From an optimization exercise on the open Yosys and OpenROAD flow, aimed at small area; shortcuts taken in it are not production practice. At most, simulation tests tie the RTL to the original design; equivalence was not proved. Some runs may be left out. An edit can pass the tests and still lose a function that they never use. Only the layout flow was run in runs 6 to 10; the RTL was not checked for function there.

==> design.v <==
`timescale 1ns / 1ps
module fma_pipeline #(
    parameter FP = 32,
    parameter FPexp = 8,
    parameter FPfrac = 23
    )(
    input   wire                    clk,
    input   wire                    rst_n,
    input   wire                    valid_in,
    input   wire    [FP - 1 : 0]    A_in, 
    input   wire    [FP - 1 : 0]    B_in,
    input   wire    [FP - 1 : 0]    C_in,
    output  wire                    valid_out,
    output  wire    [FP - 1 : 0]    F_out
    );
    reg valid_s1;
    reg                     signA_s1, signB_s1, signC_s1;
    reg [FPexp - 1 : 0]     expA_s1, expB_s1, expC_s1;
    reg [FPfrac : 0]        fracA_s1, fracB_s1, fracC_s1;    
    wire                        signA_in = A_in[FP - 1];
    wire    [FPexp - 1 : 0]     expA_in = A_in[FPfrac + FPexp - 1 : FPfrac];
    wire    [FPfrac - 1 : 0]    fracA_in = A_in[FPfrac - 1 : 0];
    wire                        signB_in = B_in[FP - 1];
    wire    [FPexp - 1 : 0]     expB_in = B_in[FPfrac + FPexp - 1 : FPfrac];
    wire    [FPfrac - 1 : 0]    fracB_in = B_in[FPfrac - 1 : 0];
    wire                        signC_in = C_in[FP - 1];
    wire    [FPexp - 1 : 0]     expC_in = C_in[FPfrac + FPexp - 1 : FPfrac];
    wire    [FPfrac - 1 : 0]    fracC_in = C_in[FPfrac - 1 : 0];
    always @(posedge clk) begin
        if(!rst_n) begin
            valid_s1 <= 1'b0;
            signA_s1 <= 1'b0; expA_s1 <= {(FPexp){1'b0}}; fracA_s1 <= {(FPfrac + 1){1'b0}};
            signB_s1 <= 1'b0; expB_s1 <= {(FPexp){1'b0}}; fracB_s1 <= {(FPfrac + 1){1'b0}};
            signC_s1 <= 1'b0; expC_s1 <= {(FPexp){1'b0}}; fracC_s1 <= {(FPfrac + 1){1'b0}};
        end
        else begin
            valid_s1 <= valid_in;
            signA_s1 <= signA_in;
            expA_s1 <= expA_in;
            fracA_s1 <= (expA_in == 0) ? {1'b0, fracA_in} : {1'b1, fracA_in};
            signB_s1 <= signB_in;
            expB_s1 <= expB_in;
            fracB_s1 <= (expB_in == 0) ? {1'b0, fracB_in} : {1'b1, fracB_in};
            signC_s1 <= signC_in;
            expC_s1 <= expC_in;
            fracC_s1 <= (expC_in == 0) ? {1'b0, fracC_in} : {1'b1, fracC_in};
        end
    end
    reg valid_s2;
    reg                                 signAB_s2;
    reg [FPexp + 1 : 0]                 expAB_s2;    
    reg [((FPfrac + 1) << 1) - 1 : 0]   prodAB_s2;   
    reg                                 signC_s2;
    reg [FPexp - 1 : 0]                 expC_s2;
    reg [FPfrac : 0]                    fracC_s2;
    always @(posedge clk) begin
        if(!rst_n) begin
            valid_s2 <= 1'b0;
            signAB_s2 <= 1'b0;
            expAB_s2 <= {(FPexp + 2){1'b0}}; prodAB_s2 <= {((FPfrac + 1) << 1){1'b0}};
            signC_s2 <= 1'b0;
            expC_s2 <= {(FPexp){1'b0}};
            fracC_s2 <= {(FPfrac + 1){1'b0}};
        end 
        else begin
            valid_s2 <= valid_s1;
            signAB_s2 <= signA_s1 ^ signB_s1;
            expAB_s2 <= ((&expA_s1) | (&expB_s1)) ? ({(FPexp){1'b1}}) : ({{2'b0}, expA_s1} + {{2'b0}, expB_s1}) - ((1 << (FPexp - 1)) - 1);
            prodAB_s2 <= {{(FPfrac + 1){1'b0}}, fracA_s1} * {{(FPfrac + 1){1'b0}}, fracB_s1};
            signC_s2 <= signC_s1;
            expC_s2 <= expC_s1;
            fracC_s2 <= fracC_s1;
        end
    end
    reg valid_s3;
    reg                                 signAB_s3;
    reg [FPexp + 1 : 0]                 expAB_s3;
    reg [((FPfrac + 1) << 1) - 1 : 0]   prodAB_s3;
    reg                                 signC_s3;
    reg [FPexp + 1 : 0]                 expC_s3;
    reg [((FPfrac + 1) << 1) - 1 : 0]   fracC_s3;
    reg [FPexp + 1 : 0]                 expAB_norm;
    reg [((FPfrac + 1) << 1) - 1 : 0]   prodAB_norm;
    always @(*) begin
        if(prodAB_s2 == 0) begin
            expAB_norm = {(FPexp + 2){1'b0}};
            prodAB_norm = {((FPfrac + 1) << 1){1'b0}};
        end
        else begin
            if(prodAB_s2[((FPfrac + 1) << 1) - 1] == 1'b1) begin
                expAB_norm = expAB_s2 + 1;
                prodAB_norm = prodAB_s2 >> 1;
            end
            else begin
                expAB_norm = expAB_s2;
                prodAB_norm = prodAB_s2;
            end
        end
    end
    always @(posedge clk) begin
        if(!rst_n) begin
            valid_s3 <= 1'b0;
            signAB_s3 <= 1'b0;
            expAB_s3 <= {(FPexp + 2){1'b0}};
            prodAB_s3 <= {((FPfrac + 1) << 1){1'b0}};
        end
        else begin
            valid_s3 <= valid_s2;
            signAB_s3 <= signAB_s2;
            expAB_s3 <= expAB_norm;
            prodAB_s3 <= prodAB_norm;
        end
    end
    reg valid_s4;
    reg                                 sign_s4;
    reg [FPexp + 1 : 0]                 exp_s4;
    reg [((FPfrac + 1) << 1) - 1 : 0]   frac_s4;
    reg                                 sign_big, sign_small;
    reg [FPexp + 1 : 0]                 exp_big, exp_small;
    reg [((FPfrac + 1) << 1) - 1 : 0]   frac_big, frac_small;
    always @(*) begin
        if($signed(expAB_s3) > $signed(expC_s3)) begin
            sign_big = signAB_s3;
            exp_big = expAB_s3;
            frac_big = prodAB_s3;
            sign_small = signC_s3;
            exp_small = expC_s3;
            frac_small = fracC_s3;
        end
        else begin
            sign_big = signC_s3;
            exp_big = expC_s3;
            frac_big = fracC_s3;
            sign_small = signAB_s3;
            exp_small = expAB_s3;
            frac_small = prodAB_s3;
        end
    end
    wire [FPexp + 1 : 0]    exp_diff = exp_big - exp_small;
    wire [((FPfrac + 1) << 1) - 1 : 0]  frac_aligned = frac_small >> exp_diff;
    reg                                 sign_sum;
    reg [((FPfrac + 1) << 1) - 1 : 0]   frac_sum;
    always @(*) begin
        if(sign_big ^ sign_small) begin
            if(frac_big >= frac_aligned) begin
                sign_sum = sign_big;
                frac_sum = frac_big - frac_aligned;
            end
            else begin
                sign_sum = ~sign_big;
                frac_sum = frac_aligned - frac_big;
            end
        end
        else begin
            sign_sum = sign_big;
            frac_sum = frac_big + frac_aligned;
        end
    end
    reg [FPexp + 1 : 0]                 exp_norm;
    reg [((FPfrac + 1) << 1) - 1 : 0]   frac_norm;
    always @(*) begin
        if(frac_sum[((FPfrac + 1) << 1) - 1] == 1'b1) begin
            exp_norm = exp_big + 1;
            frac_norm = frac_sum >> 1;
        end
        else begin
            exp_norm = exp_big;
            frac_norm = frac_sum;
        end
    end
    always @(posedge clk) begin
        if(!rst_n) begin
            valid_s4 <= 1'b0;
            sign_s4 <= 1'b0;
            exp_s4 <= {(FPexp + 2){1'b0}};
            frac_s4 <= {((FPfrac + 1) << 1){1'b0}};
            signC_s3 <= 1'b0;
            expC_s3 <= {(FPexp + 2){1'b0}};
            fracC_s3 <= {((FPfrac + 1) << 1){1'b0}};
        end
        else begin
            valid_s4 <= valid_s3;
            sign_s4 <= sign_sum;
            exp_s4 <= exp_norm;
            frac_s4 <= frac_norm;
            if(valid_s3) begin
                signC_s3 <= sign_sum;
                expC_s3 <= exp_norm;
                fracC_s3 <= frac_norm;
            end
            else begin
                signC_s3 <= signC_s2;
                expC_s3 <= {{2'b0}, expC_s2};
                fracC_s3 <= {{1'b0}, fracC_s2, {(FPfrac){1'b0}}};
            end
        end
    end
    reg                 valid_s5;
    reg [FP - 1 : 0]    out_s5;
    reg [FPexp - 1 : 0]     exp_final;
    reg [FPfrac - 1 : 0]    frac_final;
    always @(*) begin
        if(exp_s4[FPexp + 1]) begin
            exp_final = {(FPexp){1'b0}};
            frac_final = {(FPfrac){1'b0}};
        end
        else if(exp_s4[FPexp] | (&exp_s4[FPexp - 1 : 0])) begin
            exp_final = {(FPexp){1'b1}};
            frac_final = {(FPfrac){1'b0}};
        end
        else begin
            exp_final = exp_s4[FPexp - 1 : 0];
            frac_final = frac_s4[(FPfrac << 1) - 1 : FPfrac];
        end
    end
    always @(posedge clk) begin
        if(!rst_n) begin
            valid_s5 <= 1'b0;
            out_s5 <= {(FP){1'b0}};
        end
        else begin
            valid_s5 <= valid_s4;
            out_s5 <= {sign_s4, exp_final, frac_final};
        end
    end
    assign valid_out = valid_s5;
    assign F_out = out_s5;
endmodule
==> run.sh <==
#!/bin/bash
# synth_recipe.tcl (not shown) runs the flow's synth.tcl, then flattens the netlist and writes it again
# the make line also repeats each setting of config.mk as NAME=value (left out here)
make -C /OpenROAD-flow-scripts/flow DESIGN_CONFIG=/design/flow/config.mk WORK_HOME=/design/flow/orfs CLKGATE_MAP_FILE= SYNTH_SCRIPT=/design/flow/synth_recipe.tcl finish
==> config.mk <==
export PLATFORM = sky130hd
export DESIGN_NAME = fma_pipeline
export DESIGN_NICKNAME = fma_pipeline
export VERILOG_FILES = /design/flow/design.v
export SDC_FILE = /design/flow/constraint.sdc
export NUM_CORES = 4
export LEC_CHECK = 0
export CAP_MARGIN = 20
export CORE_MARGIN = 2
export CORE_UTILIZATION = 40
export SLEW_MARGIN = 20
==> constraint.sdc <==
create_clock -name core_clock -period 10.5 [get_ports {clk}]
set_input_delay 2.1000 -clock core_clock [delete_from_list [all_inputs] [get_ports {clk}]]
set_output_delay 2.1000 -clock core_clock [all_outputs]
set_load 0.01 [all_outputs]
==> run_1/power_grid.png <==
Pins as bars on the die edge.
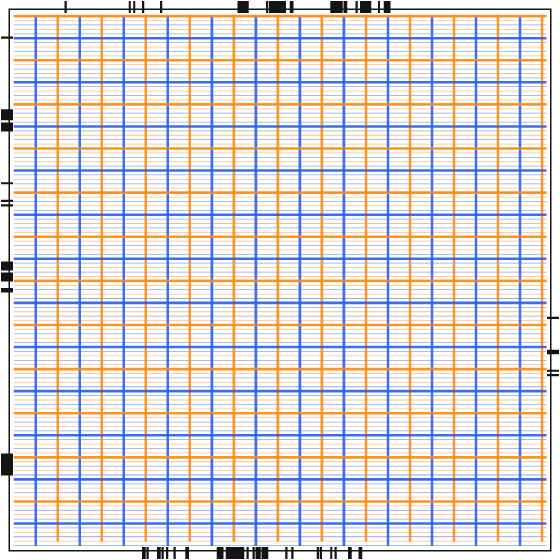
Orange marks VDD. Blue marks VSS.
The core has 120 rows. 132 signal pins sit on the boundary. 24 straps on met4. 24 straps on met5. 121 met1 rails follow the rows.

==> run_1/placement_by_type.png <==
Bar = 100 um.
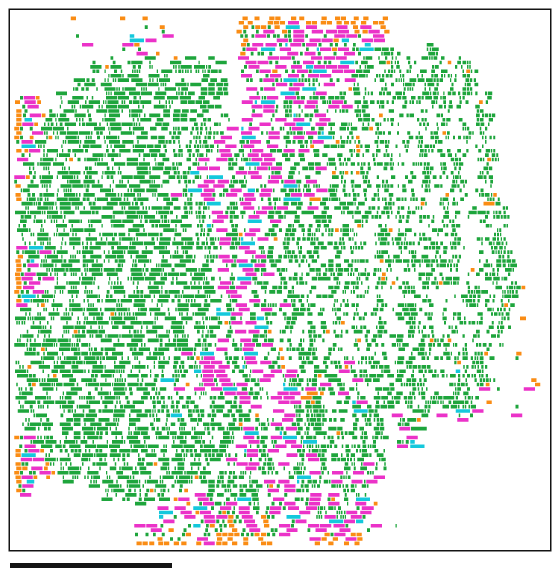
Magenta marks sequential cells, cells 378, share of their area 17%. Cyan marks clock drivers and dummy loads, cells 80, share of their area 3.2%. Green marks combinational and other logic, cells 4485, share of their area 76%. Orange marks remaining buffers and delay cells, cells 227, share of their area 4.6%.

==> metrics.yaml, run 1 <==
start_util_pct: 40.4
synth_area_leaders: "fa_1, dfxtp_1, ha_1"
synth_top_family_by_area: "adder cells"
syn-cell-area_mm2: 0.0433
syn_to_final_growth_pct: 9.75
dr.pass1.iters: 6
finalCritPeriodShare_pct: 92.9
antennaDiodeCount: 0
via_per_inst: 5.52
holdBufCountCts: 0
yosysTopAreaCellShare_pct: 22.5
synth_cell_types: 93
multi_input_area_mm2: 0.0322
drv_slew: 0
hold_path_class: "register to register"
synth_fp_nets: 6082
postRouteAntennaNets: 0
grt_pass1_wl_um: 215000
grt_overflow_total: 0
layout_min_cycle_time_ns: 9.76
worst_path_largest_cell_delay_ns: 0.76
synth-adder-area-share_pct: 32.4
synthMuxAreaShare_pct: 6.22
startpoint_type: "register"
final_cells: 6573
status: "complete, no violations"
placed_area_mm2: 0.0460
dp_cells: 6493
synth_compound_area_share_pct: 13.8
grt_pass1_vias: 36800
cts_setup_buffers: 0
fin_area_mm2: 0.0475
tightestPinTransition_ns: 1.10
cp_num_buf_inv: 3
port_buffers: 131
dp_hpwl_um: 112000
synth_area_leader_cell: "fa_1"
synth_xor_area_share_pct: 2.51
reg2regPathDepth: 27
synth-simple-area-share_pct: 19.3
syn_area_per_cell_um2: 8.40
yosysSeqAreaShare_pct: 17.5
==> run_1/clk_routes.png <==
Bar = 100 um.
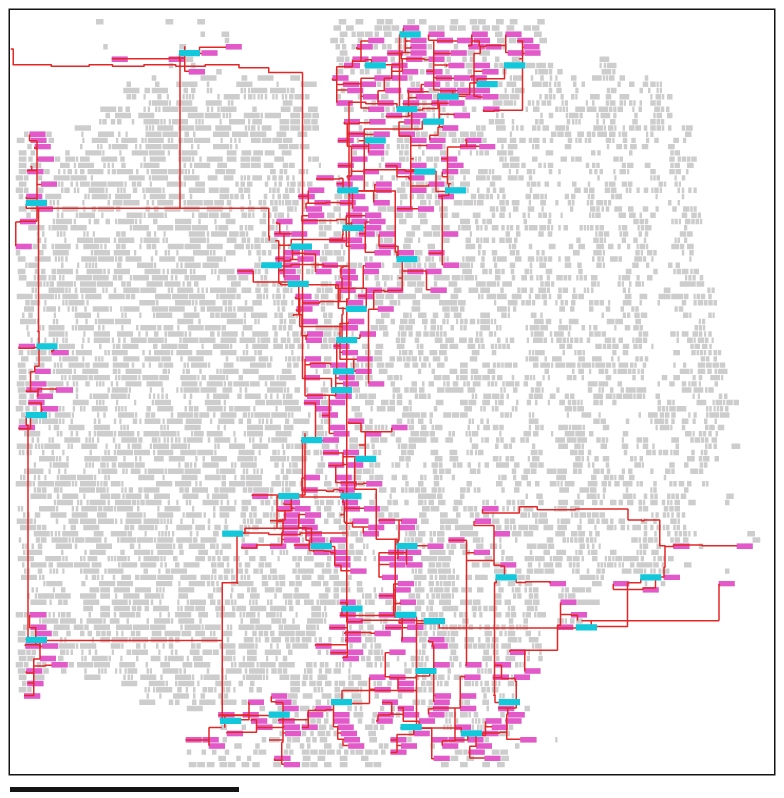
Magenta marks flip-flops, count 378. Red marks clock wires, length 5470 um. Cyan marks clock drivers, count 45.
There are 46 routed clock nets.
Skew-Pair Late Insertion Delay: 0.61 ns
Final Skew: 0.0382 ns

==> run_1/wires.png <==
Bar = 100 um.
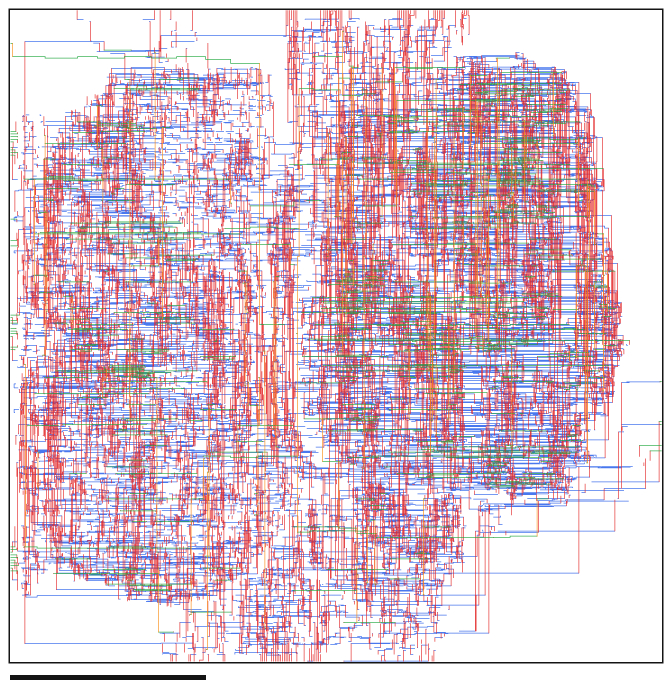
Blue marks metal 1, wire length 60.4 mm. Green marks metal 3, wire length 9970 um. Orange marks metal 4, wire length 5420 um. Red marks metal 2, wire length 61.7 mm.
overall routing resource usage: 24.8%
via count: 36300
per-cell routed wire length: 20.9 um
WL final: 137000 um

[run 1: flip-flops by register name, summed over array words and instances (netlist names), 10 cells and up]
register   cells
fracC_s2      24
expAB_s3      10
expAB_s2      10
frac_s4       23
fracC_s1      24
fracA_s1      24
out_s5        32
prodAB_s2     48
exp_s4        10
fracB_s1      24
fracC_s3      47
prodAB_s3     47
expC_s3       10
[run 1: final timing paths]
path / start / end / slack, ns
max reg2reg: expC_s3[9]$_SDFF_PN0_ / fracC_s3[33]$_SDFF_PN0_ / 0.74
max: expC_s3[9]$_SDFF_PN0_ / fracC_s3[33]$_SDFF_PN0_ / 0.74
min reg2reg: fracC_s1[17]$_SDFF_PN0_ / fracC_s2[17]$_SDFF_PN0_ / 0.43
min: fracC_s1[17]$_SDFF_PN0_ / fracC_s2[17]$_SDFF_PN0_ / 0.43
[run 1: synth_stat cells (all sizes together), types with 16 or more instances]
library cell	count
and2	398
o22ai	24
nand3	70
o21ai	141
nor4	40
ha	343
clkbuf	220
a221oi	21
xnor2	88
nand2	594
buf	71
nor2b	38
nand4	51
o31ai	16
nand2b	38
fa	486
o211ai	42
a21o	56
xor2	35
a21oi	309
mux2i	181
a22oi	45
dfxtp	378
inv	641
mux2	58
o21bai	53
and3	19
nor3	60
a31oi	28
o21a	21
a211oi	45
nor2	357
[run 1: kinds of logic (layout without fill, tap and decap cells)]
kind of cell | count (synthesis) | in the layout
compound gates | 917 | 917
mux | 249 | 249
fa+ha+maj | 829 | 829
xor+xnor | 123 | 123
buf+inv | 933 | 949
flops | 378 | 378
simple gates | 1725 | 1725
[run 1: cell type report]
class / instances / share of cell area (%)
clock buffer: 62 / 2.74
clock inverter: 18 / 0.382
inverter: 642 / 5.07
multi-input combinational: 3843 / 67.8
sequential: 378 / 15.9
tap: 1403 / 3.70
timing repair buffer: 227 / 4.39
[run 1: per-stage QoR]
stage                     util, %  setup WS, ns
after floorplan                 -          3.19
after CTS                    44.3         0.876
after global placement       42.9         0.960
after global routing         44.3         0.119
after detailed placement     42.9         0.922
final                        44.3         0.744
[run 1: cell usage in the layout, fill, tap and decap left out, types with 46 or more instances in the layout]
cell type	netlist	layout
inv_1	640	639
o21bai_1	53	53
buf_4	4	92
and2_1	398	397
clkbuf_16	0	46
mux2i_1	181	181
xnor2_1	87	83
mux2_2	58	58
o21ai_0	141	141
nand3_1	69	69
ha_1	343	343
nand4_1	51	51
fa_1	486	486
dfxtp_1	378	373
a21oi_1	307	307
nor3_1	59	58
a21o_1	56	56
nand2_1	593	593
clkdlybuf4s50_1	0	130
nor2_1	357	356
[run 1: routing by layer]
| layer | up-vias | part of all wire [%] | global-route usage (%) |
|---|---|---|---|
| met3 | 223 | 7.3 | 4.36 |
| met4 | 0 | 3.9 | 9.11 |
| met5 | - | 0 | 0 |
| li1 | 16900 | - | - |
| met2 | 1316 | 45 | 39.9 |
| met1 | 17800 | 44 | 33.3 |
==> run 2, diff against run 1 <==
==> design.v (replaced) <==
`timescale 1ns / 1ps
module fma_pipeline #(
    parameter FP = 32,
    parameter FPexp = 8,
    parameter FPfrac = 23
    )(
    input   wire                    clk,
    input   wire                    rst_n,
    input   wire                    valid_in,
    input   wire    [FP - 1 : 0]    A_in,
    input   wire    [FP - 1 : 0]    B_in,
    input   wire    [FP - 1 : 0]    C_in,
    output  wire                    valid_out,
    output  wire    [FP - 1 : 0]    F_out
    );
    wire [7:0]  eA = A_in[30:23];
    wire [7:0]  eB = B_in[30:23];
    wire [23:0] mA = {|eA, A_in[22:0]};
    wire [23:0] mB = {|eB, B_in[22:0]};
    wire [47:0] prod = mA * mB;
    wire        pzero = ~(|A_in[30:0]) | ~(|B_in[30:0]);
    wire        inf   = (&eA) | (&eB);
    wire [9:0]  esum  = {2'b0, eA} + {2'b0, eB} - 10'd127;
    wire [9:0]  e_raw = inf ? 10'd255 : esum;
    wire [9:0]  e_n   = pzero ? 10'd0 : (prod[47] ? e_raw + 10'd1 : e_raw);
    wire [46:0] p_n   = prod[47] ? prod[47:1] : prod[46:0];
    reg         v1;
    reg         s1;
    reg  [9:0]  e1;
    reg  [46:0] p1;
    reg         v2;
    reg         acc_s;
    reg  [9:0]  acc_e;
    reg  [46:0] acc_f;
    wire        ab_big  = $signed(e1) > $signed(acc_e);
    wire        s_big   = ab_big ? s1 : acc_s;
    wire [9:0]  e_big   = ab_big ? e1 : acc_e;
    wire [46:0] f_big   = ab_big ? p1 : acc_f;
    wire [9:0]  e_small = ab_big ? acc_e : e1;
    wire [46:0] f_small = ab_big ? acc_f : p1;
    wire        sub     = s1 ^ acc_s;
    wire [9:0]  diff    = e_big - e_small;
    wire [46:0] f_al    = f_small >> diff;
    wire [47:0] t       = {1'b0, f_big} + ({1'b0, f_al} ^ {48{sub}}) + {47'd0, sub};
    wire        neg     = sub & t[47];
    wire [47:0] mag     = neg ? (~t + 48'd1) : t;
    wire        s_sum   = s_big ^ neg;
    wire        ovf     = ~sub & t[47];
    wire [9:0]  e_sum   = ovf ? e_big + 10'd1 : e_big;
    wire [46:0] f_sum   = ovf ? mag[47:1] : mag[46:0];
    wire [7:0]  e_out = acc_e[9] ? 8'd0 : ((acc_e[8] | (&acc_e[7:0])) ? 8'hff : acc_e[7:0]);
    wire [22:0] f_out = (acc_e[9] | acc_e[8] | (&acc_e[7:0])) ? 23'd0 : acc_f[45:23];
    reg         v3, v4, v5;
    reg  [31:0] o3, o4, o5;
    always @(posedge clk) begin
        if (!rst_n) begin
            v1 <= 1'b0;
            v2 <= 1'b0;
            v3 <= 1'b0;
            v4 <= 1'b0;
            v5 <= 1'b0;
        end
        else begin
            v1 <= valid_in;
            v2 <= v1;
            v3 <= v2;
            v4 <= v3;
            v5 <= v4;
        end
    end
    always @(posedge clk) begin
        s1 <= A_in[31] ^ B_in[31];
        e1 <= e_n;
        p1 <= p_n;
        if (v1) begin
            acc_s <= s_sum;
            acc_e <= e_sum;
            acc_f <= f_sum;
        end
        else begin
            acc_s <= C_in[31];
            acc_e <= {2'b0, C_in[30:23]};
            acc_f <= {|C_in[30:23], C_in[22:0], 23'd0};
        end
        o3 <= {acc_s, e_out, f_out};
        o4 <= o3;
        o5 <= o4;
    end
    assign valid_out = v5;
    assign F_out = o5;
endmodule
==> metrics.yaml, run 2 <==
status: "complete, no violations"
clk_path_buf_depth: 3
yosysTopAreaCellShare_pct: 27.4  # +4.9 points
final_cell_mix: "nand2_1, inv_1, fa_1"
cts-root-buf: "clkbuf_16"
hold_viol_final: 0
synth-edff-count: 0
critPathCaptureType: "register"
cts_tree: "done"
htreeDepth: 1
antennaDiodeCount: 0  # unchanged
core_area_mm2: 0.0880
fin_area_mm2: 0.0395  # -17%
synthArstFlopShare_pct: 0
synth_area_leaders: "fa_1, dfxtp_1, ha_1"
tightestPinTransition_ns: 1.05  # -0.0446 ns
dr.pass1.iters: 5  # -1
yosysSeqAreaShare_pct: 12.3  # -5.2 points
largestRegisters: "acc_f x47, p1 x47"
required_ns: 10.90
drc_errors: 0
dieArea_mm2: 0.0908
drv_slew: 0  # unchanged
row_count: 109
crit_fanout: 6
postRouteAntennaNets: 0  # unchanged
drt_wl_total_um: 101000  # -26%
dp_hpwl_um: 86100  # -23%
max_cap_violations: 0
holdBufCountCts: 0  # unchanged
worst_slack_ns: 0.500  # -0.244 ns
worst_path_largest_cell_delay_ns: 0.47  # -0.29 ns
ys_ff_latch: 217
worstSetupEndpoint: "acc_f[44]$_DFF_P_"
dr_total_vias: 29500  # -19%
reg2regPathDepth: 42  # +56%
cpMostUsedCell: "a21o_1"
synthCells: 4303
tns_ns: 0
r2r_slack_ns: 0.50  # -0.24 ns
slew_headroom_pct: 30.0
synth_ff_type: "dfxtp_1"
r2r_end: "acc_f[44]$_DFF_P_"
routabilityCongestion: 0.977
clock_latency_ns: 0.55  # -0.06 ns
antenna_found_initial: 1
grt_pass1_wl_um: 163000  # -24%
synth_most_common_cell: "nand2_1"
grt_max_degree: 70
drive_above_1_share_pct: 8.07
syn_area_per_cell_um2: 8.22  # -2.1%
port_buffers: 131  # unchanged
synth_fp_nets: 5137  # -16%
syn_to_final_growth_pct: 11.6
grt_setup_unrepaired: "true"
finalCritPeriodShare_pct: 95.2  # +2.3 points
fmax_ghz: 0.100
wl_per_cell_um: 18.1  # -13%
critPathArrivalTime_ns: 10.40
critPathSlowestCell: "or3_1"
startpoint_type: "register"
grt_overflow_total: 0  # unchanged
cts.sinks: 217
die_width_um: 301
pre_cts_ws_ns: 0.0410  # -0.881 ns
final_nets: 5246
die_height_um: 301
start_util_pct: 40.2  # -0.15 points
via_per_inst: 5.28  # -4.4%
io_pins: 132
final-setup-viol-count: 0
clkTransAtPathRegs_ns: 0.06
r2r_start: "acc_e[5]$_DFF_P_"
drt-initial-drc-count: 2084
syn-cell-area_mm2: 0.0354  # -18%
numCtsBuffers: 22
synth_cell_types: 104  # +12%
synth_area_leader_cell: "fa_1"
hold_path_class: "register to register"
yosys_warnings: 1
grt_pass1_vias: 29500  # -20%
layout_min_cycle_time_ns: 10.00  # +0.244 ns
cts_setup_buffers: 0  # unchanged
placed_area_mm2: 0.0388  # -16%
crit_type: "register to register"
critPathLaunch: "acc_e[5]$_DFF_P_"
synth_common_cells: "nand2_1, inv_1, fa_1"
final_common_cell: "nand2_1"
## run 2: area by class of cell
| class | count | area [um2] |
|---|---|---|
| multi-input combinational | 3281 | 28000 |
| clock inverter | 11 | 115 |
| sequential | 217 | 4350 |
| clock buffer | 26 | 596 |
| tap | 1165 | 1460 |
| timing repair buffer | 324 | 2860 |
| fill | 8798 | 48500 |
| inverter | 566 | 2120 |
## run 2: metrics by stage
stage               hold slack [ns]  cells
finish                        0.310   5590
global route                  0.318   5590
CTS                           0.309   5590
detailed placement            0.312   5553
global placement              0.310   5553
floorplan                     0.310   4303
## run 2: how the worst min path moves through the flow
stage          slack [ns]        startpoint              to  cells after the start
2_1_floorplan        0.31  o3[0]$_SDFF_PP0_   o4[0]$_DFF_P_                      0
3_3_place_gp         0.31    o4[16]$_DFF_P_  o5[16]$_DFF_P_                      0
3_5_place_dp         0.31     o4[0]$_DFF_P_   o5[0]$_DFF_P_                      0
4_1_cts              0.31     o4[8]$_DFF_P_   o5[8]$_DFF_P_                      0
5_1_grt              0.32     o4[8]$_DFF_P_   o5[8]$_DFF_P_                      0
6_report             0.31     o4[8]$_DFF_P_   o5[8]$_DFF_P_                      0
## run 2: cells by family after synthesis
logic type,share of synthesized area [%]
and+or+nand+nor,20.5
buffers and inverters,8.77
adders and majority gates,36.3
AOI/OAI and AO/OA,11.6
DFF,12.3
xor gates and xnor gates,4.78
muxes,5.83
## run 2: worst max-delay path, delay by kind of cell (launching register included)
kind                       cells  cell delay [ns]
buffers and inverters          4             0.60
AOI/OAI and AO/OA             24             4.64
and+or+nand+nor                9             2.85
muxes                          1             0.30
adders and majority gates      3             0.89
xor gates and xnor gates       1             0.21
DFF                            1             0.36
## run 2: per-layer routing
metal	GRT usage, %	wire length (um)
met1	32.7	48400
met2	35.8	44800
met3	1.79	5730
met4	5.25	2350
met5	0	0
## run 2: repair_timing
item | 4_1_cts | 5_1_grt
setup endpoints to repair | 0 | 27
gates resized for setup | 0 | 3
hold endpoints to repair | 0 | 0
==> run_2/congestion.png <==
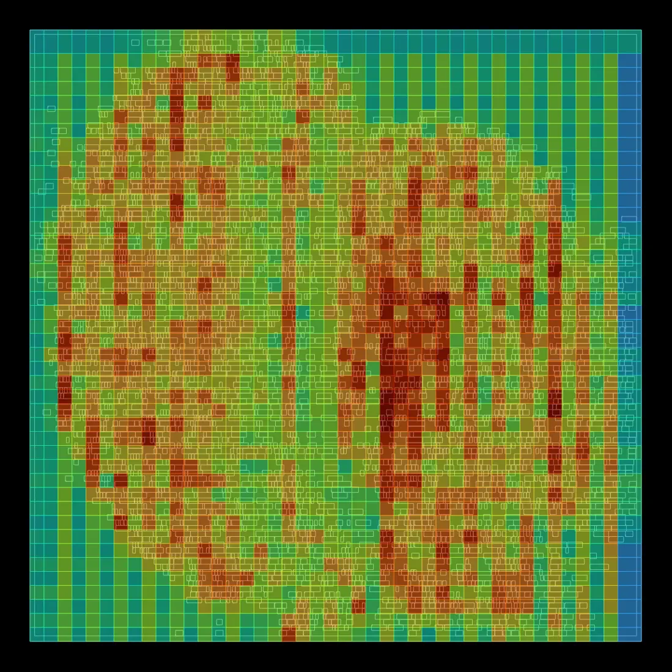
overall routing resource usage: 22.4%
Core Util, Final: 44.9%

==> run_2/clk_routes.png <==
Bar = 100 um.
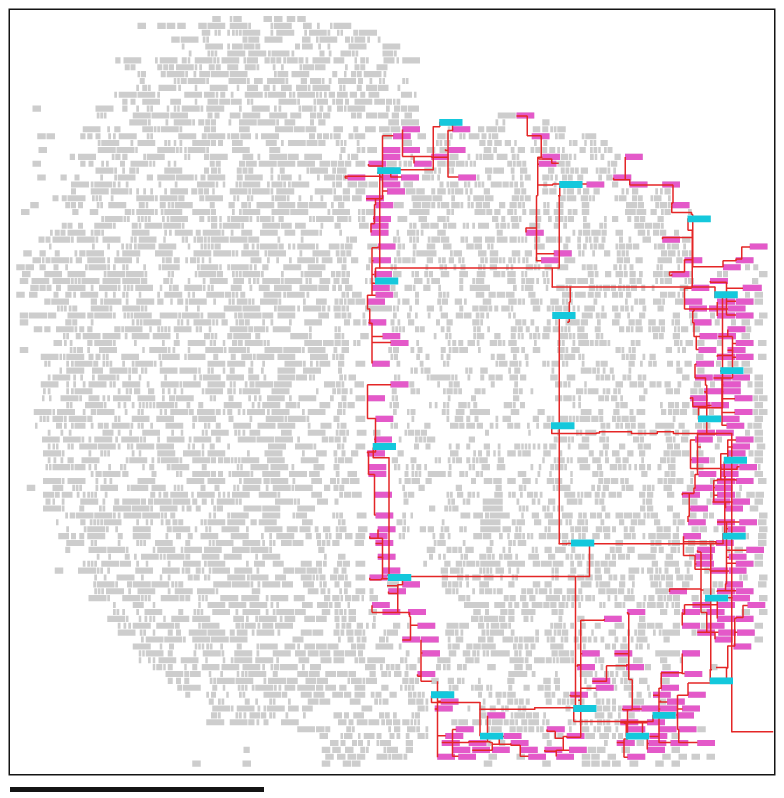
Red marks clock wires, length 2900 um. Cyan marks clock drivers, count 22. Magenta marks flip-flops, count 217.
There are 23 routed clock nets.
Final Skew: 0.0243 ns

==> run_2/wires.png <==
Bar = 100 um.
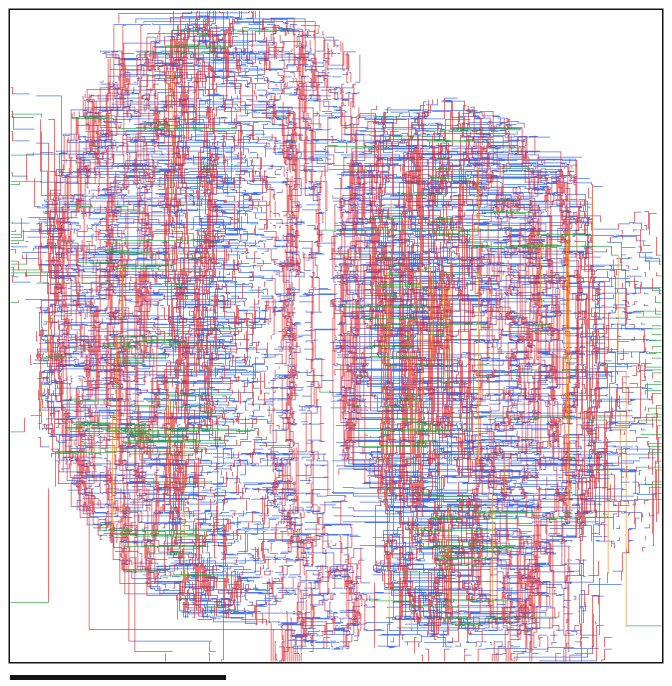

--- run 3: outline of the changes from run 2 ---
design.v: 91 -> 1686 lines; modules unchanged: 0
  fma_fa: new, 4 lines
  fma_pipeline: edited, 90 -> 1681 lines
==> module fma_fa as of run 3 <==
module fma_fa(input a, input b, input c, output s, output co);
    assign s = a ^ b ^ c;
    assign co = (a & b) | (a & c) | (b & c);
endmodule
--- a/config.mk
+++ b/config.mk
@@ -9,3 +9,5 @@
 export CORE_MARGIN = 2
 export CORE_UTILIZATION = 40
+export GPL_TIMING_DRIVEN = 0
 export SLEW_MARGIN = 20
+export SYNTH_HIERARCHICAL = 1
==> run_3/wires.png <==
Bar = 100 um.
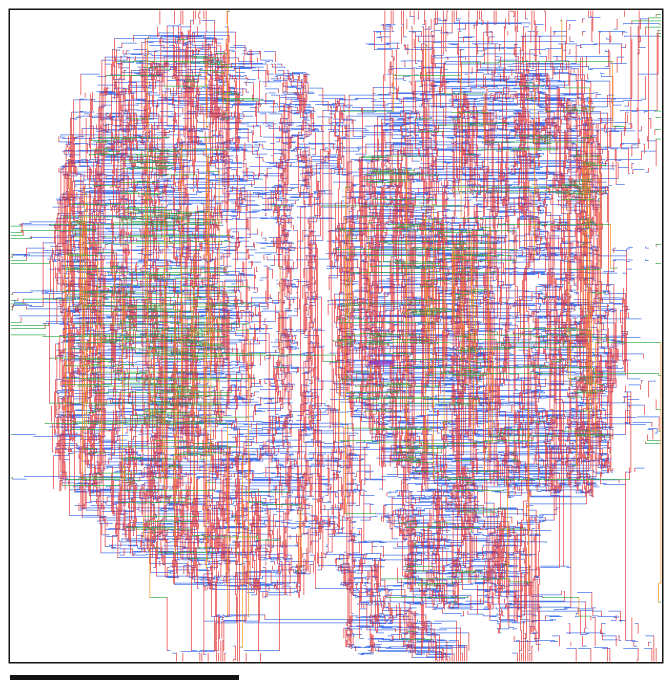
Orange marks metal 4, wire length 5010 um. Purple marks metal 5, wire length 9.20 um. Green marks metal 3, wire length 8180 um. Red marks metal 2, wire length 50.9 mm. Blue marks metal 1, wire length 46.4 mm.
WL final: 111000 um
via count: 27400

==> run_3/placement_by_type.png <==
Bar = 100 um.
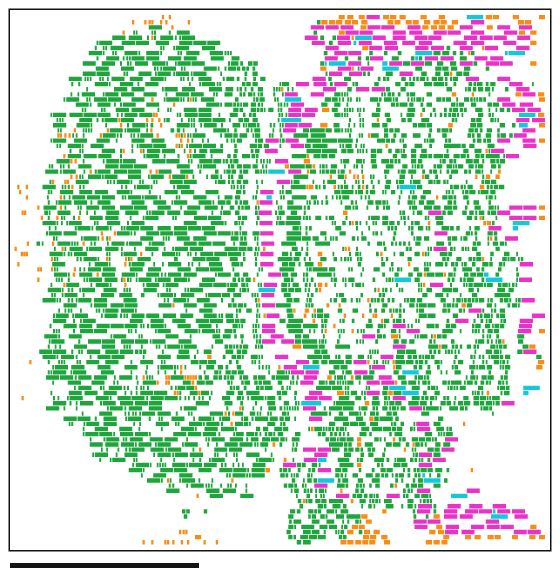
Orange marks remaining buffers and delay cells, cells 343, share of their area 5.9%. Green marks combinational and other logic, cells 3254, share of their area 79%. Magenta marks sequential cells, cells 217, share of their area 13%. Cyan marks clock drivers and dummy loads, cells 38, share of their area 2.2%.

==> metrics.yaml, run 3 <==
status: "complete, no violations"
fin_worst_skew_ns: 0.0163  # -0.00798 ns
clkTransAtPathRegs_ns: 0.07  # about the same
cts.sinks: 217  # unchanged
synth_ff_type: "dfxtp_1"
ys_ff_latch: 217  # unchanged
grt_overflow_total: 0  # unchanged
tns_ns: 0  # unchanged
r2r_slack_ns: 0.46  # -0.04 ns
drc_errors: 0  # unchanged
via_per_inst: 5.59  # +6.0%
synthArstFlopShare_pct: 0  # unchanged
dp_hpwl_um: 91300  # +6.1%
antenna_found_initial: 1  # unchanged
largestRegisters: "acc_f x47, p1 x47"
whs_ns: 0.320  # +0.0101 ns
clock_latency_ns: 0.55  # about the same
syn_area_per_cell_um2: 8.50  # +3.4%
routabilityCongestion: 0.995  # +1.8%
postRouteAntennaNets: 0  # unchanged
critPathSlowestCell: "o41a_1"
syn_to_final_growth_pct: 10.9
syn-cell-area_mm2: 0.0316  # -11%
cts_tree: "done"
hold_path_class: "register to register"
final_common_cell: "nand2_1"
clk_path_buf_depth: 3  # unchanged
dp_cells: 4859  # -12%
max_cap_violations: 0  # unchanged
fmax_ghz: 0.0996  # -0.42%
numCtsBuffers: 22  # unchanged
required_ns: 10.93  # +0.03 ns
final_cells: 4902  # -12%
grt.total_usage_pct: 27.0  # +4.7 points
reg2regPathDepth: 46  # +9.5%
whs_endpoint: "o5[31]$_DFF_P_"
final-setup-viol-count: 0  # unchanged
yosysSeqAreaShare_pct: 13.7  # +1.4 points
final_cell_mix: "nand2_1, fa_1, dfxtp_1"
core_area_mm2: 0.0786  # -11%
dr.pass1.iters: 6  # +1
slew_headroom_pct: 22.5  # -7.5 points
drt-initial-drc-count: 2142  # +2.8%
io_pins: 132  # unchanged
crit_type: "register to register"
row_count: 103  # -5.5%
start_util_pct: 40.3  # +0.047 points
synth_cell_types: 101  # -2.9%
grt_pass1_wl_um: 170000  # +4.1%
tightestPinTransition_ns: 1.13  # +0.0829 ns
synthCells: 3722  # -14%
layout_min_cycle_time_ns: 10.04  # +0.0425 ns
port_buffers: 86  # -34%
htreeDepth: 1  # unchanged
r2r_start: "acc_e[8]$_SDFF_PN0_"
wl_per_cell_um: 22.5  # +24%
synth_common_cells: "nand2_1, fa_1, clkbuf_1"
yosysTopAreaCellShare_pct: 30.7  # +3.3 points
yosys_warnings: 7  # +6
die_height_um: 285  # -5.3%
hp-start: "o4[31]$_DFF_P_"
fillers: 7886  # -10%
grt_max_degree: 17  # -76%
critPathCaptureType: "register"
synth-edff-count: 0  # unchanged
antennaDiodeCount: 0  # unchanged
r2r_end: "acc_f[26]$_DFF_P_"
critPathArrivalTime_ns: 10.47  # +0.07 ns
drive_above_1_share_pct: 6.52  # -1.6 points
synth_area_leaders: "fa_1, dfxtp_1, nand2_1"
crit_fanout: 10  # +4
synth_most_common_cell: "nand2_1"
hold_viol_final: 0  # unchanged
final_nets: 4569  # -13%
-- run 3: cell types whose count changed after synthesis, sizes merged, moves of 19 or more --
cell    previous run  this run
o21ai            158       112
inv              564       158
ha               251       146
clkbuf           201       230
mux4              12        36
mux2              52        33
nand2b            44        20
and2             225        43
nor2             264       194
nand2            720      1032
-- run 3: metal layers --
metal  GRT usage (%)  wire, um  part of all wire (%)
met5               0         9                0.0081
met4            10.6      5010                   4.5
met3            3.86      8180                   7.4
met2            44.7     50900                    46
met1            35.8     46400                    42
-- run 3: how the worst max path moves through the flow --
stage	cells after the start	slack (ns)	to
2_1_floorplan	49	0.77	acc_f[3]$_SDFF_PN0_
3_3_place_gp	48	-3.17	acc_f[4]$_SDFF_PN0_
3_5_place_dp	48	-3.08	acc_f[11]$_SDFF_PN0_
4_1_cts	46	0.008	acc_f[26]$_DFF_P_
5_1_grt	45	-0.003	acc_e[9]$_SDFF_PN0_
6_report	46	0.46	acc_f[26]$_DFF_P_
-- run 3: worst max-delay path: cells and delay by family, from the launching register on --
family	cells	cell delay (ns)
DFF	1	0.41
adders and majority gates	4	1.15
AOI/OAI and AO/OA	20	4.06
and+or+nand+nor	7	0.96
xor gates and xnor gates	2	0.49
muxes	3	1.02
buffers and inverters	10	1.78
-- run 3: logic make-up after synthesis --
kind of cell               count (synthesis)  share of synthesized area (%)
xor gates and xnor gates                 202                           5.65
DFF                                      217                           13.7
AOI/OAI and AO/OA                        517                           10.6
buffers and inverters                    411                           5.01
and+or+nand+nor                         1551                           20.8
muxes                                    192                           7.65
adders and majority gates                632                           36.5
-- run 3: what timing repair did --
| action | CTS | global route |
|---|---|---|
| pin swaps | 4 | 9 |
| buffers inserted | 3 | 7 |
| gates cloned | 0 | 0 |
| endpoints found under the setup margin | 114 | 113 |
| hold buffers | 0 | 0 |
| resized for setup | 83 | 58 |
-- run 3: Yosys stat by module (local to each module, per instance) --
module	flops+latches	cells inside	area [um2]
fma_fa	0	1	20.0
fma_pipeline	217	3239	22000
-- run 3: per-stage QoR --
step	cell area [um2]	worst slack, ns	utilization [%]
after floorplan	31600	0.773	-
after global placement	33800	-3.17	43.0
after detailed placement	33800	-3.08	43.0
after CTS	34900	0.00808	44.4
after global routing	35100	-0.00312	44.6
final	35100	0.457	44.6
-- run 3: cell type report --
class	instances	area, um2	area share, %
inverters	160	602	1.72
plain buffers	246	1050	2.98
flip-flops and latches	217	4350	12.4
repair buffers	97	943	2.69
clock inverters	12	128	0.364
multi-input cells	3094	26100	74.4
well taps	1050	1310	3.74
clock buffers	26	607	1.73
==> run 4, diff against run 3 <==
--- a/config.mk
+++ b/config.mk
@@ -8,6 +8,5 @@
 export CAP_MARGIN = 20
 export CORE_MARGIN = 2
 export CORE_UTILIZATION = 40
-export GPL_TIMING_DRIVEN = 0
 export SLEW_MARGIN = 20
 export SYNTH_HIERARCHICAL = 1
==> run_4/wires.png <==
Bar = 100 um.
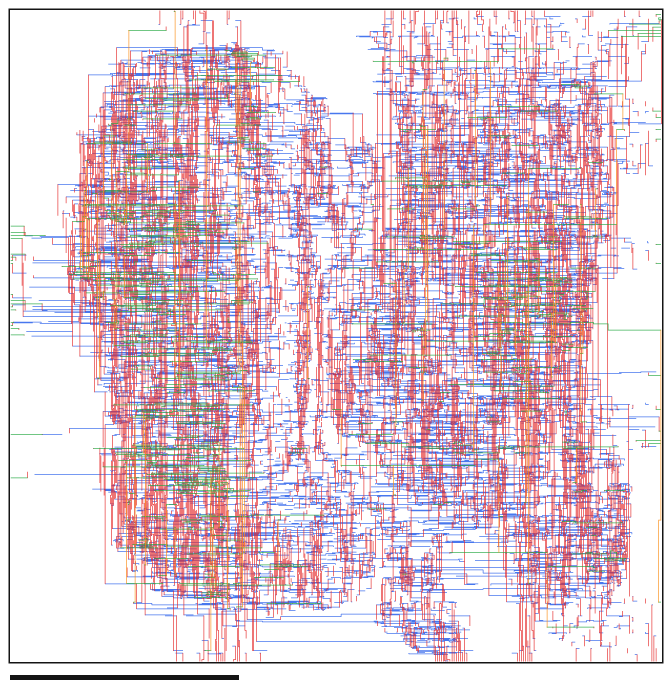
Orange marks metal 4, wire length 3760 um. Green marks metal 3, wire length 6940 um. Blue marks metal 1, wire length 42.2 mm. Red marks metal 2, wire length 47.6 mm.
per-cell routed wire length: 20.6 um
overall routing resource usage: 24.6%

==> run_4/clk_routes.png <==
Bar = 100 um.
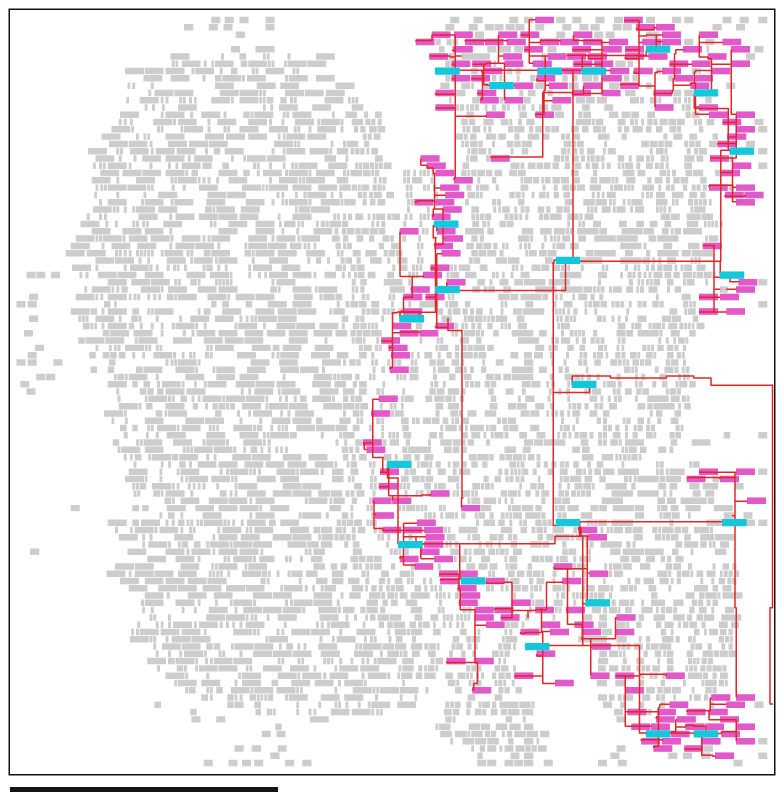
Red marks clock wires, length 2990 um. Cyan marks clock drivers, count 22. Magenta marks flip-flops, count 217.
There are 23 routed clock nets.
Final Skew: 0.0276 ns
Skew-Pair Late Insertion Delay: 0.55 ns

==> metrics.yaml, run 4 <==
status: "complete, no violations"
htreeDepth: 1  # unchanged
syn_area_per_cell_um2: 8.50  # unchanged
synth_most_common_cell: "nand2_1"
reg2regPathDepth: 38  # -17%
synth-edff-count: 0  # unchanged
crit_type: "register to register"
grt_overflow_total: 0  # unchanged
grt_max_degree: 51  # +34
drt_wl_total_um: 100000  # -9.1%
dr.pass1.iters: 5  # -1
numCtsBuffers: 22  # unchanged
critPathCaptureType: "register"
syn_to_final_growth_pct: 12.4
critPathArrivalTime_ns: 10.10  # -0.37 ns
antenna_found_initial: 1  # unchanged
postRouteAntennaNets: 0  # unchanged
tightestPinTransition_ns: 1.05  # -0.0792 ns
synth_common_cells: "nand2_1, fa_1, clkbuf_1"
port_buffers: 131  # +52%
r2r_slack_ns: 0.83  # +0.37 ns
row_count: 103  # unchanged
synth_ff_type: "dfxtp_1"
synth_cell_types: 101  # unchanged
slew_headroom_pct: 29.2  # +6.7 points
hold_path_class: "register to register"
dr_total_vias: 27000  # -1.6%
routabilityCongestion: 0.984  # -1.2%
final_nets: 4537  # -0.70%
required_ns: 10.93  # about the same
cp_num_buf_inv: 5  # -5
grt_pass1_wl_um: 158000  # -7.4%
largestRegisters: "acc_f x47, p1 x47"
drive_above_1_share_pct: 8.92  # +2.4 points
hold_viol_final: 0  # unchanged
max_cap_violations: 0  # unchanged
final_cell_mix: "nand2_1, fa_1, dfxtp_1"
ys_ff_latch: 217  # unchanged
syn-cell-area_mm2: 0.0316  # unchanged
via_per_inst: 5.53  # -1.0%
drc_errors: 0  # unchanged
core_area_mm2: 0.0786  # unchanged
drt-initial-drc-count: 2179  # +1.7%
yosysTopAreaCellShare_pct: 30.7  # unchanged
io_pins: 132  # unchanged
cts_tree: "done"
final-setup-viol-count: 0  # unchanged
synthCells: 3722  # unchanged
hp-start: "o4[25]$_DFF_P_"
yosysSeqAreaShare_pct: 13.7  # unchanged
clkTransAtPathRegs_ns: 0.06  # about the same
layout_min_cycle_time_ns: 9.67  # -0.374 ns
tns_ns: 0  # unchanged
run 4: metrics by stage:
step | util [%] | instance area (um2) | cells | setup WS, ns
2_1_floorplan | - | 31600 | 3722 | 0.773
3_3_place_gp | 44.2 | 34800 | 4827 | 0.287
3_5_place_dp | 44.2 | 34800 | 4827 | 0.213
4_1_cts | 45.2 | 35500 | 4867 | 0.716
5_1_grt | 45.3 | 35600 | 4873 | 0.0319
6_report | 45.3 | 35600 | 4873 | 0.831
run 4: worst max path at each step:
stage	slack [ns]	end	cells past startpoint	from
after floorplan	0.77	acc_f[3]$_SDFF_PN0_	49	acc_e[8]$_SDFF_PN0_
after global placement	0.29	e1[8]$_SDFF_PP0_	29	B_in[23]
after detailed placement	0.21	e1[8]$_SDFF_PP0_	29	B_in[23]
after CTS	0.72	acc_f[46]$_DFF_P_	39	acc_e[4]$_DFF_P_
after global routing	0.03	acc_f[46]$_DFF_P_	44	acc_e[8]$_SDFF_PN0_
final	0.83	acc_f[42]$_DFF_P_	38	acc_e[6]$_DFF_P_
run 4: what timing repair did:
action,in CTS,in global routing
hold buffers,0,0
endpoints found under the setup margin,0,21
buffers inserted,0,5
gates resized for setup,0,7
run 4: cell type report:
class	count	area, um2
fillers	7883	43000
multi-input cells	3094	25800
flip-flops and latches	217	4350
repair buffers	311	2760
well taps	1050	1310
inverters	160	601
clock buffers	26	586
clock inverters	14	151
diodes	1	2.50
run 4: worst reg2reg max path, delay by kind of cell, from the launching register on:
family,cells,cell delay [ns]
AO/OA/AOI/OAI,17,4.04
multiplexers,2,0.46
AND/OR/NAND/NOR,9,2.64
flip-flops,1,0.39
XOR/XNOR,3,0.48
adder cells (fa/ha/maj),2,0.65
buffers and inverters,5,0.93
run 4: per-module statistics from Yosys, one instance, submodules excluded:
module | flip-flops and latches | cells | times used
fma_pipeline | 217 | 3239 | 1
fma_fa | 0 | 1 | 483
run 4: layer usage:
layer | up-vias | share of wire [%] | routed length (um) | GRT usage [%]
met1 | 13300 | 42 | 42200 | 32.4
li1 | 12400 | - | - | -
met2 | 1099 | 47 | 47600 | 41.6
met5 | - | 0 | 0 | 0
met4 | 0 | 3.7 | 3760 | 8.49
met3 | 167 | 6.9 | 6940 | 3.16
run 4: logic make-up after synthesis:
family                   Yosys count  share of synthesized area [%]
multiplexers                     192                           7.65
AND/OR/NAND/NOR                 1551                           20.8
buffers and inverters            411                           5.01
AO/OA/AOI/OAI                    517                           10.6
flip-flops                       217                           13.7
XOR/XNOR                         202                           5.65
adder cells (fa/ha/maj)          632                           36.5
==> run 5, diff against run 4 <==
--- a/config.mk
+++ b/config.mk
@@ -5,8 +5,8 @@
 export SDC_FILE = /design/flow/constraint.sdc
 export NUM_CORES = 4
 export LEC_CHECK = 0
-export CAP_MARGIN = 20
+export CAP_MARGIN = 0
 export CORE_MARGIN = 2
 export CORE_UTILIZATION = 40
-export SLEW_MARGIN = 20
+export SLEW_MARGIN = 0
 export SYNTH_HIERARCHICAL = 1
==> run_5/congestion.png <==
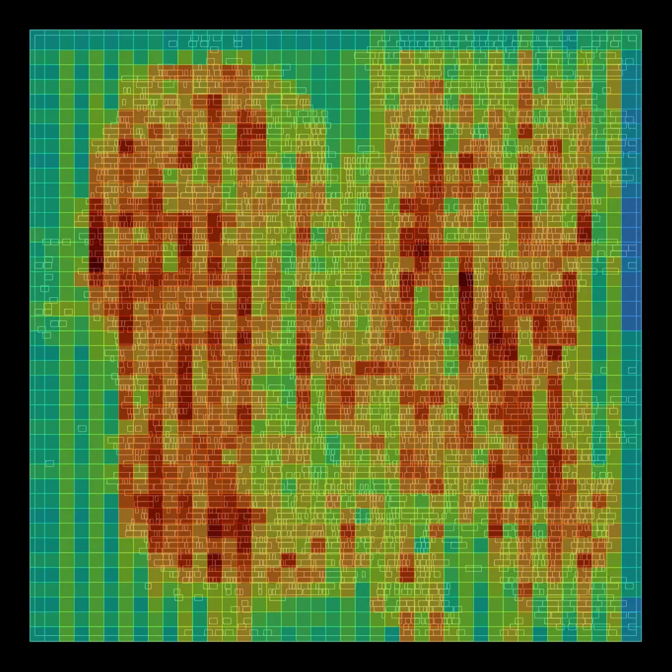
M3 GR Usage: 3.16%
met1 Use GR: 32.4%
Core Util, Final: 45.3%

==> metrics.yaml, run 5 <==
status: "complete, no violations"
yosysTopAreaCellShare_pct: 30.7  # unchanged
htreeDepth: 1  # unchanged
whs_ns: 0.325
start_util_pct: 40.3
ys_ff_latch: 217  # unchanged
dr.pass1.iters: 5  # unchanged
grt_setup_unrepaired: "false"
hold_viol_final: 0  # unchanged
critPathSlowestCell: "or4_1"
multi_input_area_mm2: 0.0258  # unchanged
die_height_um: 285
drc_errors: 0  # unchanged
syn-cell-area_mm2: 0.0316  # unchanged
final-setup-viol-count: 0  # unchanged
cts.sinks: 217
cts-root-buf: "clkbuf_16"
tightestPinTransition_ns: 1.05  # unchanged
layout_min_cycle_time_ns: 9.67  # unchanged
max_cap_violations: 0  # unchanged
numCtsBuffers: 22  # unchanged
synth_most_common_cell: "nand2_1"
syn_area_per_cell_um2: 8.50  # unchanged
antenna_found_initial: 1  # unchanged
die_width_um: 285
syn_to_final_growth_pct: 12.4  # unchanged
crit_type: "register to register"
synth_common_cells: "nand2_1, fa_1, clkbuf_1"
grt_max_degree: 51  # unchanged
synth_area_leaders: "fa_1, dfxtp_1, nand2_1"
clock_latency_ns: 0.55  # about the same
required_ns: 10.93  # about the same
startpoint_type: "register"
cts_tree: "done"
grt.total_usage_pct: 24.6  # unchanged
via_per_inst: 5.53  # unchanged
hold_path_class: "register to register"
routabilityCongestion: 0.984  # unchanged
critPathArrivalTime_ns: 10.10  # about the same
final_cell_mix: "nand2_1, fa_1, dfxtp_1"
holdBufCountCts: 0  # unchanged
fillers: 7883  # unchanged
dp_hpwl_um: 81500
whs_path_depth: 0
synth_cell_types: 101  # unchanged
drt_wl_total_um: 100000  # unchanged
crit_fanout: 15
port_buffers: 131  # unchanged
core_area_mm2: 0.0786  # unchanged
dr_total_vias: 27000  # unchanged
worst_path_largest_cell_delay_ns: 0.60
io_pins: 132  # unchanged
largestRegisters: "acc_f x47, p1 x47"
final_nets: 4537  # unchanged
synthArstFlopShare_pct: 0
slew_headroom_pct: 29.2  # unchanged
regArea_mm2: 0.00435  # unchanged
yosys_warnings: 7
grt_overflow_total: 0  # unchanged
synthCells: 3722  # unchanged
fin_worst_skew_ns: 0.0276  # unchanged
clkTransAtPathRegs_ns: 0.06  # about the same
synth-edff-count: 0  # unchanged
grt_pass1_wl_um: 158000  # unchanged
reg2regPathDepth: 38  # unchanged
wl_per_cell_um: 20.6  # unchanged
critPathCaptureType: "register"
finalCritPeriodShare_pct: 92.1
yosysSeqAreaShare_pct: 13.7  # unchanged
drive_above_1_share_pct: 8.92  # unchanged
grt_pass1_vias: 27500
postRouteAntennaNets: 0  # unchanged
tns_ns: 0  # unchanged
clk_path_buf_depth: 3
fmax_ghz: 0.103
dieArea_mm2: 0.0814
synth_fp_nets: 4453
row_count: 103  # unchanged
drt-initial-drc-count: 2179  # unchanged
synth_ff_type: "dfxtp_1"
==> run_5/placement_by_type.png <==
Bar = 100 um.
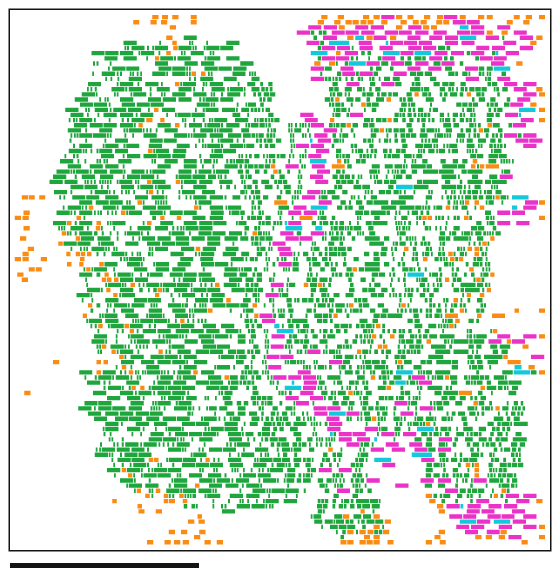
Magenta marks sequential cells, cells 217, share of their area 13%. Orange marks remaining buffers and delay cells, cells 311, share of their area 8.1%. Green marks combinational and other logic, cells 3254, share of their area 77%. Cyan marks clock drivers and dummy loads, cells 40, share of their area 2.2%.

## run 5: cell counts in the layout (fill, tap and decap cells not counted)
No cell type changed its count.
## run 5: modules after synthesis, one instance, submodules excluded
module,cell area (um2),flops+latches
fma_fa,20.0,0
fma_pipeline,22000,217
## run 5: kinds of logic after synthesis
kind of cell | synth area share, %
adders and majority gates | 36.5
DFF | 13.7
and+or+nand+nor | 20.8
buffers and inverters | 5.01
xor gates and xnor gates | 5.65
AOI/OAI and AO/OA | 10.6
muxes | 7.65
## run 5: per-layer routing
metal	track usage (%)	wire length, um
met1	32.4	42200
met2	41.6	47600
met3	3.16	6940
met4	8.49	3760
met5	0	0
## run 5: final timing paths
path / startpoint / endpoint / slack (ns)
worst max register to register: acc_e[6]$_DFF_P_ / acc_f[42]$_DFF_P_ / 0.83
worst max-delay path: acc_e[6]$_DFF_P_ / acc_f[42]$_DFF_P_ / 0.83
worst min register to register: o4[25]$_DFF_P_ / o5[25]$_DFF_P_ / 0.33
worst min-delay path: o4[25]$_DFF_P_ / o5[25]$_DFF_P_ / 0.33
## run 5: cell type report
| class | instances | share of cell area, % |
|---|---|---|
| clock inverter | 14 | 0.425 |
| inverter | 160 | 1.69 |
| tap | 1050 | 3.69 |
| multi-input combinational | 3094 | 72.6 |
| sequential | 217 | 12.2 |
| clock buffer | 26 | 1.65 |
| timing repair buffer | 311 | 7.76 |
| antenna | 1 | 0.00703 |
## run 5: metrics by stage
| step | cell area (um2) | utilization [%] | instances | setup WS, ns |
|---|---|---|---|---|
| after floorplan | 31600 | - | 3722 | 0.773 |
| after global placement | 34800 | 44.2 | 4827 | 0.287 |
| after detailed placement | 34800 | 44.2 | 4827 | 0.213 |
| after CTS | 35500 | 45.2 | 4867 | 0.716 |
| after global routing | 35600 | 45.3 | 4873 | 0.0319 |
| final | 35600 | 45.3 | 4873 | 0.831 |
## run 5: what timing repair did
action,in CTS,in global routing
setup buffers,0,5
resized for setup,0,7
endpoints found under the hold margin,0,0
endpoints found under the setup margin,0,21
## run 5: critical path, delay by kind of cell (launching register included)
kind	cells	cell delay [ns]
simple gates	9	2.63
compound gates	17	4.03
mux	2	0.46
fa+ha+maj	2	0.65
buf+inv	5	0.93
flops	1	0.39
xor+xnor	3	0.48
## Run 6: large edit since run 5, in outline
design.v: 1686 -> 2000 lines; modules unchanged: 1
  fma_pipeline: edited, 1681 -> 1995 lines
==> flow/run.sh (new file) <==
#!/bin/bash
# Own layout flow: the standard flow, except that the final technology
# mapping in synthesis uses an area-oriented ABC script (area.abc) with a delay
# target. Everything else (synthesis passes, register names, floorplan, power
# grid, placement, CTS, routing) is the standard flow.
set -uo pipefail
HERE=$(pwd)
FLOWDIR=$HERE/flow
ABC_D=$(cat $FLOWDIR/abc_delay_ps)
sed -e "s/{D}/$ABC_D/g" $FLOWDIR/area.abc > $HERE/area_d.abc

# synthesis script: the standard flow's, with yosys' abc command wrapped to use our script
cat > $HERE/my_synth.tcl <<EOT
proc abc {args} {
  set out {}
  set i 0
  while {\$i < [llength \$args]} {
    set a [lindex \$args \$i]
    if {\$a eq "-script"} {
      incr i
      lappend out -script $HERE/area_d.abc
    } elseif {\$a eq "-D"} {
      incr i
      lappend out -D $ABC_D
    } else {
      lappend out \$a
    }
    incr i
  }
  if {[lsearch -exact \$out -D] < 0} { lappend out -D $ABC_D }
  yosys abc {*}\$out
}
source $HERE/synth_recipe.tcl
EOT

sed -e "s#SYNTH_SCRIPT=[^ ]*#SYNTH_SCRIPT=$HERE/my_synth.tcl#" standard.sh > $HERE/my_standard.sh
bash $HERE/my_standard.sh synth > $HERE/synth.log 2>&1 || { echo "synthesis failed"; tail -20 $HERE/synth.log; exit 1; }
bash standard.sh > $HERE/layout.log 2>&1 || { echo "layout failed"; tail -20 $HERE/layout.log; exit 1; }
==> flow/abc_delay_ps (new file) <==
9000
==> flow/area.abc (new file) <==
strash
dch
map -D {D}
topo
buffer -c
upsize -c -D {D}
dnsize -c -D {D}
==> standard.sh (new file) <==
#!/bin/bash
# synth_recipe.tcl (not shown) runs the flow's synth.tcl, then flattens the netlist and writes it again
# the make line also repeats each setting of config.mk as NAME=value (left out here)
make -C /OpenROAD-flow-scripts/flow DESIGN_CONFIG=/design/flow/config.mk WORK_HOME=/design/flow/orfs CLKGATE_MAP_FILE= SYNTH_SCRIPT=/design/flow/synth_recipe.tcl "${@:-finish}"
--- a/config.mk
+++ b/config.mk
@@ -6,7 +6,7 @@
 export NUM_CORES = 4
 export LEC_CHECK = 0
-export CAP_MARGIN = 0
+export CAP_MARGIN = 20
 export CORE_MARGIN = 2
 export CORE_UTILIZATION = 40
-export SLEW_MARGIN = 0
+export SLEW_MARGIN = 20
 export SYNTH_HIERARCHICAL = 1
removed: run.sh
==> run_6/clk_routes.png <==
Bar = 100 um.
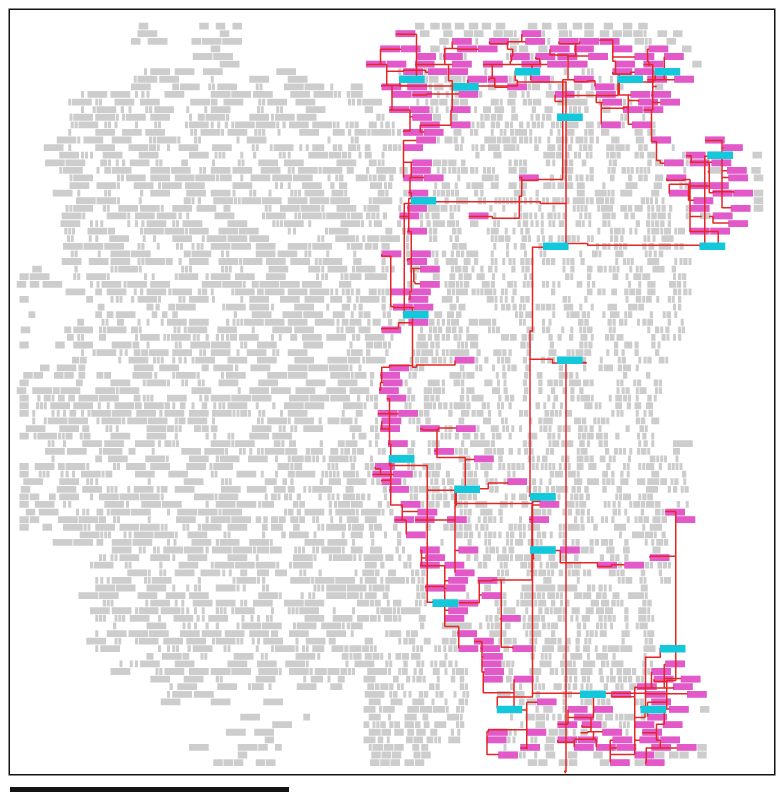
Magenta marks flip-flops, count 217. Cyan marks clock drivers, count 21. Red marks clock wires, length 2700 um.
There are 22 routed clock nets.
Final Skew: 0.0240 ns
Skew-Pair Late Insertion Delay: 0.53 ns

==> metrics.yaml, run 6 <==
synthArstFlopShare_pct: 0  # unchanged
synth_most_common_cell: "nand2_1"
final-setup-viol-count: 0  # unchanged
start_util_pct: 40.6  # +0.30 points
grt.total_usage_pct: 24.4  # -0.12 points
met3_usage_pct: 3.62  # +0.46 points
die_width_um: 274  # -4.1%
yosysTopAreaCellShare_pct: 35.0  # +4.3 points
critPathArrivalTime_ns: 10.25  # +0.15 ns
drive_above_1_share_pct: 6.56  # -2.4 points
grt_pass1_wl_um: 144000  # -8.7%
status: "complete, no violations"
largestRegisters: "acc_f x47, p1 x47"
reg2regPathDepth: 47  # +24%
yosysSeqAreaShare_pct: 14.9  # +1.2 points
postRouteAntennaNets: 0  # unchanged
whs_endpoint: "o5[13]$_DFF_P_"
numCtsBuffers: 21  # -4.5%
drt-initial-drc-count: 2106  # -3.4%
htreeDepth: 1  # unchanged
synth_cell_types: 44  # -56%
syn_to_final_growth_pct: 14.2
die_height_um: 274  # -4.1%
port_buffers: 131  # unchanged
syn_area_per_cell_um2: 7.93  # -6.8%
synthCells: 3671  # -1.4%
use_met2_pct: 40.8  # -0.74 points
r2r_end: "acc_f[46]$_DFF_P_"
top_usage_layer: "met2"
synth_ff_type: "dfxtp_1"
layout_min_cycle_time_ns: 9.89  # +0.216 ns
io_pins: 132  # unchanged
ys_ff_latch: 217  # unchanged
max_cap_violations: 0  # unchanged
fillers: 7076  # -10%
synth_fp_nets: 4432  # -0.47%
antennaDiodeCount: 0  # -1
via_per_inst: 5.32  # -3.8%
==> run_6/placement_by_type.png <==
Bar = 100 um.
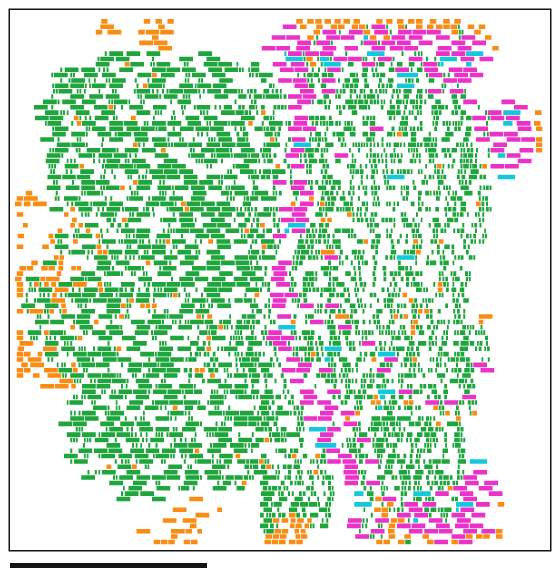
Green marks combinational and other logic, cells 3202, share of their area 75%. Orange marks remaining buffers and delay cells, cells 310, share of their area 9.6%. Magenta marks sequential cells, cells 217, share of their area 14%. Cyan marks clock drivers and dummy loads, cells 37, share of their area 2.2%.
# rows: 98
design area: 0.0332 mm2
Seq/total area: 13.1%
Core Util, Final: 46.3%

## run 6: cell count changes in the layout (fill, tap and decap cells not counted), moves of 31 or more
cell     change
mux2i_1    -109
a21o_1      -38
nor2_1      +51
o22ai_1     +41
mux4_2      -36
and2_1      -41
xor2_1      +73
inv_1      +196
o21ai_0    +176
xnor2_1    -132
mux2_2      -31
## run 6: timing repair
item / 4_1_cts / 5_1_grt
pin swaps: 1 / 2
resized for setup: 0 / 22
setup buffers: 4 / 2
endpoints found under the setup margin: 6 / 80
## run 6: worst max-delay path by stage
stage | slack, ns | to | startpoint | depth (start not counted)
finish | 0.61 | e1[8]$_SDFF_PP0_ | A_in[17] | 37
global placement | -0.12 | e1[9]$_SDFF_PP0_ | B_in[28] | 38
global route | -0.02 | e1[8]$_SDFF_PP0_ | B_in[28] | 40
floorplan | 0.73 | e1[9]$_SDFF_PP0_ | B_in[2] | 37
detailed placement | -0.17 | e1[8]$_SDFF_PP0_ | B_in[28] | 40
CTS | 0.26 | acc_f[19]$_SDFF_PN0_ | e1[0]$_SDFF_PP0_ | 50
## run 6: per-stage QoR
step	std cells	utilization, %	hold WS [ns]	setup slack, ns
6_report	4716	46.3	0.314	0.615
5_1_grt	4716	46.3	0.323	-0.0203
4_1_cts	4714	46.2	0.318	0.265
3_5_place_dp	4673	45.1	0.312	-0.171
3_3_place_gp	4673	45.1	0.311	-0.117
2_1_floorplan	3671	-	0.310	0.728
## run 6: worst max-delay path: cells and delay by family
family	cells	cell delay, ns
buffers and inverters	5	1.10
adder cells (fa/ha/maj)	10	4.49
AND/OR/NAND/NOR	17	1.79
AO/OA/AOI/OAI	5	0.76
## run 6: metal layers
layer	part of all wire, %	vias up
met5	0	-
met4	3.0	0
met3	7.6	140
met2	47	1053
met1	43	12100
li1	-	11800
## run 6: logic make-up (layout without fill, tap and decap cells)
group	count (synthesis)	after routing	share of synthesized area (%)
simple gates	1383	1383	18.6
mux	13	13	0.447
buf+inv	613	708	7.91
fa+ha+maj	662	662	41.6
compound gates	647	647	12.4
flops	217	217	14.9
xor+xnor	136	136	4.09
## run 6: per-module statistics from Yosys, one instance, submodules excluded
module | copies in the design | cells inside | cell area [um2] | flops+latches
fma_fa | 483 | 1 | 20.0 | 0
fma_pipeline | 1 | 3188 | 19400 | 217
## run 6: area by class of cell
type	instances	area (um2)	share of cell area [%]
Clock buffer	25	571	1.72
Clock inverter	12	138	0.414
Inverter	361	1360	4.10
Multi-Input combinational cell	2841	22500	67.9
Sequential cell	217	4340	13.1
Tap cell	950	1190	3.58
Timing Repair Buffer	310	3070	9.24
==> run 7, diff against run 6 <==
==> flow/abc_delay_ps (replaced) <==
7000
==> run_7/congestion.png <==
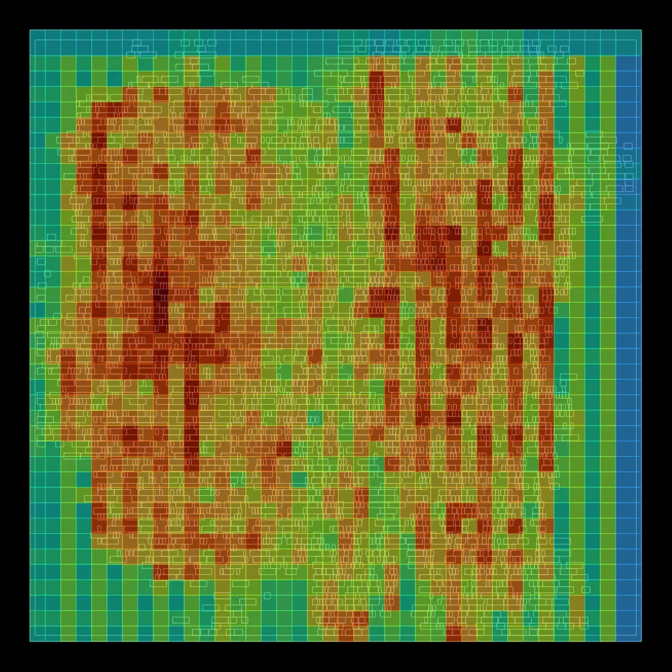
met1 Use GR: 33.0%
overall routing resource usage: 24.4%
global-route met2 utilization: 40.8%
M3 GR Usage: 3.62%
per-cell routed wire length: 19.3 um

==> run_7/power_grid.png <==
Pins as bars on the die edge.
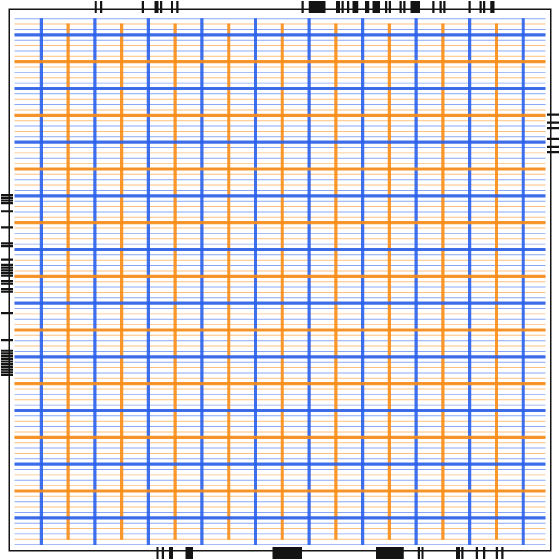
Blue marks VSS. Orange marks VDD.
132 signal pins sit on the boundary. 99 met1 rails follow the rows. 19 straps on met4. The core has 98 rows. 19 straps on met5.

==> metrics.yaml, run 7 <==
startpoint_type: "input pin"
reg2regPathDepth: 47  # unchanged
antennaDiodeCount: 0  # unchanged
synth_cell_types: 44  # unchanged
clkTransAtPathRegs_ns: 0.07
htreeDepth: 1  # unchanged
final_cell_mix: "nand2_1, fa_1, inv_1"
yosysTopAreaCellShare_pct: 35.0  # unchanged
grt_overflow_total: 0
critPathArrivalTime_ns: 10.25  # about the same
grt_pass1_wl_um: 144000  # unchanged
dp_cells: 4673  # unchanged
yosysSeqAreaShare_pct: 14.9  # unchanged
numCtsBuffers: 21  # unchanged
final_cells: 4716  # unchanged
core_area_mm2: 0.0717
final-setup-viol-count: 0  # unchanged
start_util_pct: 40.6  # unchanged
syn_area_per_cell_um2: 7.93  # unchanged
hold_viol_final: 0
drive_above_1_share_pct: 6.56  # unchanged
ys_ff_latch: 217  # unchanged
synth_fp_nets: 4432  # unchanged
max_cap_violations: 0  # unchanged
fin_area_mm2: 0.0332  # unchanged
synth_ff_type: "dfxtp_1"
row_count: 98  # unchanged
largestRegisters: "acc_f x47, p1 x47"
final_util_pct: 46.3  # unchanged
syn_to_final_growth_pct: 14.2  # unchanged
status: "complete, no violations"
drt-initial-drc-count: 2106  # unchanged
tightestPinTransition_ns: 0.963
via_per_inst: 5.32  # unchanged
clock_latency_ns: 0.53  # about the same
layout_min_cycle_time_ns: 9.89  # unchanged
die_width_um: 274  # unchanged
synth_most_common_cell: "nand2_1"
synth_area_leaders: "fa_1, dfxtp_1, nand2_1"
synthCells: 3671  # unchanged
postRouteAntennaNets: 0  # unchanged
synthArstFlopShare_pct: 0  # unchanged
io_pins: 132  # unchanged
port_buffers: 131  # unchanged
die_height_um: 274  # unchanged
fin_worst_skew_ns: 0.0240  # unchanged
run 7: cell counts after synthesis:
No cell type changed its count.
run 7: worst max-delay path: cells and delay by family:
family | cells | cell delay, ns
AO/OA/AOI/OAI | 5 | 0.76
buffers and inverters | 5 | 1.10
AND/OR/NAND/NOR | 17 | 1.79
adder cells (fa/ha/maj) | 10 | 4.49
run 7: path summary, 6_finish.rpt:
path               startpoint                 to  slack (ns)
max                  A_in[17]   e1[8]$_SDFF_PP0_        0.61
min reg2reg    o4[13]$_DFF_P_     o5[13]$_DFF_P_        0.31
max reg2reg  e1[0]$_SDFF_PP0_  acc_f[46]$_DFF_P_        0.75
min            o4[13]$_DFF_P_     o5[13]$_DFF_P_        0.31
run 7: logic make-up after synthesis:
family / count (synthesis) / synth area share [%]
flip-flops: 217 / 14.9
buffers and inverters: 613 / 7.91
AND/OR/NAND/NOR: 1383 / 18.6
multiplexers: 13 / 0.447
AO/OA/AOI/OAI: 647 / 12.4
adder cells (fa/ha/maj): 662 / 41.6
XOR/XNOR: 136 / 4.09
run 7: cell type report:
class / instances / area [um2]
multi-input combinational: 2841 / 22500
clock buffer: 25 / 571
tap: 950 / 1190
sequential: 217 / 4340
inverter: 361 / 1360
timing repair buffer: 310 / 3070
fill: 7076 / 38500
clock inverter: 12 / 138
run 7: Yosys stat by module, one instance, submodules excluded:
module	cells	times used	area (um2)
fma_pipeline	3188	1	19400
fma_fa	1	483	20.0
run 7: layer usage:
metal  wire [um]  share of wire, %  global-route usage, %  vias to the layer above
met5           0                 0                      0                        -
met4        2720               3.0                   6.79                        0
met3        6940               7.6                   3.62                      140
met2       42600                47                   40.8                     1053
met1       38900                43                   33.0                    12100
li1            -                 -                      -                    11800
run 7: timing repair:
item / 4_1_cts / 5_1_grt
pin swaps: 1 / 2
buffers inserted: 4 / 2
endpoints found under the setup margin: 6 / 80
endpoints found under the hold margin: 0 / 0
resized for setup: 0 / 22
run 7: stage by stage:
step	setup TNS, ns	worst slack (ns)	hold WS, ns
detailed placement	-0.495	-0.171	0.312
floorplan	0	0.728	0.310
CTS	0	0.265	0.318
global route	-0.0203	-0.0203	0.323
finish	0	0.615	0.314
global placement	-0.230	-0.117	0.311
==> run 8, diff against run 7 <==
--- a/config.mk
+++ b/config.mk
@@ -8,5 +8,6 @@
 export CAP_MARGIN = 20
 export CORE_MARGIN = 2
 export CORE_UTILIZATION = 40
+export GPL_TIMING_DRIVEN = 0
 export SLEW_MARGIN = 20
 export SYNTH_HIERARCHICAL = 1
==> run_8/placement_by_type.png <==
Bar = 100 um.
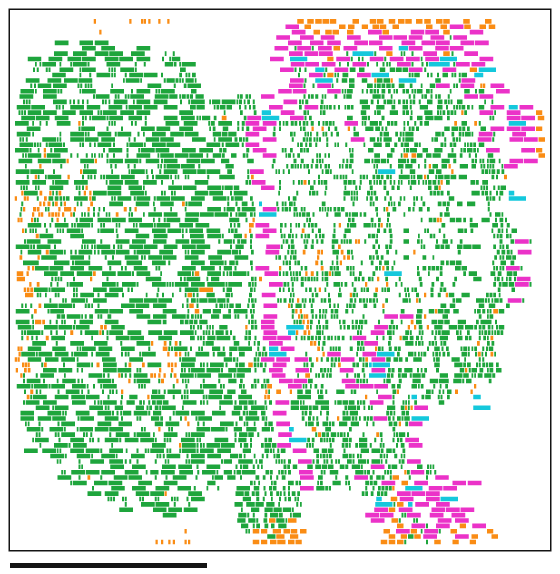
Cyan marks clock drivers and dummy loads, cells 40, share of their area 2.5%. Orange marks remaining buffers and delay cells, cells 351, share of their area 6.6%. Magenta marks sequential cells, cells 217, share of their area 14%. Green marks combinational and other logic, cells 3202, share of their area 77%.

==> metrics.yaml, run 8 <==
synthCells: 3671  # unchanged
die_width_um: 274  # unchanged
r2r_end: "acc_f[9]$_SDFF_PN0_"
critPathSlowestCell: "clkdlybuf4s50_1"
synth_top_family_by_area: "adder cells"
drt_wl_total_um: 106000
drt-initial-drc-count: 2747  # +30%
slew_headroom_pct: 40.8
worst_path_largest_cell_delay_ns: 0.74
numCtsBuffers: 22  # +4.8%
largestRegisters: "acc_f x47, p1 x47"
critPathCaptureType: "register"
dr.pass1.iters: 6
synth-edff-count: 0
dieArea_mm2: 0.0749
fmax_ghz: 0.0989
crit_type: "input pin to register"
final_common_cell: "nand2_1"
dp_cells: 4710  # +0.79%
core_area_mm2: 0.0717  # unchanged
cpMostUsedCell: "fa_1"
dr_total_vias: 26000
final_nets: 4555
dp_hpwl_um: 87500
clk_path_buf_depth: 3
syn_area_per_cell_um2: 7.93  # unchanged
port_buffers: 89  # -32%
final_cell_mix: "nand2_1, fa_1, inv_1"
synth-simple-area-share_pct: 18.6  # unchanged
synth_area_leader_cell: "fa_1"
status: "complete, no violations"
grt_overflow_total: 0  # unchanged
critPathLaunch: "A_in[1]"
synth_common_cells: "nand2_1, fa_1, inv_1"
yosysTopAreaCellShare_pct: 35.0  # unchanged
grt_setup_unrepaired: "true"
drive_above_1_share_pct: 4.91  # -1.7 points
grt_pass1_wl_um: 160000  # +12%
grt_pass1_vias: 26400
syn-cell-area_mm2: 0.0291
finalCritPeriodShare_pct: 96.3
cts-root-buf: "clkbuf_16"
synth_most_common_cell: "nand2_1"
htreeDepth: 1  # unchanged
row_count: 98  # unchanged
final_cells: 4761  # +0.95%
crit_fanout: 10
synthMuxAreaShare_pct: 0.447  # unchanged
layout_min_cycle_time_ns: 10.11  # +0.226 ns
clkTransAtPathRegs_ns: 0.08  # about the same
r2r_start: "e1[0]$_SDFF_PP0_"
io_pins: 132  # unchanged
routabilityCongestion: 1.00
synth_fp_nets: 4432  # unchanged
tightestPinTransition_ns: 0.882  # -0.0814 ns
synth_xor_area_share_pct: 4.09  # unchanged
synth_compound_area_share_pct: 12.4  # unchanged
ys_ff_latch: 217  # unchanged
cts.sinks: 217
die_height_um: 274  # unchanged
start_util_pct: 40.6  # unchanged
max_cap_violations: 0  # unchanged
fin_worst_skew_ns: 0.0280  # +0.00400 ns
antenna_found_initial: 1
syn_to_final_growth_pct: 11.4
worstSetupEndpoint: "e1[8]$_SDFF_PP0_"
grt_max_degree: 17
yosysSeqAreaShare_pct: 14.9  # unchanged
clock_latency_ns: 0.54  # about the same
reg2regPathDepth: 43  # -8.5%
startpoint_type: "input pin"
via_per_inst: 5.46  # +2.7%
r2r_slack_ns: 0.69  # -0.06 ns
synth_cell_types: 44  # unchanged
drv_slew: 0
synth_area_leaders: "fa_1, dfxtp_1, nand2_1"
yosys_warnings: 7
cts_tree: "done"
synthArstFlopShare_pct: 0  # unchanged
grt.total_usage_pct: 28.2  # +3.8 points
critPathArrivalTime_ns: 10.47  # +0.22 ns
synth-adder-area-share_pct: 41.6  # unchanged
hold_viol_final: 0  # unchanged
drc_errors: 0
final-setup-viol-count: 0  # unchanged
hold_path_class: "register to register"
synth_ff_type: "dfxtp_1"
required_ns: 10.86
postRouteAntennaNets: 0  # unchanged
==> run_8/congestion.png <==
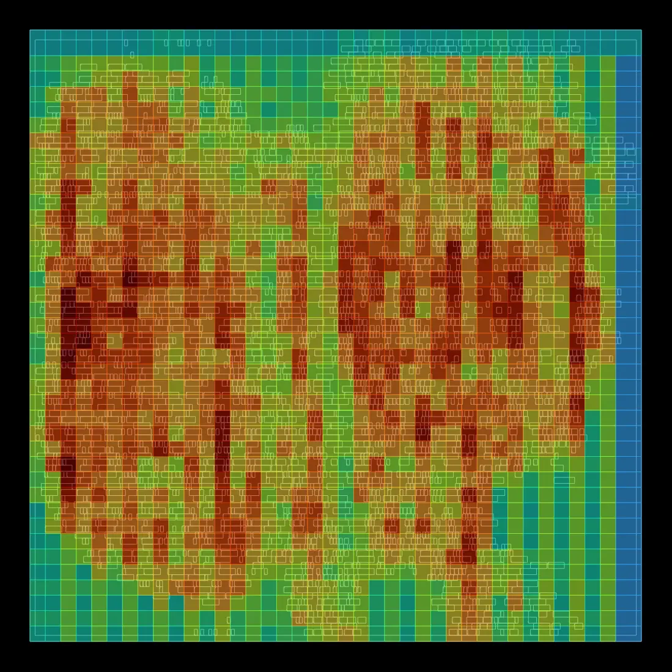
M3 GR Usage: 3.46%
global-route met2 utilization: 46.6%
per-cell routed wire length: 22.3 um
Core Util, Final: 45.2%
met1 Use GR: 37.9%

## run 8: cell type report
class                           instances  area (um2)
Fill cell                            7313       39300
Multi-Input combinational cell       2841       22600
Sequential cell                       217        4340
Inverter                              361        1360
Tap cell                              950        1190
Buffer                                250        1060
Timing Repair Buffer                  101        1010
Clock buffer                           29         658
Clock inverter                         11         134
Antenna cell                            1        2.50
## run 8: per-module statistics from Yosys (local to each module, per instance)
module        flip-flops and latches  area [um2]
fma_pipeline                     217       19400
fma_fa                             0        20.0
## run 8: repair_timing
item,CTS,global route
buffers inserted,6,6
resized for setup,67,144
endpoints found under the hold margin,0,0
endpoints found under the setup margin,115,101
hold buffers,0,0
pin swaps,3,16
## run 8: metrics by stage
step | utilization (%) | hold slack, ns | cell area (um2) | setup WS, ns | setup TNS [ns]
2_1_floorplan | - | 0.310 | 29100 | 0.728 | 0
3_3_place_gp | 43.5 | 0.310 | 31200 | -2.05 | -156.22
3_5_place_dp | 43.5 | 0.312 | 31200 | -2.08 | -162.76
4_1_cts | 44.8 | 0.305 | 32100 | 0.0302 | 0
5_1_grt | 45.2 | 0.329 | 32400 | -0.0177 | -0.0337
6_report | 45.2 | 0.315 | 32400 | 0.389 | 0
## run 8: worst max-delay path: cells and delay by family
family                     cells  cell delay [ns]
AOI/OAI and AO/OA              5             0.77
adders and majority gates     10             4.42
buffers and inverters          6             1.43
and+or+nand+nor               17             1.72
## run 8: worst min path at each step
stage	startpoint	end	slack, ns	cells after the start
6_report	o4[25]$_DFF_P_	o5[25]$_DFF_P_	0.31	0
5_1_grt	o4[31]$_DFF_P_	o5[31]$_DFF_P_	0.33	0
4_1_cts	o4[25]$_DFF_P_	o5[25]$_DFF_P_	0.31	0
3_5_place_dp	o3[18]$_SDFF_PP0_	o4[18]$_DFF_P_	0.31	0
3_3_place_gp	o3[22]$_SDFF_PP0_	o4[22]$_DFF_P_	0.31	0
2_1_floorplan	o3[0]$_SDFF_PP0_	o4[0]$_DFF_P_	0.31	0
## run 8: kinds of logic (layout without fill, tap and decap cells)
kind of cell	Yosys count	in the layout
buffers and inverters	613	752
other	0	1
and+or+nand+nor	1383	1383
DFF	217	217
adders and majority gates	662	662
xor gates and xnor gates	136	136
muxes	13	13
AOI/OAI and AO/OA	647	647
## run 8: routing by layer
metal	track usage [%]	wire length [um]	up-vias
li1	-	-	11900
met1	37.9	43200	12600
met2	46.6	49300	1318
met3	3.46	9270	207
met4	10.6	4340	0
met5	0	0	-
==> run 9, diff against run 8 <==
--- a/flow/run.sh
+++ b/flow/run.sh
@@ -7,7 +7,6 @@
 HERE=$(pwd)
 FLOWDIR=$HERE/flow
 ABC_D=$(cat $FLOWDIR/abc_delay_ps)
-sed -e "s/{D}/$ABC_D/g" $FLOWDIR/area.abc > $HERE/area_d.abc
 
 # synthesis script: the standard flow's, with yosys' abc command wrapped to use our script
 cat > $HERE/my_synth.tcl <<EOT
@@ -18,7 +17,7 @@
     set a [lindex \$args \$i]
     if {\$a eq "-script"} {
       incr i
-      lappend out -script $HERE/area_d.abc
+      lappend out -script $FLOWDIR/area.abc
     } elseif {\$a eq "-D"} {
       incr i
       lappend out -D $ABC_D
--- a/config.mk
+++ b/config.mk
@@ -8,6 +8,5 @@
 export CAP_MARGIN = 20
 export CORE_MARGIN = 2
 export CORE_UTILIZATION = 40
-export GPL_TIMING_DRIVEN = 0
 export SLEW_MARGIN = 20
 export SYNTH_HIERARCHICAL = 1
==> metrics.yaml, run 9 <==
status: "did not finish"
error_line: "ERROR: ABC script did not complete successfully"
yosys_warnings: 1  # -6
lastStage: "synthesis"
==> run 10, diff against run 9 <==
==> flow/abc_delay_ps (replaced) <==
9000
==> metrics.yaml, run 10 <==
yosys_warnings: 1  # unchanged
lastStage: "synthesis"
status: "did not finish"
error_line: "ERROR: ABC script did not complete successfully"
==> run 11: too many edits to list; what changed since run 10 <==
design.v: 2000 -> 1380 lines; modules unchanged: 1
  fma_pipeline: edited, 1995 -> 1375 lines
--- a/flow/run.sh
+++ b/flow/run.sh
@@ -8,4 +8,5 @@
 FLOWDIR=$HERE/flow
 ABC_D=$(cat $FLOWDIR/abc_delay_ps)
+sed -e "s/{D}/$ABC_D/g" $FLOWDIR/area.abc > $HERE/area_d.abc
 
 # synthesis script: the standard flow's, with yosys' abc command wrapped to use our script
@@ -18,5 +19,5 @@
     if {\$a eq "-script"} {
       incr i
-      lappend out -script $FLOWDIR/area.abc
+      lappend out -script $HERE/area_d.abc
     } elseif {\$a eq "-D"} {
       incr i
==> flow/abc_delay_ps (replaced) <==
7000
--- a/config.mk
+++ b/config.mk
@@ -9,4 +9,5 @@
 export CORE_MARGIN = 2
 export CORE_UTILIZATION = 40
+export GPL_TIMING_DRIVEN = 0
 export SLEW_MARGIN = 20
 export SYNTH_HIERARCHICAL = 1
==> run_11/power_grid.png <==
Pins as bars on the die edge.
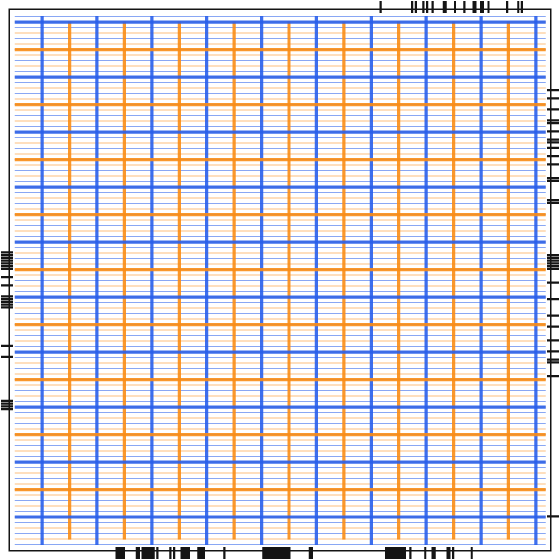
Orange marks VDD. Blue marks VSS.
The core has 96 rows. 19 straps on met5. 19 straps on met4. 97 met1 rails follow the rows. 132 signal pins sit on the boundary.

==> run_11/wires.png <==
Bar = 100 um.
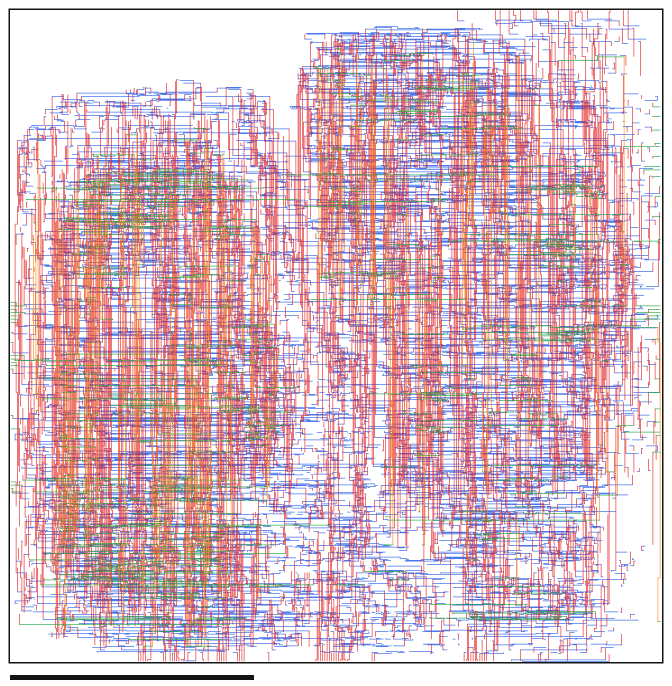
Orange marks metal 4, wire length 9240 um. Green marks metal 3, wire length 7730 um. Red marks metal 2, wire length 56.9 mm. Blue marks metal 1, wire length 48.0 mm.

==> metrics.yaml, run 11 <==
critPathLaunch: "A_in[18]"
largestRegisters: "acc_f x47, p1 x47"
ys_ff_latch: 217
final_cell_mix: "nand2_1, inv_1, xor2_1"
fin_worst_skew_ns: 0.0163
critPathSlowestCell: "fa_1"
hold_viol_final: 0
clk_path_buf_depth: 3
r2r_end: "acc_f[10]$_SDFF_PN0_"
final_util_pct: 47.0
dp_hpwl_um: 101000
synthArstFlopShare_pct: 0
dr.pass1.iters: 6
fillers: 7046
r2r_start: "e1[2]$_SDFF_PP0_"
io_pins: 132
grt.total_usage_pct: 33.8
final-setup-viol-count: 0
row_count: 96
wl_per_cell_um: 25.7
cts-root-buf: "clkbuf_16"
numCtsBuffers: 23
yosysSeqAreaShare_pct: 15.7
port_buffers: 131
critPathCaptureType: "register"
drive_above_1_share_pct: 8.50
critPathArrivalTime_ns: 10.50
crit_type: "input pin to register"
synthCells: 3603
fmax_ghz: 0.0988
reg2regPathDepth: 49
clock_latency_ns: 0.55
layout_min_cycle_time_ns: 10.12
die_width_um: 267
syn_to_final_growth_pct: 16.4
start_util_pct: 40.4
yosysTopAreaCellShare_pct: 21.0
grt_overflow_total: 0
grt_max_degree: 17
r2r_slack_ns: 0.61
synth_most_common_cell: "nand2_1"
syn_area_per_cell_um2: 7.69
hp-start: "o4[25]$_DFF_P_"
worst_slack_ns: 0.376
synth_cell_types: 40
synth_area_leaders: "fa_1, dfxtp_1, xor2_1"
drt_wl_total_um: 122000
cts.sinks: 217
synth_fp_nets: 4167
finalCritPeriodShare_pct: 96.4
yosys_warnings: 7  # +6
final_nets: 4349
crit_fanout: 10
syn-cell-area_mm2: 0.0277
dp_cells: 4665
antenna_found_initial: 1
hold_path_class: "register to register"
final_cells: 4735
slew_headroom_pct: 30.1
postRouteAntennaNets: 0
dr_total_vias: 26800
dieArea_mm2: 0.0713
grt_pass1_vias: 27000
worstSetupEndpoint: "p1[31]$_DFF_P_"
synth-edff-count: 0
whs_ns: 0.316
synth_area_leader_cell: "fa_1"
drc_errors: 0
cpMostUsedCell: "fa_1"
cts_tree: "done"
grt_pass1_wl_um: 178000
drt-initial-drc-count: 2386
via_per_inst: 5.66
multi_input_area_mm2: 0.0214
status: "complete, no violations"
drv_slew: 0
synth_common_cells: "nand2_1, inv_1, xor2_1"
max_cap_violations: 0
worst_path_largest_cell_delay_ns: 0.52
die_height_um: 267
clkTransAtPathRegs_ns: 0.07
final_common_cell: "nand2_1"
pre_cts_ws_ns: -3.25
holdBufCountCts: 0
synth_ff_type: "dfxtp_1"
==> run 11: how the worst min path moves through the flow <==
stage	to	slack (ns)	cells after the start
2_1_floorplan	o4[0]$_DFF_P_	0.31	0
3_3_place_gp	o5[26]$_DFF_P_	0.31	0
3_5_place_dp	o4[23]$_DFF_P_	0.31	0
4_1_cts	o5[25]$_DFF_P_	0.32	0
5_1_grt	o4[9]$_DFF_P_	0.33	0
6_report	o5[25]$_DFF_P_	0.32	0
==> run 11: cell families after synthesis <==
family / count (synthesis) / share of synthesized area (%)
xor gates and xnor gates: 429 / 13.6
DFF: 217 / 15.7
adders and majority gates: 465 / 28.9
muxes: 21 / 0.759
buffers and inverters: 667 / 9.04
AOI/OAI and AO/OA: 934 / 19.5
and+or+nand+nor: 870 / 12.5
==> run 11: per-layer routing <==
layer  vias up  track usage (%)  wire length, um
li1      12300                -                -
met1     12800             40.7            48000
met2      1310             57.0            56900
met3       381             4.60             7730
met4         0             21.3             9240
met5         -                0                0
==> run 11: Yosys stat by module (local to each module, per instance) <==
| module | copies in the design | cells |
|---|---|---|
| fma_fa | 264 | 1 |
| fma_pipeline | 1 | 3339 |
==> run 11: through the flow <==
step / TNS, ns / cell area (um2)
finish: 0 / 32200
global route: -0.00740 / 32200
CTS: 0 / 31600
detailed placement: -243.33 / 30200
global placement: -256.31 / 30200
floorplan: 0 / 27700
==> run 11: repair_timing <==
item                       in CTS  in global routing
buffers inserted               11                 21
resized for setup             281                272
cloned                          0                  1
setup endpoints to repair     115                113
pin swaps                       6                 19
==> run 11: area by class of cell <==
class / instances / area share [%]
Sequential cell: 217 / 13.5
Antenna cell: 2 / 0.0155
Timing Repair Buffer: 164 / 4.84
Clock inverter: 11 / 0.380
Multi-Input combinational cell: 2719 / 66.3
Tap cell: 931 / 3.61
Buffer: 230 / 4.13
Inverter: 430 / 5.17
Clock buffer: 31 / 2.07
==> run 11: critical path: cells and delay by family <==
kind	cells	cell delay (ns)
XOR/XNOR	1	0.31
adder cells (fa/ha/maj)	8	3.16
buffers and inverters	8	2.00
AND/OR/NAND/NOR	10	1.60
AO/OA/AOI/OAI	7	1.31
==> run 12, diff against run 11 <==
--- a/config.mk
+++ b/config.mk
@@ -8,6 +8,5 @@
 export CAP_MARGIN = 20
 export CORE_MARGIN = 2
 export CORE_UTILIZATION = 40
-export GPL_TIMING_DRIVEN = 0
 export SLEW_MARGIN = 20
 export SYNTH_HIERARCHICAL = 1
==> run_12/congestion.png <==
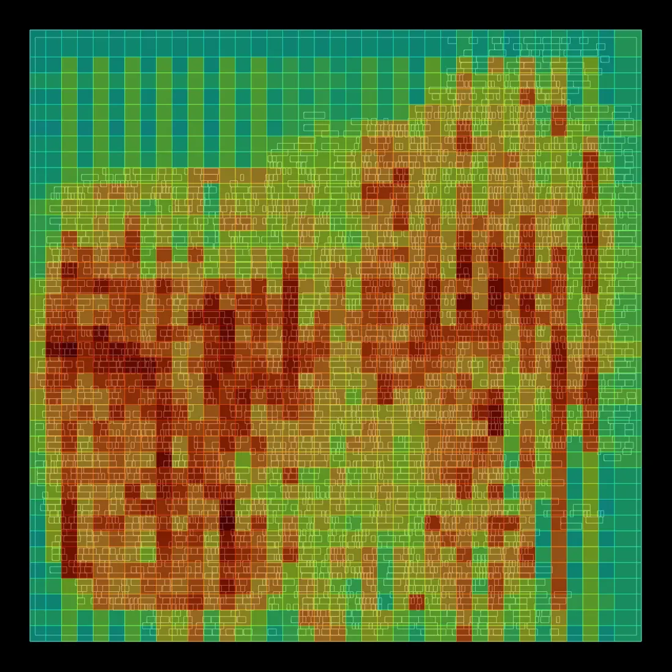
Most Used Layer, Global Route: met2
met1 Use GR: 33.1%
global-route met2 utilization: 45.5%
per-cell routed wire length: 20.3 um
overall routing resource usage: 26.4%

==> run_12/placement_by_type.png <==
Bar = 100 um.
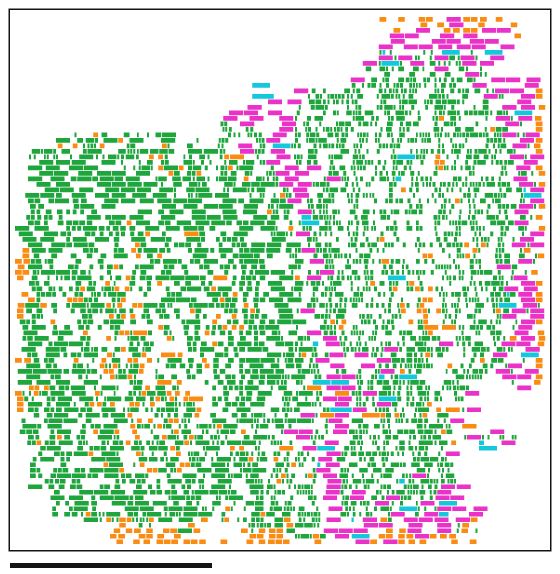
Orange marks remaining buffers and delay cells, cells 348, share of their area 10%. Cyan marks clock drivers and dummy loads, cells 35, share of their area 2.2%. Magenta marks sequential cells, cells 217, share of their area 14%. Green marks combinational and other logic, cells 3149, share of their area 73%.
Core Box Area: 0.0686 mm2
design area: 0.0319 mm2
Seq/total area: 13.6%
# rows: 96
Core Util, Final: 46.5%

==> metrics.yaml, run 12 <==
fin_worst_skew_ns: 0.0129  # -0.00337 ns
dr.pass1.iters: 6  # unchanged
dieArea_mm2: 0.0713  # unchanged
antennaDiodeCount: 0  # -2
clkTransAtPathRegs_ns: 0.07  # about the same
r2r_slack_ns: 0.78  # +0.17 ns
yosysTopAreaCellShare_pct: 21.0  # unchanged
layout_min_cycle_time_ns: 9.99  # -0.132 ns
drt-initial-drc-count: 1961  # -18%
grt_overflow_total: 0  # unchanged
cts_tree: "done"
fmax_ghz: 0.100  # +1.3%
slew_headroom_pct: 35.4  # +5.3 points
dr_total_vias: 25900  # -3.5%
fillers: 6970  # -1.1%
crit_fanout: 6  # -4
synthArstFlopShare_pct: 0  # unchanged
die_width_um: 267  # unchanged
synth_area_leaders: "fa_1, dfxtp_1, xor2_1"
drc_errors: 0  # unchanged
max_cap_violations: 0  # unchanged
met3_usage_pct: 2.39  # -2.2 points
via_per_inst: 5.53  # -2.3%
synth_fp_nets: 4167  # unchanged
grt_pass1_wl_um: 146000  # -18%
drv_slew: 0  # unchanged
synth_common_cells: "nand2_1, inv_1, xor2_1"
synthCells: 3603  # unchanged
crit_type: "input pin to register"
reg2regPathDepth: 46  # -6.1%
antenna_found_initial: 0  # -1
syn-cell-area_mm2: 0.0277  # unchanged
final_common_cell: "nand2_1"
io_pins: 132  # unchanged
postRouteAntennaNets: 0  # unchanged
largestRegisters: "acc_f x47, p1 x47"
final-setup-viol-count: 0  # unchanged
synth_cell_types: 40  # unchanged
syn_area_per_cell_um2: 7.69  # unchanged
whs_path_depth: 0  # unchanged
status: "complete, no violations"
dp_cells: 4638  # -0.58%
r2r_end: "acc_f[10]$_SDFF_PN0_"
hold_viol_final: 0  # unchanged
final_cells: 4680  # -1.2%
path_delay_family: "adder cells"
synth-edff-count: 0  # unchanged
synth_most_common_cell: "nand2_1"
final_cell_mix: "nand2_1, inv_1, xor2_1"
numCtsBuffers: 21  # -8.7%
ys_ff_latch: 217  # unchanged
grt_max_degree: 100  # +83
drive_above_1_share_pct: 7.79  # -0.71 points
holdBufCountCts: 0  # unchanged
critPathLaunch: "B_in[6]"
critPathSlowestCell: "clkdlybuf4s50_1"
run 12: cell counts after synthesis:
No cell type changed its count.
run 12: stage by stage:
stage | TNS (ns) | setup slack [ns]
6_report | 0 | 0.508
5_1_grt | -0.113 | -0.0682
4_1_cts | 0 | 0.411
3_5_place_dp | -0.205 | -0.105
3_3_place_gp | 0 | 0.0702
2_1_floorplan | 0 | 0.143
run 12: cells by family (layout without fill, tap and decap cells):
kind of cell / after synthesis / count (layout) / share of synthesized area, %
mux: 21 / 21 / 0.759
compound gates: 934 / 934 / 19.5
buf+inv: 667 / 813 / 9.04
simple gates: 870 / 870 / 12.5
fa+ha+maj: 465 / 465 / 28.9
flops: 217 / 217 / 15.7
xor+xnor: 429 / 429 / 13.6
run 12: repair_timing:
item | 4_1_cts | 5_1_grt
buffers inserted | 0 | 6
gates resized for setup | 0 | 13
setup endpoints to repair | 0 | 56
run 12: how the worst max path moves through the flow:
stage | end | slack, ns | cells after the start
after floorplan | e1[9]$_SDFF_PP0_ | 0.14 | 45
after global placement | e1[9]$_SDFF_PP0_ | 0.07 | 44
after detailed placement | e1[9]$_SDFF_PP0_ | -0.10 | 44
after CTS | e1[9]$_SDFF_PP0_ | 0.41 | 44
after global routing | e1[9]$_SDFF_PP0_ | -0.07 | 44
final | e1[9]$_SDFF_PP0_ | 0.51 | 44
run 12: routing by layer:
| layer | share of wire [%] | wire length, um |
|---|---|---|
| met3 | 5.8 | 5520 |
| met2 | 48 | 45100 |
| met5 | 0 | 0 |
| met1 | 41 | 39000 |
| met4 | 5.6 | 5280 |
run 12: layout make-up:
cell class / instances / area (um2) / share of cell area (%)
clock buffer: 26 / 564 / 1.77
clock inverter: 9 / 113 / 0.353
inverter: 430 / 1620 / 5.07
multi-input combinational: 2719 / 21000 / 65.7
sequential: 217 / 4340 / 13.6
tap: 931 / 1160 / 3.65
timing repair buffer: 348 / 3150 / 9.87
run 12: modules after synthesis (local to each module, per instance):
module        cells  times used  flip-flops and latches  cell area, um2
fma_pipeline   3339           1                     217           22400
fma_fa            1         264                       0            20.0
--- run 13: outline of the changes from run 12 ---
design.v: 1380 -> 1706 lines; modules unchanged: 1
  fma_bpp: new, 3 lines
  fma_pipeline: edited, 1375 -> 1698 lines
==> module fma_bpp as of run 13 <==
module fma_bpp(input one, input two, input a, input a1, input neg, output npp);
    assign npp = ~(((one & a) | (two & a1)) ^ neg);
endmodule
==> metrics.yaml, run 13 <==
status: "complete, no violations"
core_area_mm2: 0.0683  # -0.35%
synth-edff-count: 0  # unchanged
critPathSlowestCell: "or4_1"
synth_xor_area_share_pct: 14.0  # +0.47 points
cts.sinks: 217
yosysTopAreaCellShare_pct: 19.4  # -1.5 points
holdBufCountCts: 0  # unchanged
clk_path_buf_depth: 3
synth_most_common_cell: "nand2_1"
dp_cells: 4549  # -1.9%
layout_min_cycle_time_ns: 9.68  # -0.312 ns
synth_common_cells: "nand2_1, xor2_1, inv_1"
numCtsBuffers: 22  # +4.8%
met3_usage_pct: 3.51  # +1.1 points
drt-initial-drc-count: 2368  # +21%
synth_top_family_by_area: "adder cells"
postRouteAntennaNets: 0  # unchanged
top_usage_layer: "met2"
crit_type: "input pin to register"
grt_overflow_total: 0  # unchanged
drv_slew: 0  # unchanged
fin_worst_skew_ns: 0.0144  # +0.00144 ns
via_per_inst: 5.58  # +0.97%
grt_pass1_vias: 25000
synth_area_leaders: "fa_1, dfxtp_1, xor2_1"
slew_headroom_pct: 34.1  # -1.3 points
drive_above_1_share_pct: 5.69  # -2.1 points
synthCells: 3511  # -2.6%
antennaDiodeCount: 0  # unchanged
grt_max_degree: 65  # -35%
startpoint_type: "input pin"
final_cell_mix: "nand2_1, xor2_1, inv_1"
max_cap_violations: 0  # unchanged
final_util_pct: 45.9  # -0.60 points
final-setup-viol-count: 0  # unchanged
hold_path_class: "register to register"
synth_compound_area_share_pct: 21.6  # +2.1 points
die_width_um: 266  # -0.33%
drc_errors: 0  # unchanged
grt_pass1_wl_um: 145000  # -0.41%
fmax_ghz: 0.103  # +3.2%
dieArea_mm2: 0.0709  # -0.67%
tns_ns: 0  # unchanged
synth-adder-area-share_pct: 27.4  # -1.4 points
die_height_um: 266
antenna_found_initial: 1  # +1
use_met2_pct: 42.3  # -3.2 points
cts_tree: "done"
io_pins: 132  # unchanged
path_delay_family: "adder cells"
yosys_warnings: 7
routabilityCongestion: 0.969
synthMuxAreaShare_pct: 0.764  # +0.0052 points
synth-simple-area-share_pct: 13.5  # +0.98 points
largestRegisters: "acc_f x47, p1 x47"
gr-usage-met1_pct: 35.6  # +2.6 points
syn_area_per_cell_um2: 7.83  # +1.9%
synth_fp_nets: 4053  # -2.7%
final_common_cell: "nand2_1"
crit_fanout: 19  # +13
ys_ff_latch: 217  # unchanged
final_cells: 4591  # -1.9%
syn-cell-area_mm2: 0.0275  # -0.68%
hold_viol_final: 0  # unchanged
clkTransAtPathRegs_ns: 0.07  # about the same
dr.pass1.iters: 6  # unchanged
synth_cell_types: 46  # +15%
row_count: 96  # unchanged
synthArstFlopShare_pct: 0  # unchanged
-- run 13: changes by cell type after synthesis, moves of 7 or more --
cell      delta
a22oi_1    +278
inv_2       -12
nand2_1     +43
o22ai_1    -277
a31oi_1      -8
clkbuf_1   -104
fa_1        -23
nor3_1       +7
buf_1       -20
a21o_1      +14
xor2_1      +11
inv_1       -27
-- run 13: worst register-to-register path, delay by kind of cell (launching register included) --
kind,cells,cell delay (ns)
AO/OA/AOI/OAI,17,3.90
XOR/XNOR,1,0.12
adder cells (fa/ha/maj),3,0.99
buffers and inverters,14,1.87
flip-flops,1,0.36
AND/OR/NAND/NOR,16,2.15
-- run 13: final timing paths --
check | from | end | slack (ns) | depth (start not counted)
max | B_in[28] | e1[0]$_SDFF_PP0_ | 0.82 | 34
min | o4[24]$_DFF_P_ | o5[24]$_DFF_P_ | 0.32 | 0
max reg2reg | e1[0]$_SDFF_PP0_ | acc_e[9]$_SDFF_PN0_ | 1.03 | 51
min reg2reg | o4[24]$_DFF_P_ | o5[24]$_DFF_P_ | 0.32 | 0
-- run 13: cell families (layout without fill, tap and decap cells) --
| kind of cell | count (synthesis) | count (layout) |
|---|---|---|
| AO/OA/AOI/OAI | 959 | 959 |
| XOR/XNOR | 441 | 441 |
| adder cells (fa/ha/maj) | 443 | 443 |
| multiplexers | 21 | 21 |
| buffers and inverters | 502 | 700 |
| AND/OR/NAND/NOR | 928 | 928 |
| flip-flops | 217 | 217 |
-- run 13: per-stage QoR --
stage,worst slack (ns),cell area [um2]
after floorplan,0.901,27500
after global placement,0.296,30600
after detailed placement,0.218,30600
after CTS,0.750,31400
after global routing,0.0446,31400
final,0.819,31400
-- run 13: final cells by class --
class	instances	area, um2
fillers	6927	37000
well taps	882	1100
flip-flops and latches	217	4340
clock buffers	28	634
multi-input cells	2792	21300
inverters	388	1460
clock inverters	11	121
repair buffers	273	2420
-- run 13: Yosys stat by module (local to each module, per instance) --
module,flops+latches,cells inside
fma_fa,0,1
fma_pipeline,217,2695
fma_bpp,0,2
-- run 13: metal layers --
layer,wire length (um),vias to the layer above,share of wire [%]
met5,0,-,0
met4,3390,0,3.6
met3,7760,173,8.3
met2,42300,1055,45
met1,40100,12200,43
li1,-,12200,-
-- run 13: what timing repair did --
| action | in CTS | in global routing |
|---|---|---|
| gates resized for setup | 0 | 1 |
| buffers inserted | 0 | 2 |
| endpoints found under the setup margin | 0 | 48 |
==> run_13/clk_routes.png <==
Bar = 100 um.
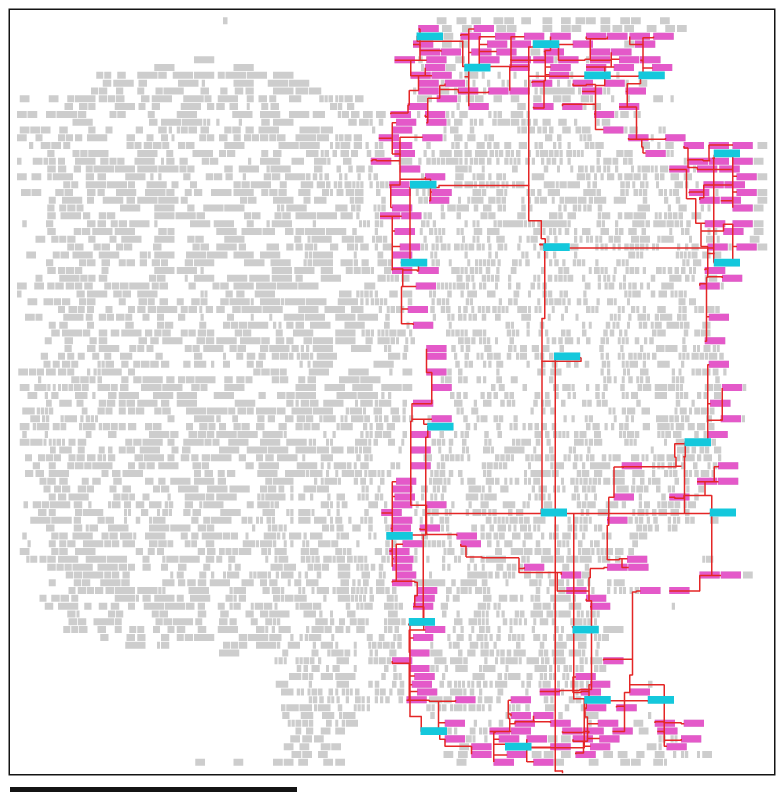
Magenta marks flip-flops, count 217. Red marks clock wires, length 2770 um. Cyan marks clock drivers, count 22.
There are 23 routed clock nets.

==> run_13/wires.png <==
Bar = 100 um.
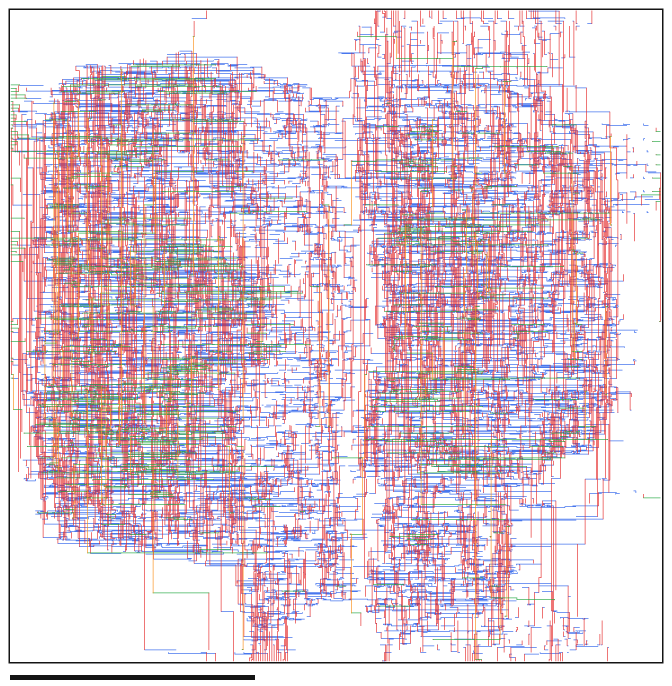
Orange marks metal 4, wire length 3390 um. Blue marks metal 1, wire length 40.1 mm. Green marks metal 3, wire length 7760 um. Red marks metal 2, wire length 42.3 mm.
overall routing resource usage: 26.1%
per-cell routed wire length: 20.4 um
WL final: 93600 um
via count: 25600

==> run 14, diff against run 13 <==
==> flow/area.abc (replaced) <==
strash
dch
amap
topo
==> run_14/power_grid.png <==
Pins as bars on the die edge.
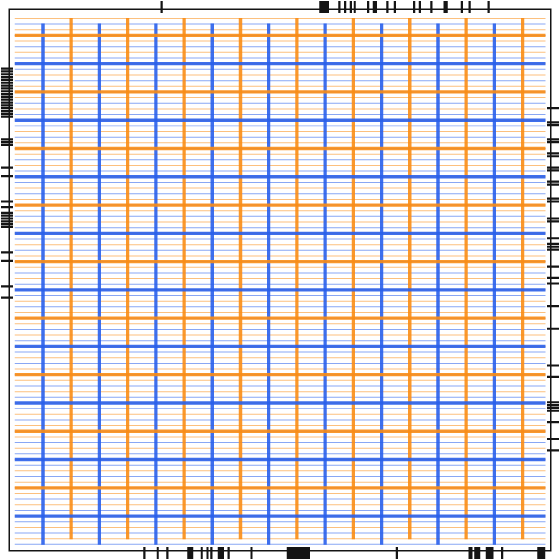
Orange marks VDD. Blue marks VSS.
The core has 93 rows. 18 straps on met5. 132 signal pins sit on the boundary. 18 straps on met4. 94 met1 rails follow the rows.

==> run_14/placement_by_type.png <==
Bar = 100 um.
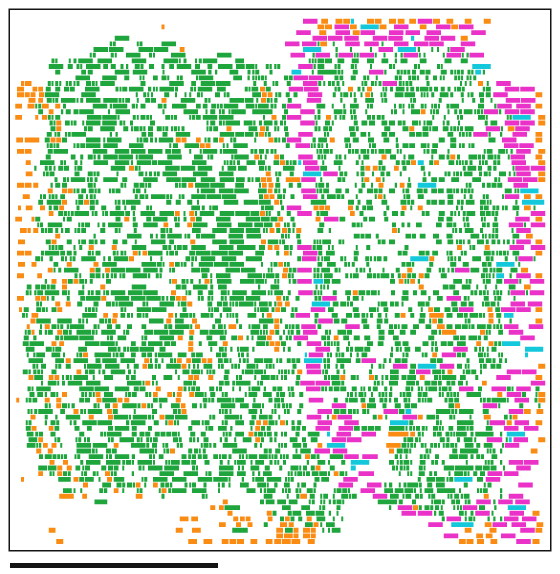
Magenta marks sequential cells, cells 217, share of their area 14%. Orange marks remaining buffers and delay cells, cells 441, share of their area 12%. Cyan marks clock drivers and dummy loads, cells 38, share of their area 2.3%. Green marks combinational and other logic, cells 3111, share of their area 72%.

==> metrics.yaml, run 14 <==
numCtsBuffers: 21  # -4.5%
final_common_cell: "nor2_1"
htreeDepth: 1
synth_most_common_cell: "nor2_1"
slew_headroom_pct: 25.6  # -8.5 points
grt_pass1_wl_um: 150000  # +3.4%
synthCells: 3327  # -5.2%
hold_viol_final: 0  # unchanged
fin_area_mm2: 0.0324  # +3.2%
postRouteAntennaNets: 0  # unchanged
dieArea_mm2: 0.0675  # -4.8%
critPathArrivalTime_ns: 10.47
worst_path_largest_cell_delay_ns: 0.60
largestRegisters: "acc_f x47, p1 x47"
dr_total_vias: 27300  # +6.7%
yosys_warnings: 7  # unchanged
synth_common_cells: "nor2_1, a21oi_1, clkinv_1"
dr.pass1.iters: 8  # +2
cts.sinks: 217  # unchanged
synth_area_leader_cell: "fa_1"
drive_above_1_share_pct: 12.9  # +7.2 points
wl_per_cell_um: 20.8  # +2.2%
synth_area_leaders: "fa_1, dfxtp_1, a21oi_1"
placed_area_mm2: 0.0314  # +2.4%
required_ns: 10.93
yosysTopAreaCellShare_pct: 20.4  # +1.0 points
fillers: 6396  # -7.7%
clk_path_buf_depth: 3  # unchanged
dp_cells: 4613  # +1.4%
syn_to_final_growth_pct: 23.8
row_count: 93  # -3.1%
final_cells: 4662  # +1.5%
cpMostUsedCell: "fa_1"
via_per_inst: 5.87  # +5.0%
pre_cts_ws_ns: -0.368  # -0.587 ns
io_pins: 132  # unchanged
ys_ff_latch: 217  # unchanged
crit_type: "input pin to register"
grt_max_degree: 76  # +17%
syn_area_per_cell_um2: 7.86  # +0.38%
drc_errors: 0  # unchanged
final-setup-viol-count: 0  # unchanged
synth_ff_type: "dfxtp_1"
start_util_pct: 40.5
die_width_um: 260  # -2.4%
clock_latency_ns: 0.52
drt-initial-drc-count: 2665  # +13%
critPathCaptureType: "register"
clkTransAtPathRegs_ns: 0.07  # about the same
synth_cell_types: 44  # -4.3%
crit_fanout: 4  # -15
antennaDiodeCount: 0  # unchanged
synth-edff-count: 0  # unchanged
final_nets: 4334
syn-cell-area_mm2: 0.0262  # -4.9%
grt.total_usage_pct: 28.2  # +2.2 points
tightestPinTransition_ns: 1.11
tns_ns: 0  # unchanged
yosysSeqAreaShare_pct: 16.6
port_buffers: 131
hold_path_class: "register to register"
status: "complete, no violations"
cts-root-buf: "clkbuf_16"
final_cell_mix: "nor2_1, a21oi_1, buf_4"
antenna_found_initial: 4  # +3
synthArstFlopShare_pct: 0  # unchanged
core_area_mm2: 0.0646  # -5.5%
layout_min_cycle_time_ns: 10.04  # +0.357 ns
critPathSlowestCell: "clkdlybuf4s50_1"
grt_overflow_total: 0  # unchanged
fin_worst_skew_ns: 0.0122  # -0.00215 ns
worst_slack_ns: 0.462  # -0.357 ns
die_height_um: 260  # -2.4%
routabilityCongestion: 0.966  # -0.35%
drt_wl_total_um: 97100  # +3.8%
finalCritPeriodShare_pct: 95.6
fmax_ghz: 0.0996  # -3.6%
dp_hpwl_um: 76900
drv_slew: 0  # unchanged
max_cap_violations: 0  # unchanged
grt_pass1_vias: 25700  # +2.8%
synth_fp_nets: 3869  # -4.5%
cts_tree: "done"
startpoint_type: "input pin"
[run 14: cell types whose count changed in the layout (fill, tap and decap cells not counted), moves of 30 or more]
cell,change
nor2_1,+319
clkinv_1,+278
o22a_1,+159
inv_1,-383
buf_4,+166
nand2_1,-346
o21ai_0,-140
xor2_1,-412
o22ai_1,+82
nand3_1,-30
a21oi_1,+294
[run 14: worst max-delay path, delay by kind of cell]
| family | cells | cell delay, ns |
|---|---|---|
| and+or+nand+nor | 9 | 1.31 |
| AOI/OAI and AO/OA | 14 | 2.90 |
| adders and majority gates | 8 | 3.25 |
| buffers and inverters | 4 | 0.91 |
[run 14: final timing paths]
path	start	endpoint	slack, ns	depth (start not counted)
worst min-delay path	o4[17]$_DFF_P_	o5[17]$_DFF_P_	0.33	0
worst min register to register	o4[17]$_DFF_P_	o5[17]$_DFF_P_	0.33	0
worst max register to register	e1[0]$_SDFF_PP0_	acc_f[4]$_SDFF_PN0_	0.62	47
worst max-delay path	B_in[20]	e1[9]$_SDFF_PP0_	0.46	35
[run 14: cell families (layout without fill, tap and decap cells)]
kind of cell / Yosys count / after routing / share of synthesized area, %
DFF: 217 / 217 / 16.6
adders and majority gates: 443 / 443 / 28.9
buffers and inverters: 295 / 774 / 4.23
AOI/OAI and AO/OA: 1468 / 1468 / 36.2
xor gates and xnor gates: 3 / 3 / 0.100
and+or+nand+nor: 901 / 902 / 14.0
[run 14: final cells by class]
cell class	count	area [um2]	area share [%]
Inverter	295	1160	3.57
Sequential cell	217	4350	13.4
Clock inverter	13	135	0.417
Multi-Input combinational cell	2816	21400	66.1
Clock buffer	25	571	1.76
Timing Repair Buffer	441	3700	11.4
Tap cell	855	1070	3.30
[run 14: timing repair]
item                                    in CTS  in global routing
hold buffers                                 0                  0
buffers inserted                             0                  9
endpoints found under the setup margin       0                 96
resized for setup                            0                 63
[run 14: per-layer routing]
metal  GRT usage (%)  wire length [um]
met1            38.3             42300
met2            46.1             43800
met3            3.80              7120
met5               0                 0
met4            9.69              3910
[run 14: per-stage QoR]
step / hold WS, ns / utilization (%)
2_1_floorplan: 0.310 / -
3_3_place_gp: 0.310 / 48.5
3_5_place_dp: 0.312 / 48.5
4_1_cts: 0.327 / 49.6
5_1_grt: 0.330 / 50.2
6_report: 0.325 / 50.2
[run 14: modules after synthesis (local to each module, per instance)]
module        cell area [um2]  cells  times used  flip-flops and latches
fma_fa                   20.0      1         264                       0
fma_bpp                  16.3      3         276                       0
fma_pipeline            16400   2235           1                     217
==> run_14/congestion.png <==
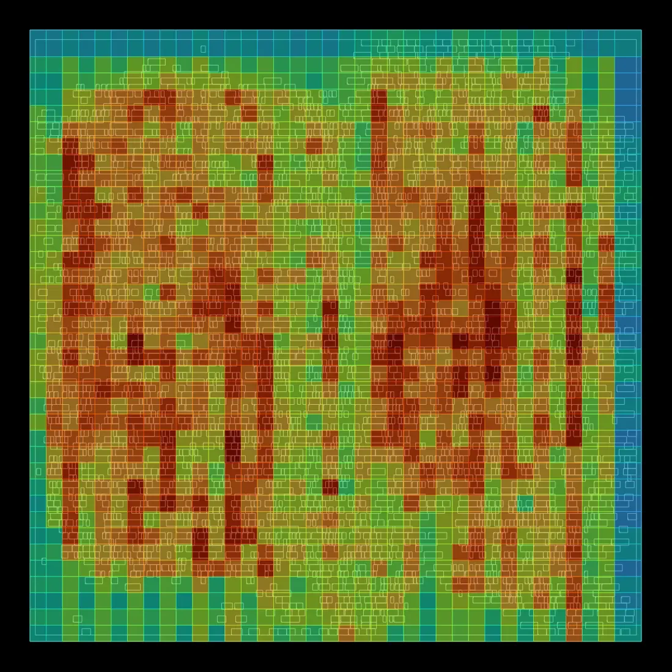

==> run 15, diff against run 14 <==
==> flow/area.abc (replaced) <==
strash
dch
map -a
topo
dnsize -c -D {D}
==> run_15/congestion.png <==
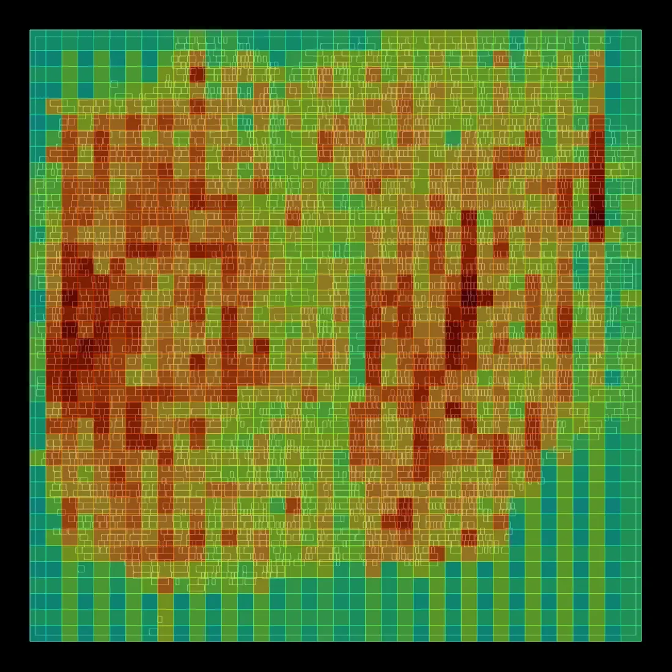
Core Util, Final: 47.6%
per-cell routed wire length: 19.9 um
overall routing resource usage: 26.0%
M3 GR Usage: 4.07%
met1 Use GR: 36.4%

==> run_15/clk_routes.png <==
Bar = 100 um.
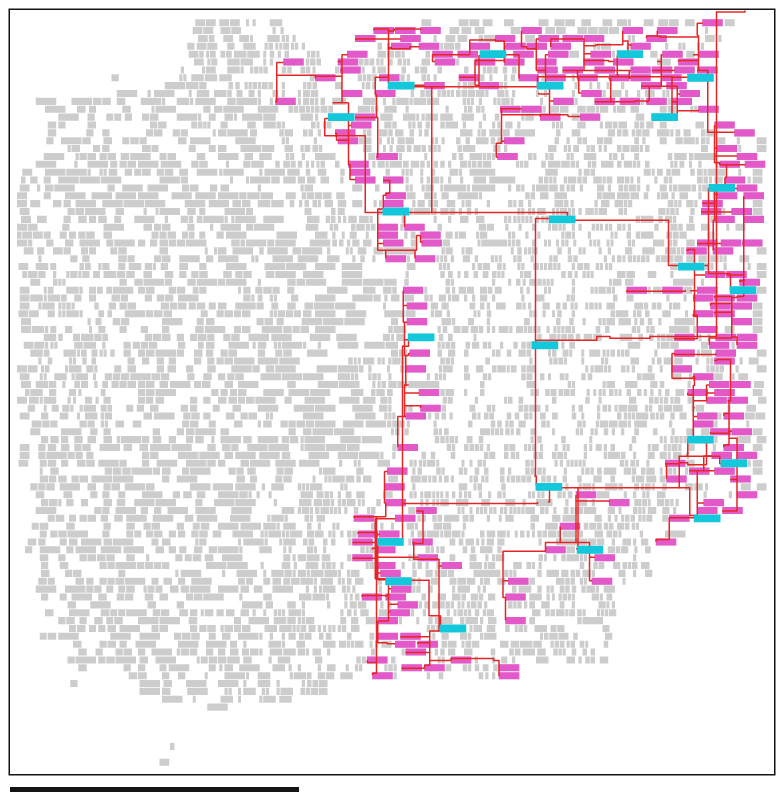
Magenta marks flip-flops, count 217. Red marks clock wires, length 2850 um. Cyan marks clock drivers, count 22.
There are 23 routed clock nets.
Skew-Pair Late Insertion Delay: 0.54 ns
Final Skew: 0.0354 ns

==> metrics.yaml, run 15 <==
syn_to_final_growth_pct: 17.9
synth_common_cells: "nand2_1, xor2_1, clkinv_1"
hold_path_class: "register to register"
yosysSeqAreaShare_pct: 16.0  # -0.56 points
dr.pass1.iters: 6  # -2
synth_area_leaders: "fa_1, dfxtp_1, xor2_1"
synth_ff_type: "dfxtp_1"
path_delay_family: "adder cells"
numCtsBuffers: 22  # +4.8%
status: "complete, no violations"
critPathCaptureType: "register"
r2r_slack_ns: 1.12  # +0.50 ns
syn_area_per_cell_um2: 7.97  # +1.4%
yosys_warnings: 7  # unchanged
htreeDepth: 1  # unchanged
io_pins: 132  # unchanged
cts_tree: "done"
postRouteAntennaNets: 0  # unchanged
syn-cell-area_mm2: 0.0271  # +3.5%
cts_setup_buffers: 0  # unchanged
die_height_um: 264  # +1.7%
critPathSlowestCell: "or4_1"
final-setup-viol-count: 0  # unchanged
clk_path_buf_depth: 3  # unchanged
final_cell_mix: "nand2_1, xor2_1, clkinv_1"
critPathArrivalTime_ns: 10.20  # -0.27 ns
routabilityCongestion: 0.954  # -1.3%
yosysTopAreaCellShare_pct: 19.7  # -0.69 points
grt_overflow_total: 0  # unchanged
synth_most_common_cell: "nand2_1"
drc_errors: 0  # unchanged
slew_headroom_pct: 35.8  # +10 points
antennaDiodeCount: 0  # unchanged
holdBufCountCts: 0  # unchanged
ys_ff_latch: 217  # unchanged
cpMostUsedCell: "fa_1"
cts.sinks: 217  # unchanged
synthArstFlopShare_pct: 0  # unchanged
tns_ns: 0  # unchanged
synth_cell_types: 40  # -9.1%
crit_type: "input pin to register"
cts-root-buf: "clkbuf_16"
drive_above_1_share_pct: 7.32  # -5.6 points
grt_max_degree: 151  # +99%
tightestPinTransition_ns: 0.960  # -0.151 ns
hold_viol_final: 0  # unchanged
synthCells: 3397  # +2.1%
fmax_ghz: 0.103  # +3.0%
synth_fp_nets: 3939  # +1.8%
row_count: 95  # +2.2%
grt_pass1_wl_um: 144000  # -3.9%
dr_total_vias: 25900  # -5.4%
required_ns: 10.96  # +0.03 ns
grt_pass1_vias: 25000  # -2.8%
synth_area_leader_cell: "fa_1"
die_width_um: 264  # +1.7%
synth-edff-count: 0  # unchanged
dp_hpwl_um: 72000  # -6.4%
crit_fanout: 80  # +76
antenna_found_initial: 0  # -4
port_buffers: 131  # unchanged
==> run 15: path summary, 6_finish.rpt <==
check / start / end / cells past startpoint
worst min-delay path: o4[31]$_DFF_P_ / o5[31]$_DFF_P_ / 0
worst min register to register: o4[31]$_DFF_P_ / o5[31]$_DFF_P_ / 0
worst max-delay path: B_in[30] / p1[6]$_DFF_P_ / 31
worst max register to register: e1[2]$_SDFF_PP0_ / acc_f[5]$_SDFF_PN0_ / 55
==> run 15: timing repair <==
item                       CTS  global route
hold endpoints to repair     0             0
setup endpoints to repair    0             1
gates resized for setup      0             2
==> run 15: cells by family (layout without fill, tap and decap cells) <==
| family | after synthesis | in the layout | synth area share, % |
|---|---|---|---|
| AOI/OAI and AO/OA | 959 | 959 | 21.9 |
| and+or+nand+nor | 928 | 928 | 13.7 |
| adders and majority gates | 443 | 443 | 27.9 |
| xor gates and xnor gates | 441 | 441 | 14.3 |
| buffers and inverters | 388 | 747 | 5.38 |
| DFF | 217 | 217 | 16.0 |
| muxes | 21 | 21 | 0.776 |
==> run 15: metrics by stage <==
| stage | utilization [%] | std cells | area, um2 | hold slack (ns) | setup slack, ns |
|---|---|---|---|---|---|
| after floorplan | - | 3397 | 27200 | 0.310 | -3.27 |
| after global placement | 46.4 | 4589 | 31100 | 0.310 | 0.423 |
| after detailed placement | 46.4 | 4589 | 31100 | 0.312 | 0.248 |
| after CTS | 47.6 | 4628 | 31900 | 0.317 | 0.767 |
| after global routing | 47.6 | 4629 | 31900 | 0.314 | 0.0902 |
| final | 47.6 | 4629 | 31900 | 0.306 | 0.758 |
==> run 15: modules after synthesis, one instance, submodules excluded <==
module | copies in the design | cells | area (um2)
fma_bpp | 276 | 2 | 16.3
fma_fa | 264 | 1 | 20.0
fma_pipeline | 1 | 2581 | 17300
==> run 15: area by class of cell <==
class                           instances  area (um2)  share of cell area, %
Multi-Input combinational cell       2792       21400                   67.1
Inverter                              388        1470                   4.62
Sequential cell                       217        4350                   13.6
Timing Repair Buffer                  320        2810                   8.80
Clock buffer                           29         617                   1.93
Tap cell                              873        1090                   3.42
Clock inverter                         10         148                  0.463
==> run 15: layer usage <==
metal	share of wire, %	GRT usage [%]	up-vias
met5	0	0	-
met4	3.2	7.89	0
met3	8.0	4.07	168
met2	44	41.0	1085
met1	45	36.4	12200
li1	-	-	12400

## what the ideal ports hide
In the flow no input, the clock included, has a driving cell. The finished layouts below were timed again as built, in two steps. Step 1 (the two cells are an assumption about what drives the block):
set clk [get_ports {clk}]
set_driving_cell -lib_cell sky130_fd_sc_hd__clkbuf_16 $clk
set_driving_cell -lib_cell sky130_fd_sc_hd__buf_2 [delete_from_list [all_inputs] $clk]
Step 2 moves the port delays by t, midway between the first and last clock arrival at a register: inputs arrive t later, outputs are due t later. That takes back most of the time a late clock gives input paths. Three values: no drivers, after step 1, after step 2; two values: the first two.
run | t (ns) | setup slack, ns | clock arrival spread, ns
run 1 | 0.657 | 0.744 / 0.744 / 0.744 | 0.039 / 0.038
run 2 | 0.589 | 0.500 / 0.500 / 0.112 | 0.025 / 0.024
run 3 | 0.591 | 0.457 / 0.457 / -0.086 | 0.016 / 0.016
run 4 | 0.582 | 0.831 / 0.831 / 0.275 | 0.027 / 0.028
run 5 | 0.582 | 0.831 / 0.831 / 0.275 | 0.027 / 0.028
run 6 | 0.571 | 0.615 / 0.641 / 0.070 | 0.024 / 0.024
run 7 | 0.571 | 0.615 / 0.641 / 0.070 | 0.024 / 0.024
run 8 | 0.578 | 0.389 / 0.420 / -0.158 | 0.028 / 0.028
run 11 | 0.599 | 0.376 / 0.408 / -0.190 | 0.017 / 0.017
run 12 | 0.583 | 0.508 / 0.535 / -0.048 | 0.013 / 0.013
run 13 | 0.579 | 0.819 / 0.849 / 0.270 | 0.015 / 0.015
run 14 | 0.568 | 0.462 / 0.489 / -0.079 | 0.012 / 0.012
run 15 | 0.582 | 0.758 / 0.792 / 0.210 | 0.036 / 0.036
Met with ideal ports but missed after step 2: setup timing in 5 of these runs. The setup slack of run 11, which loses most, moves by +0.032 ns with the drivers and by -0.566 ns with both steps.
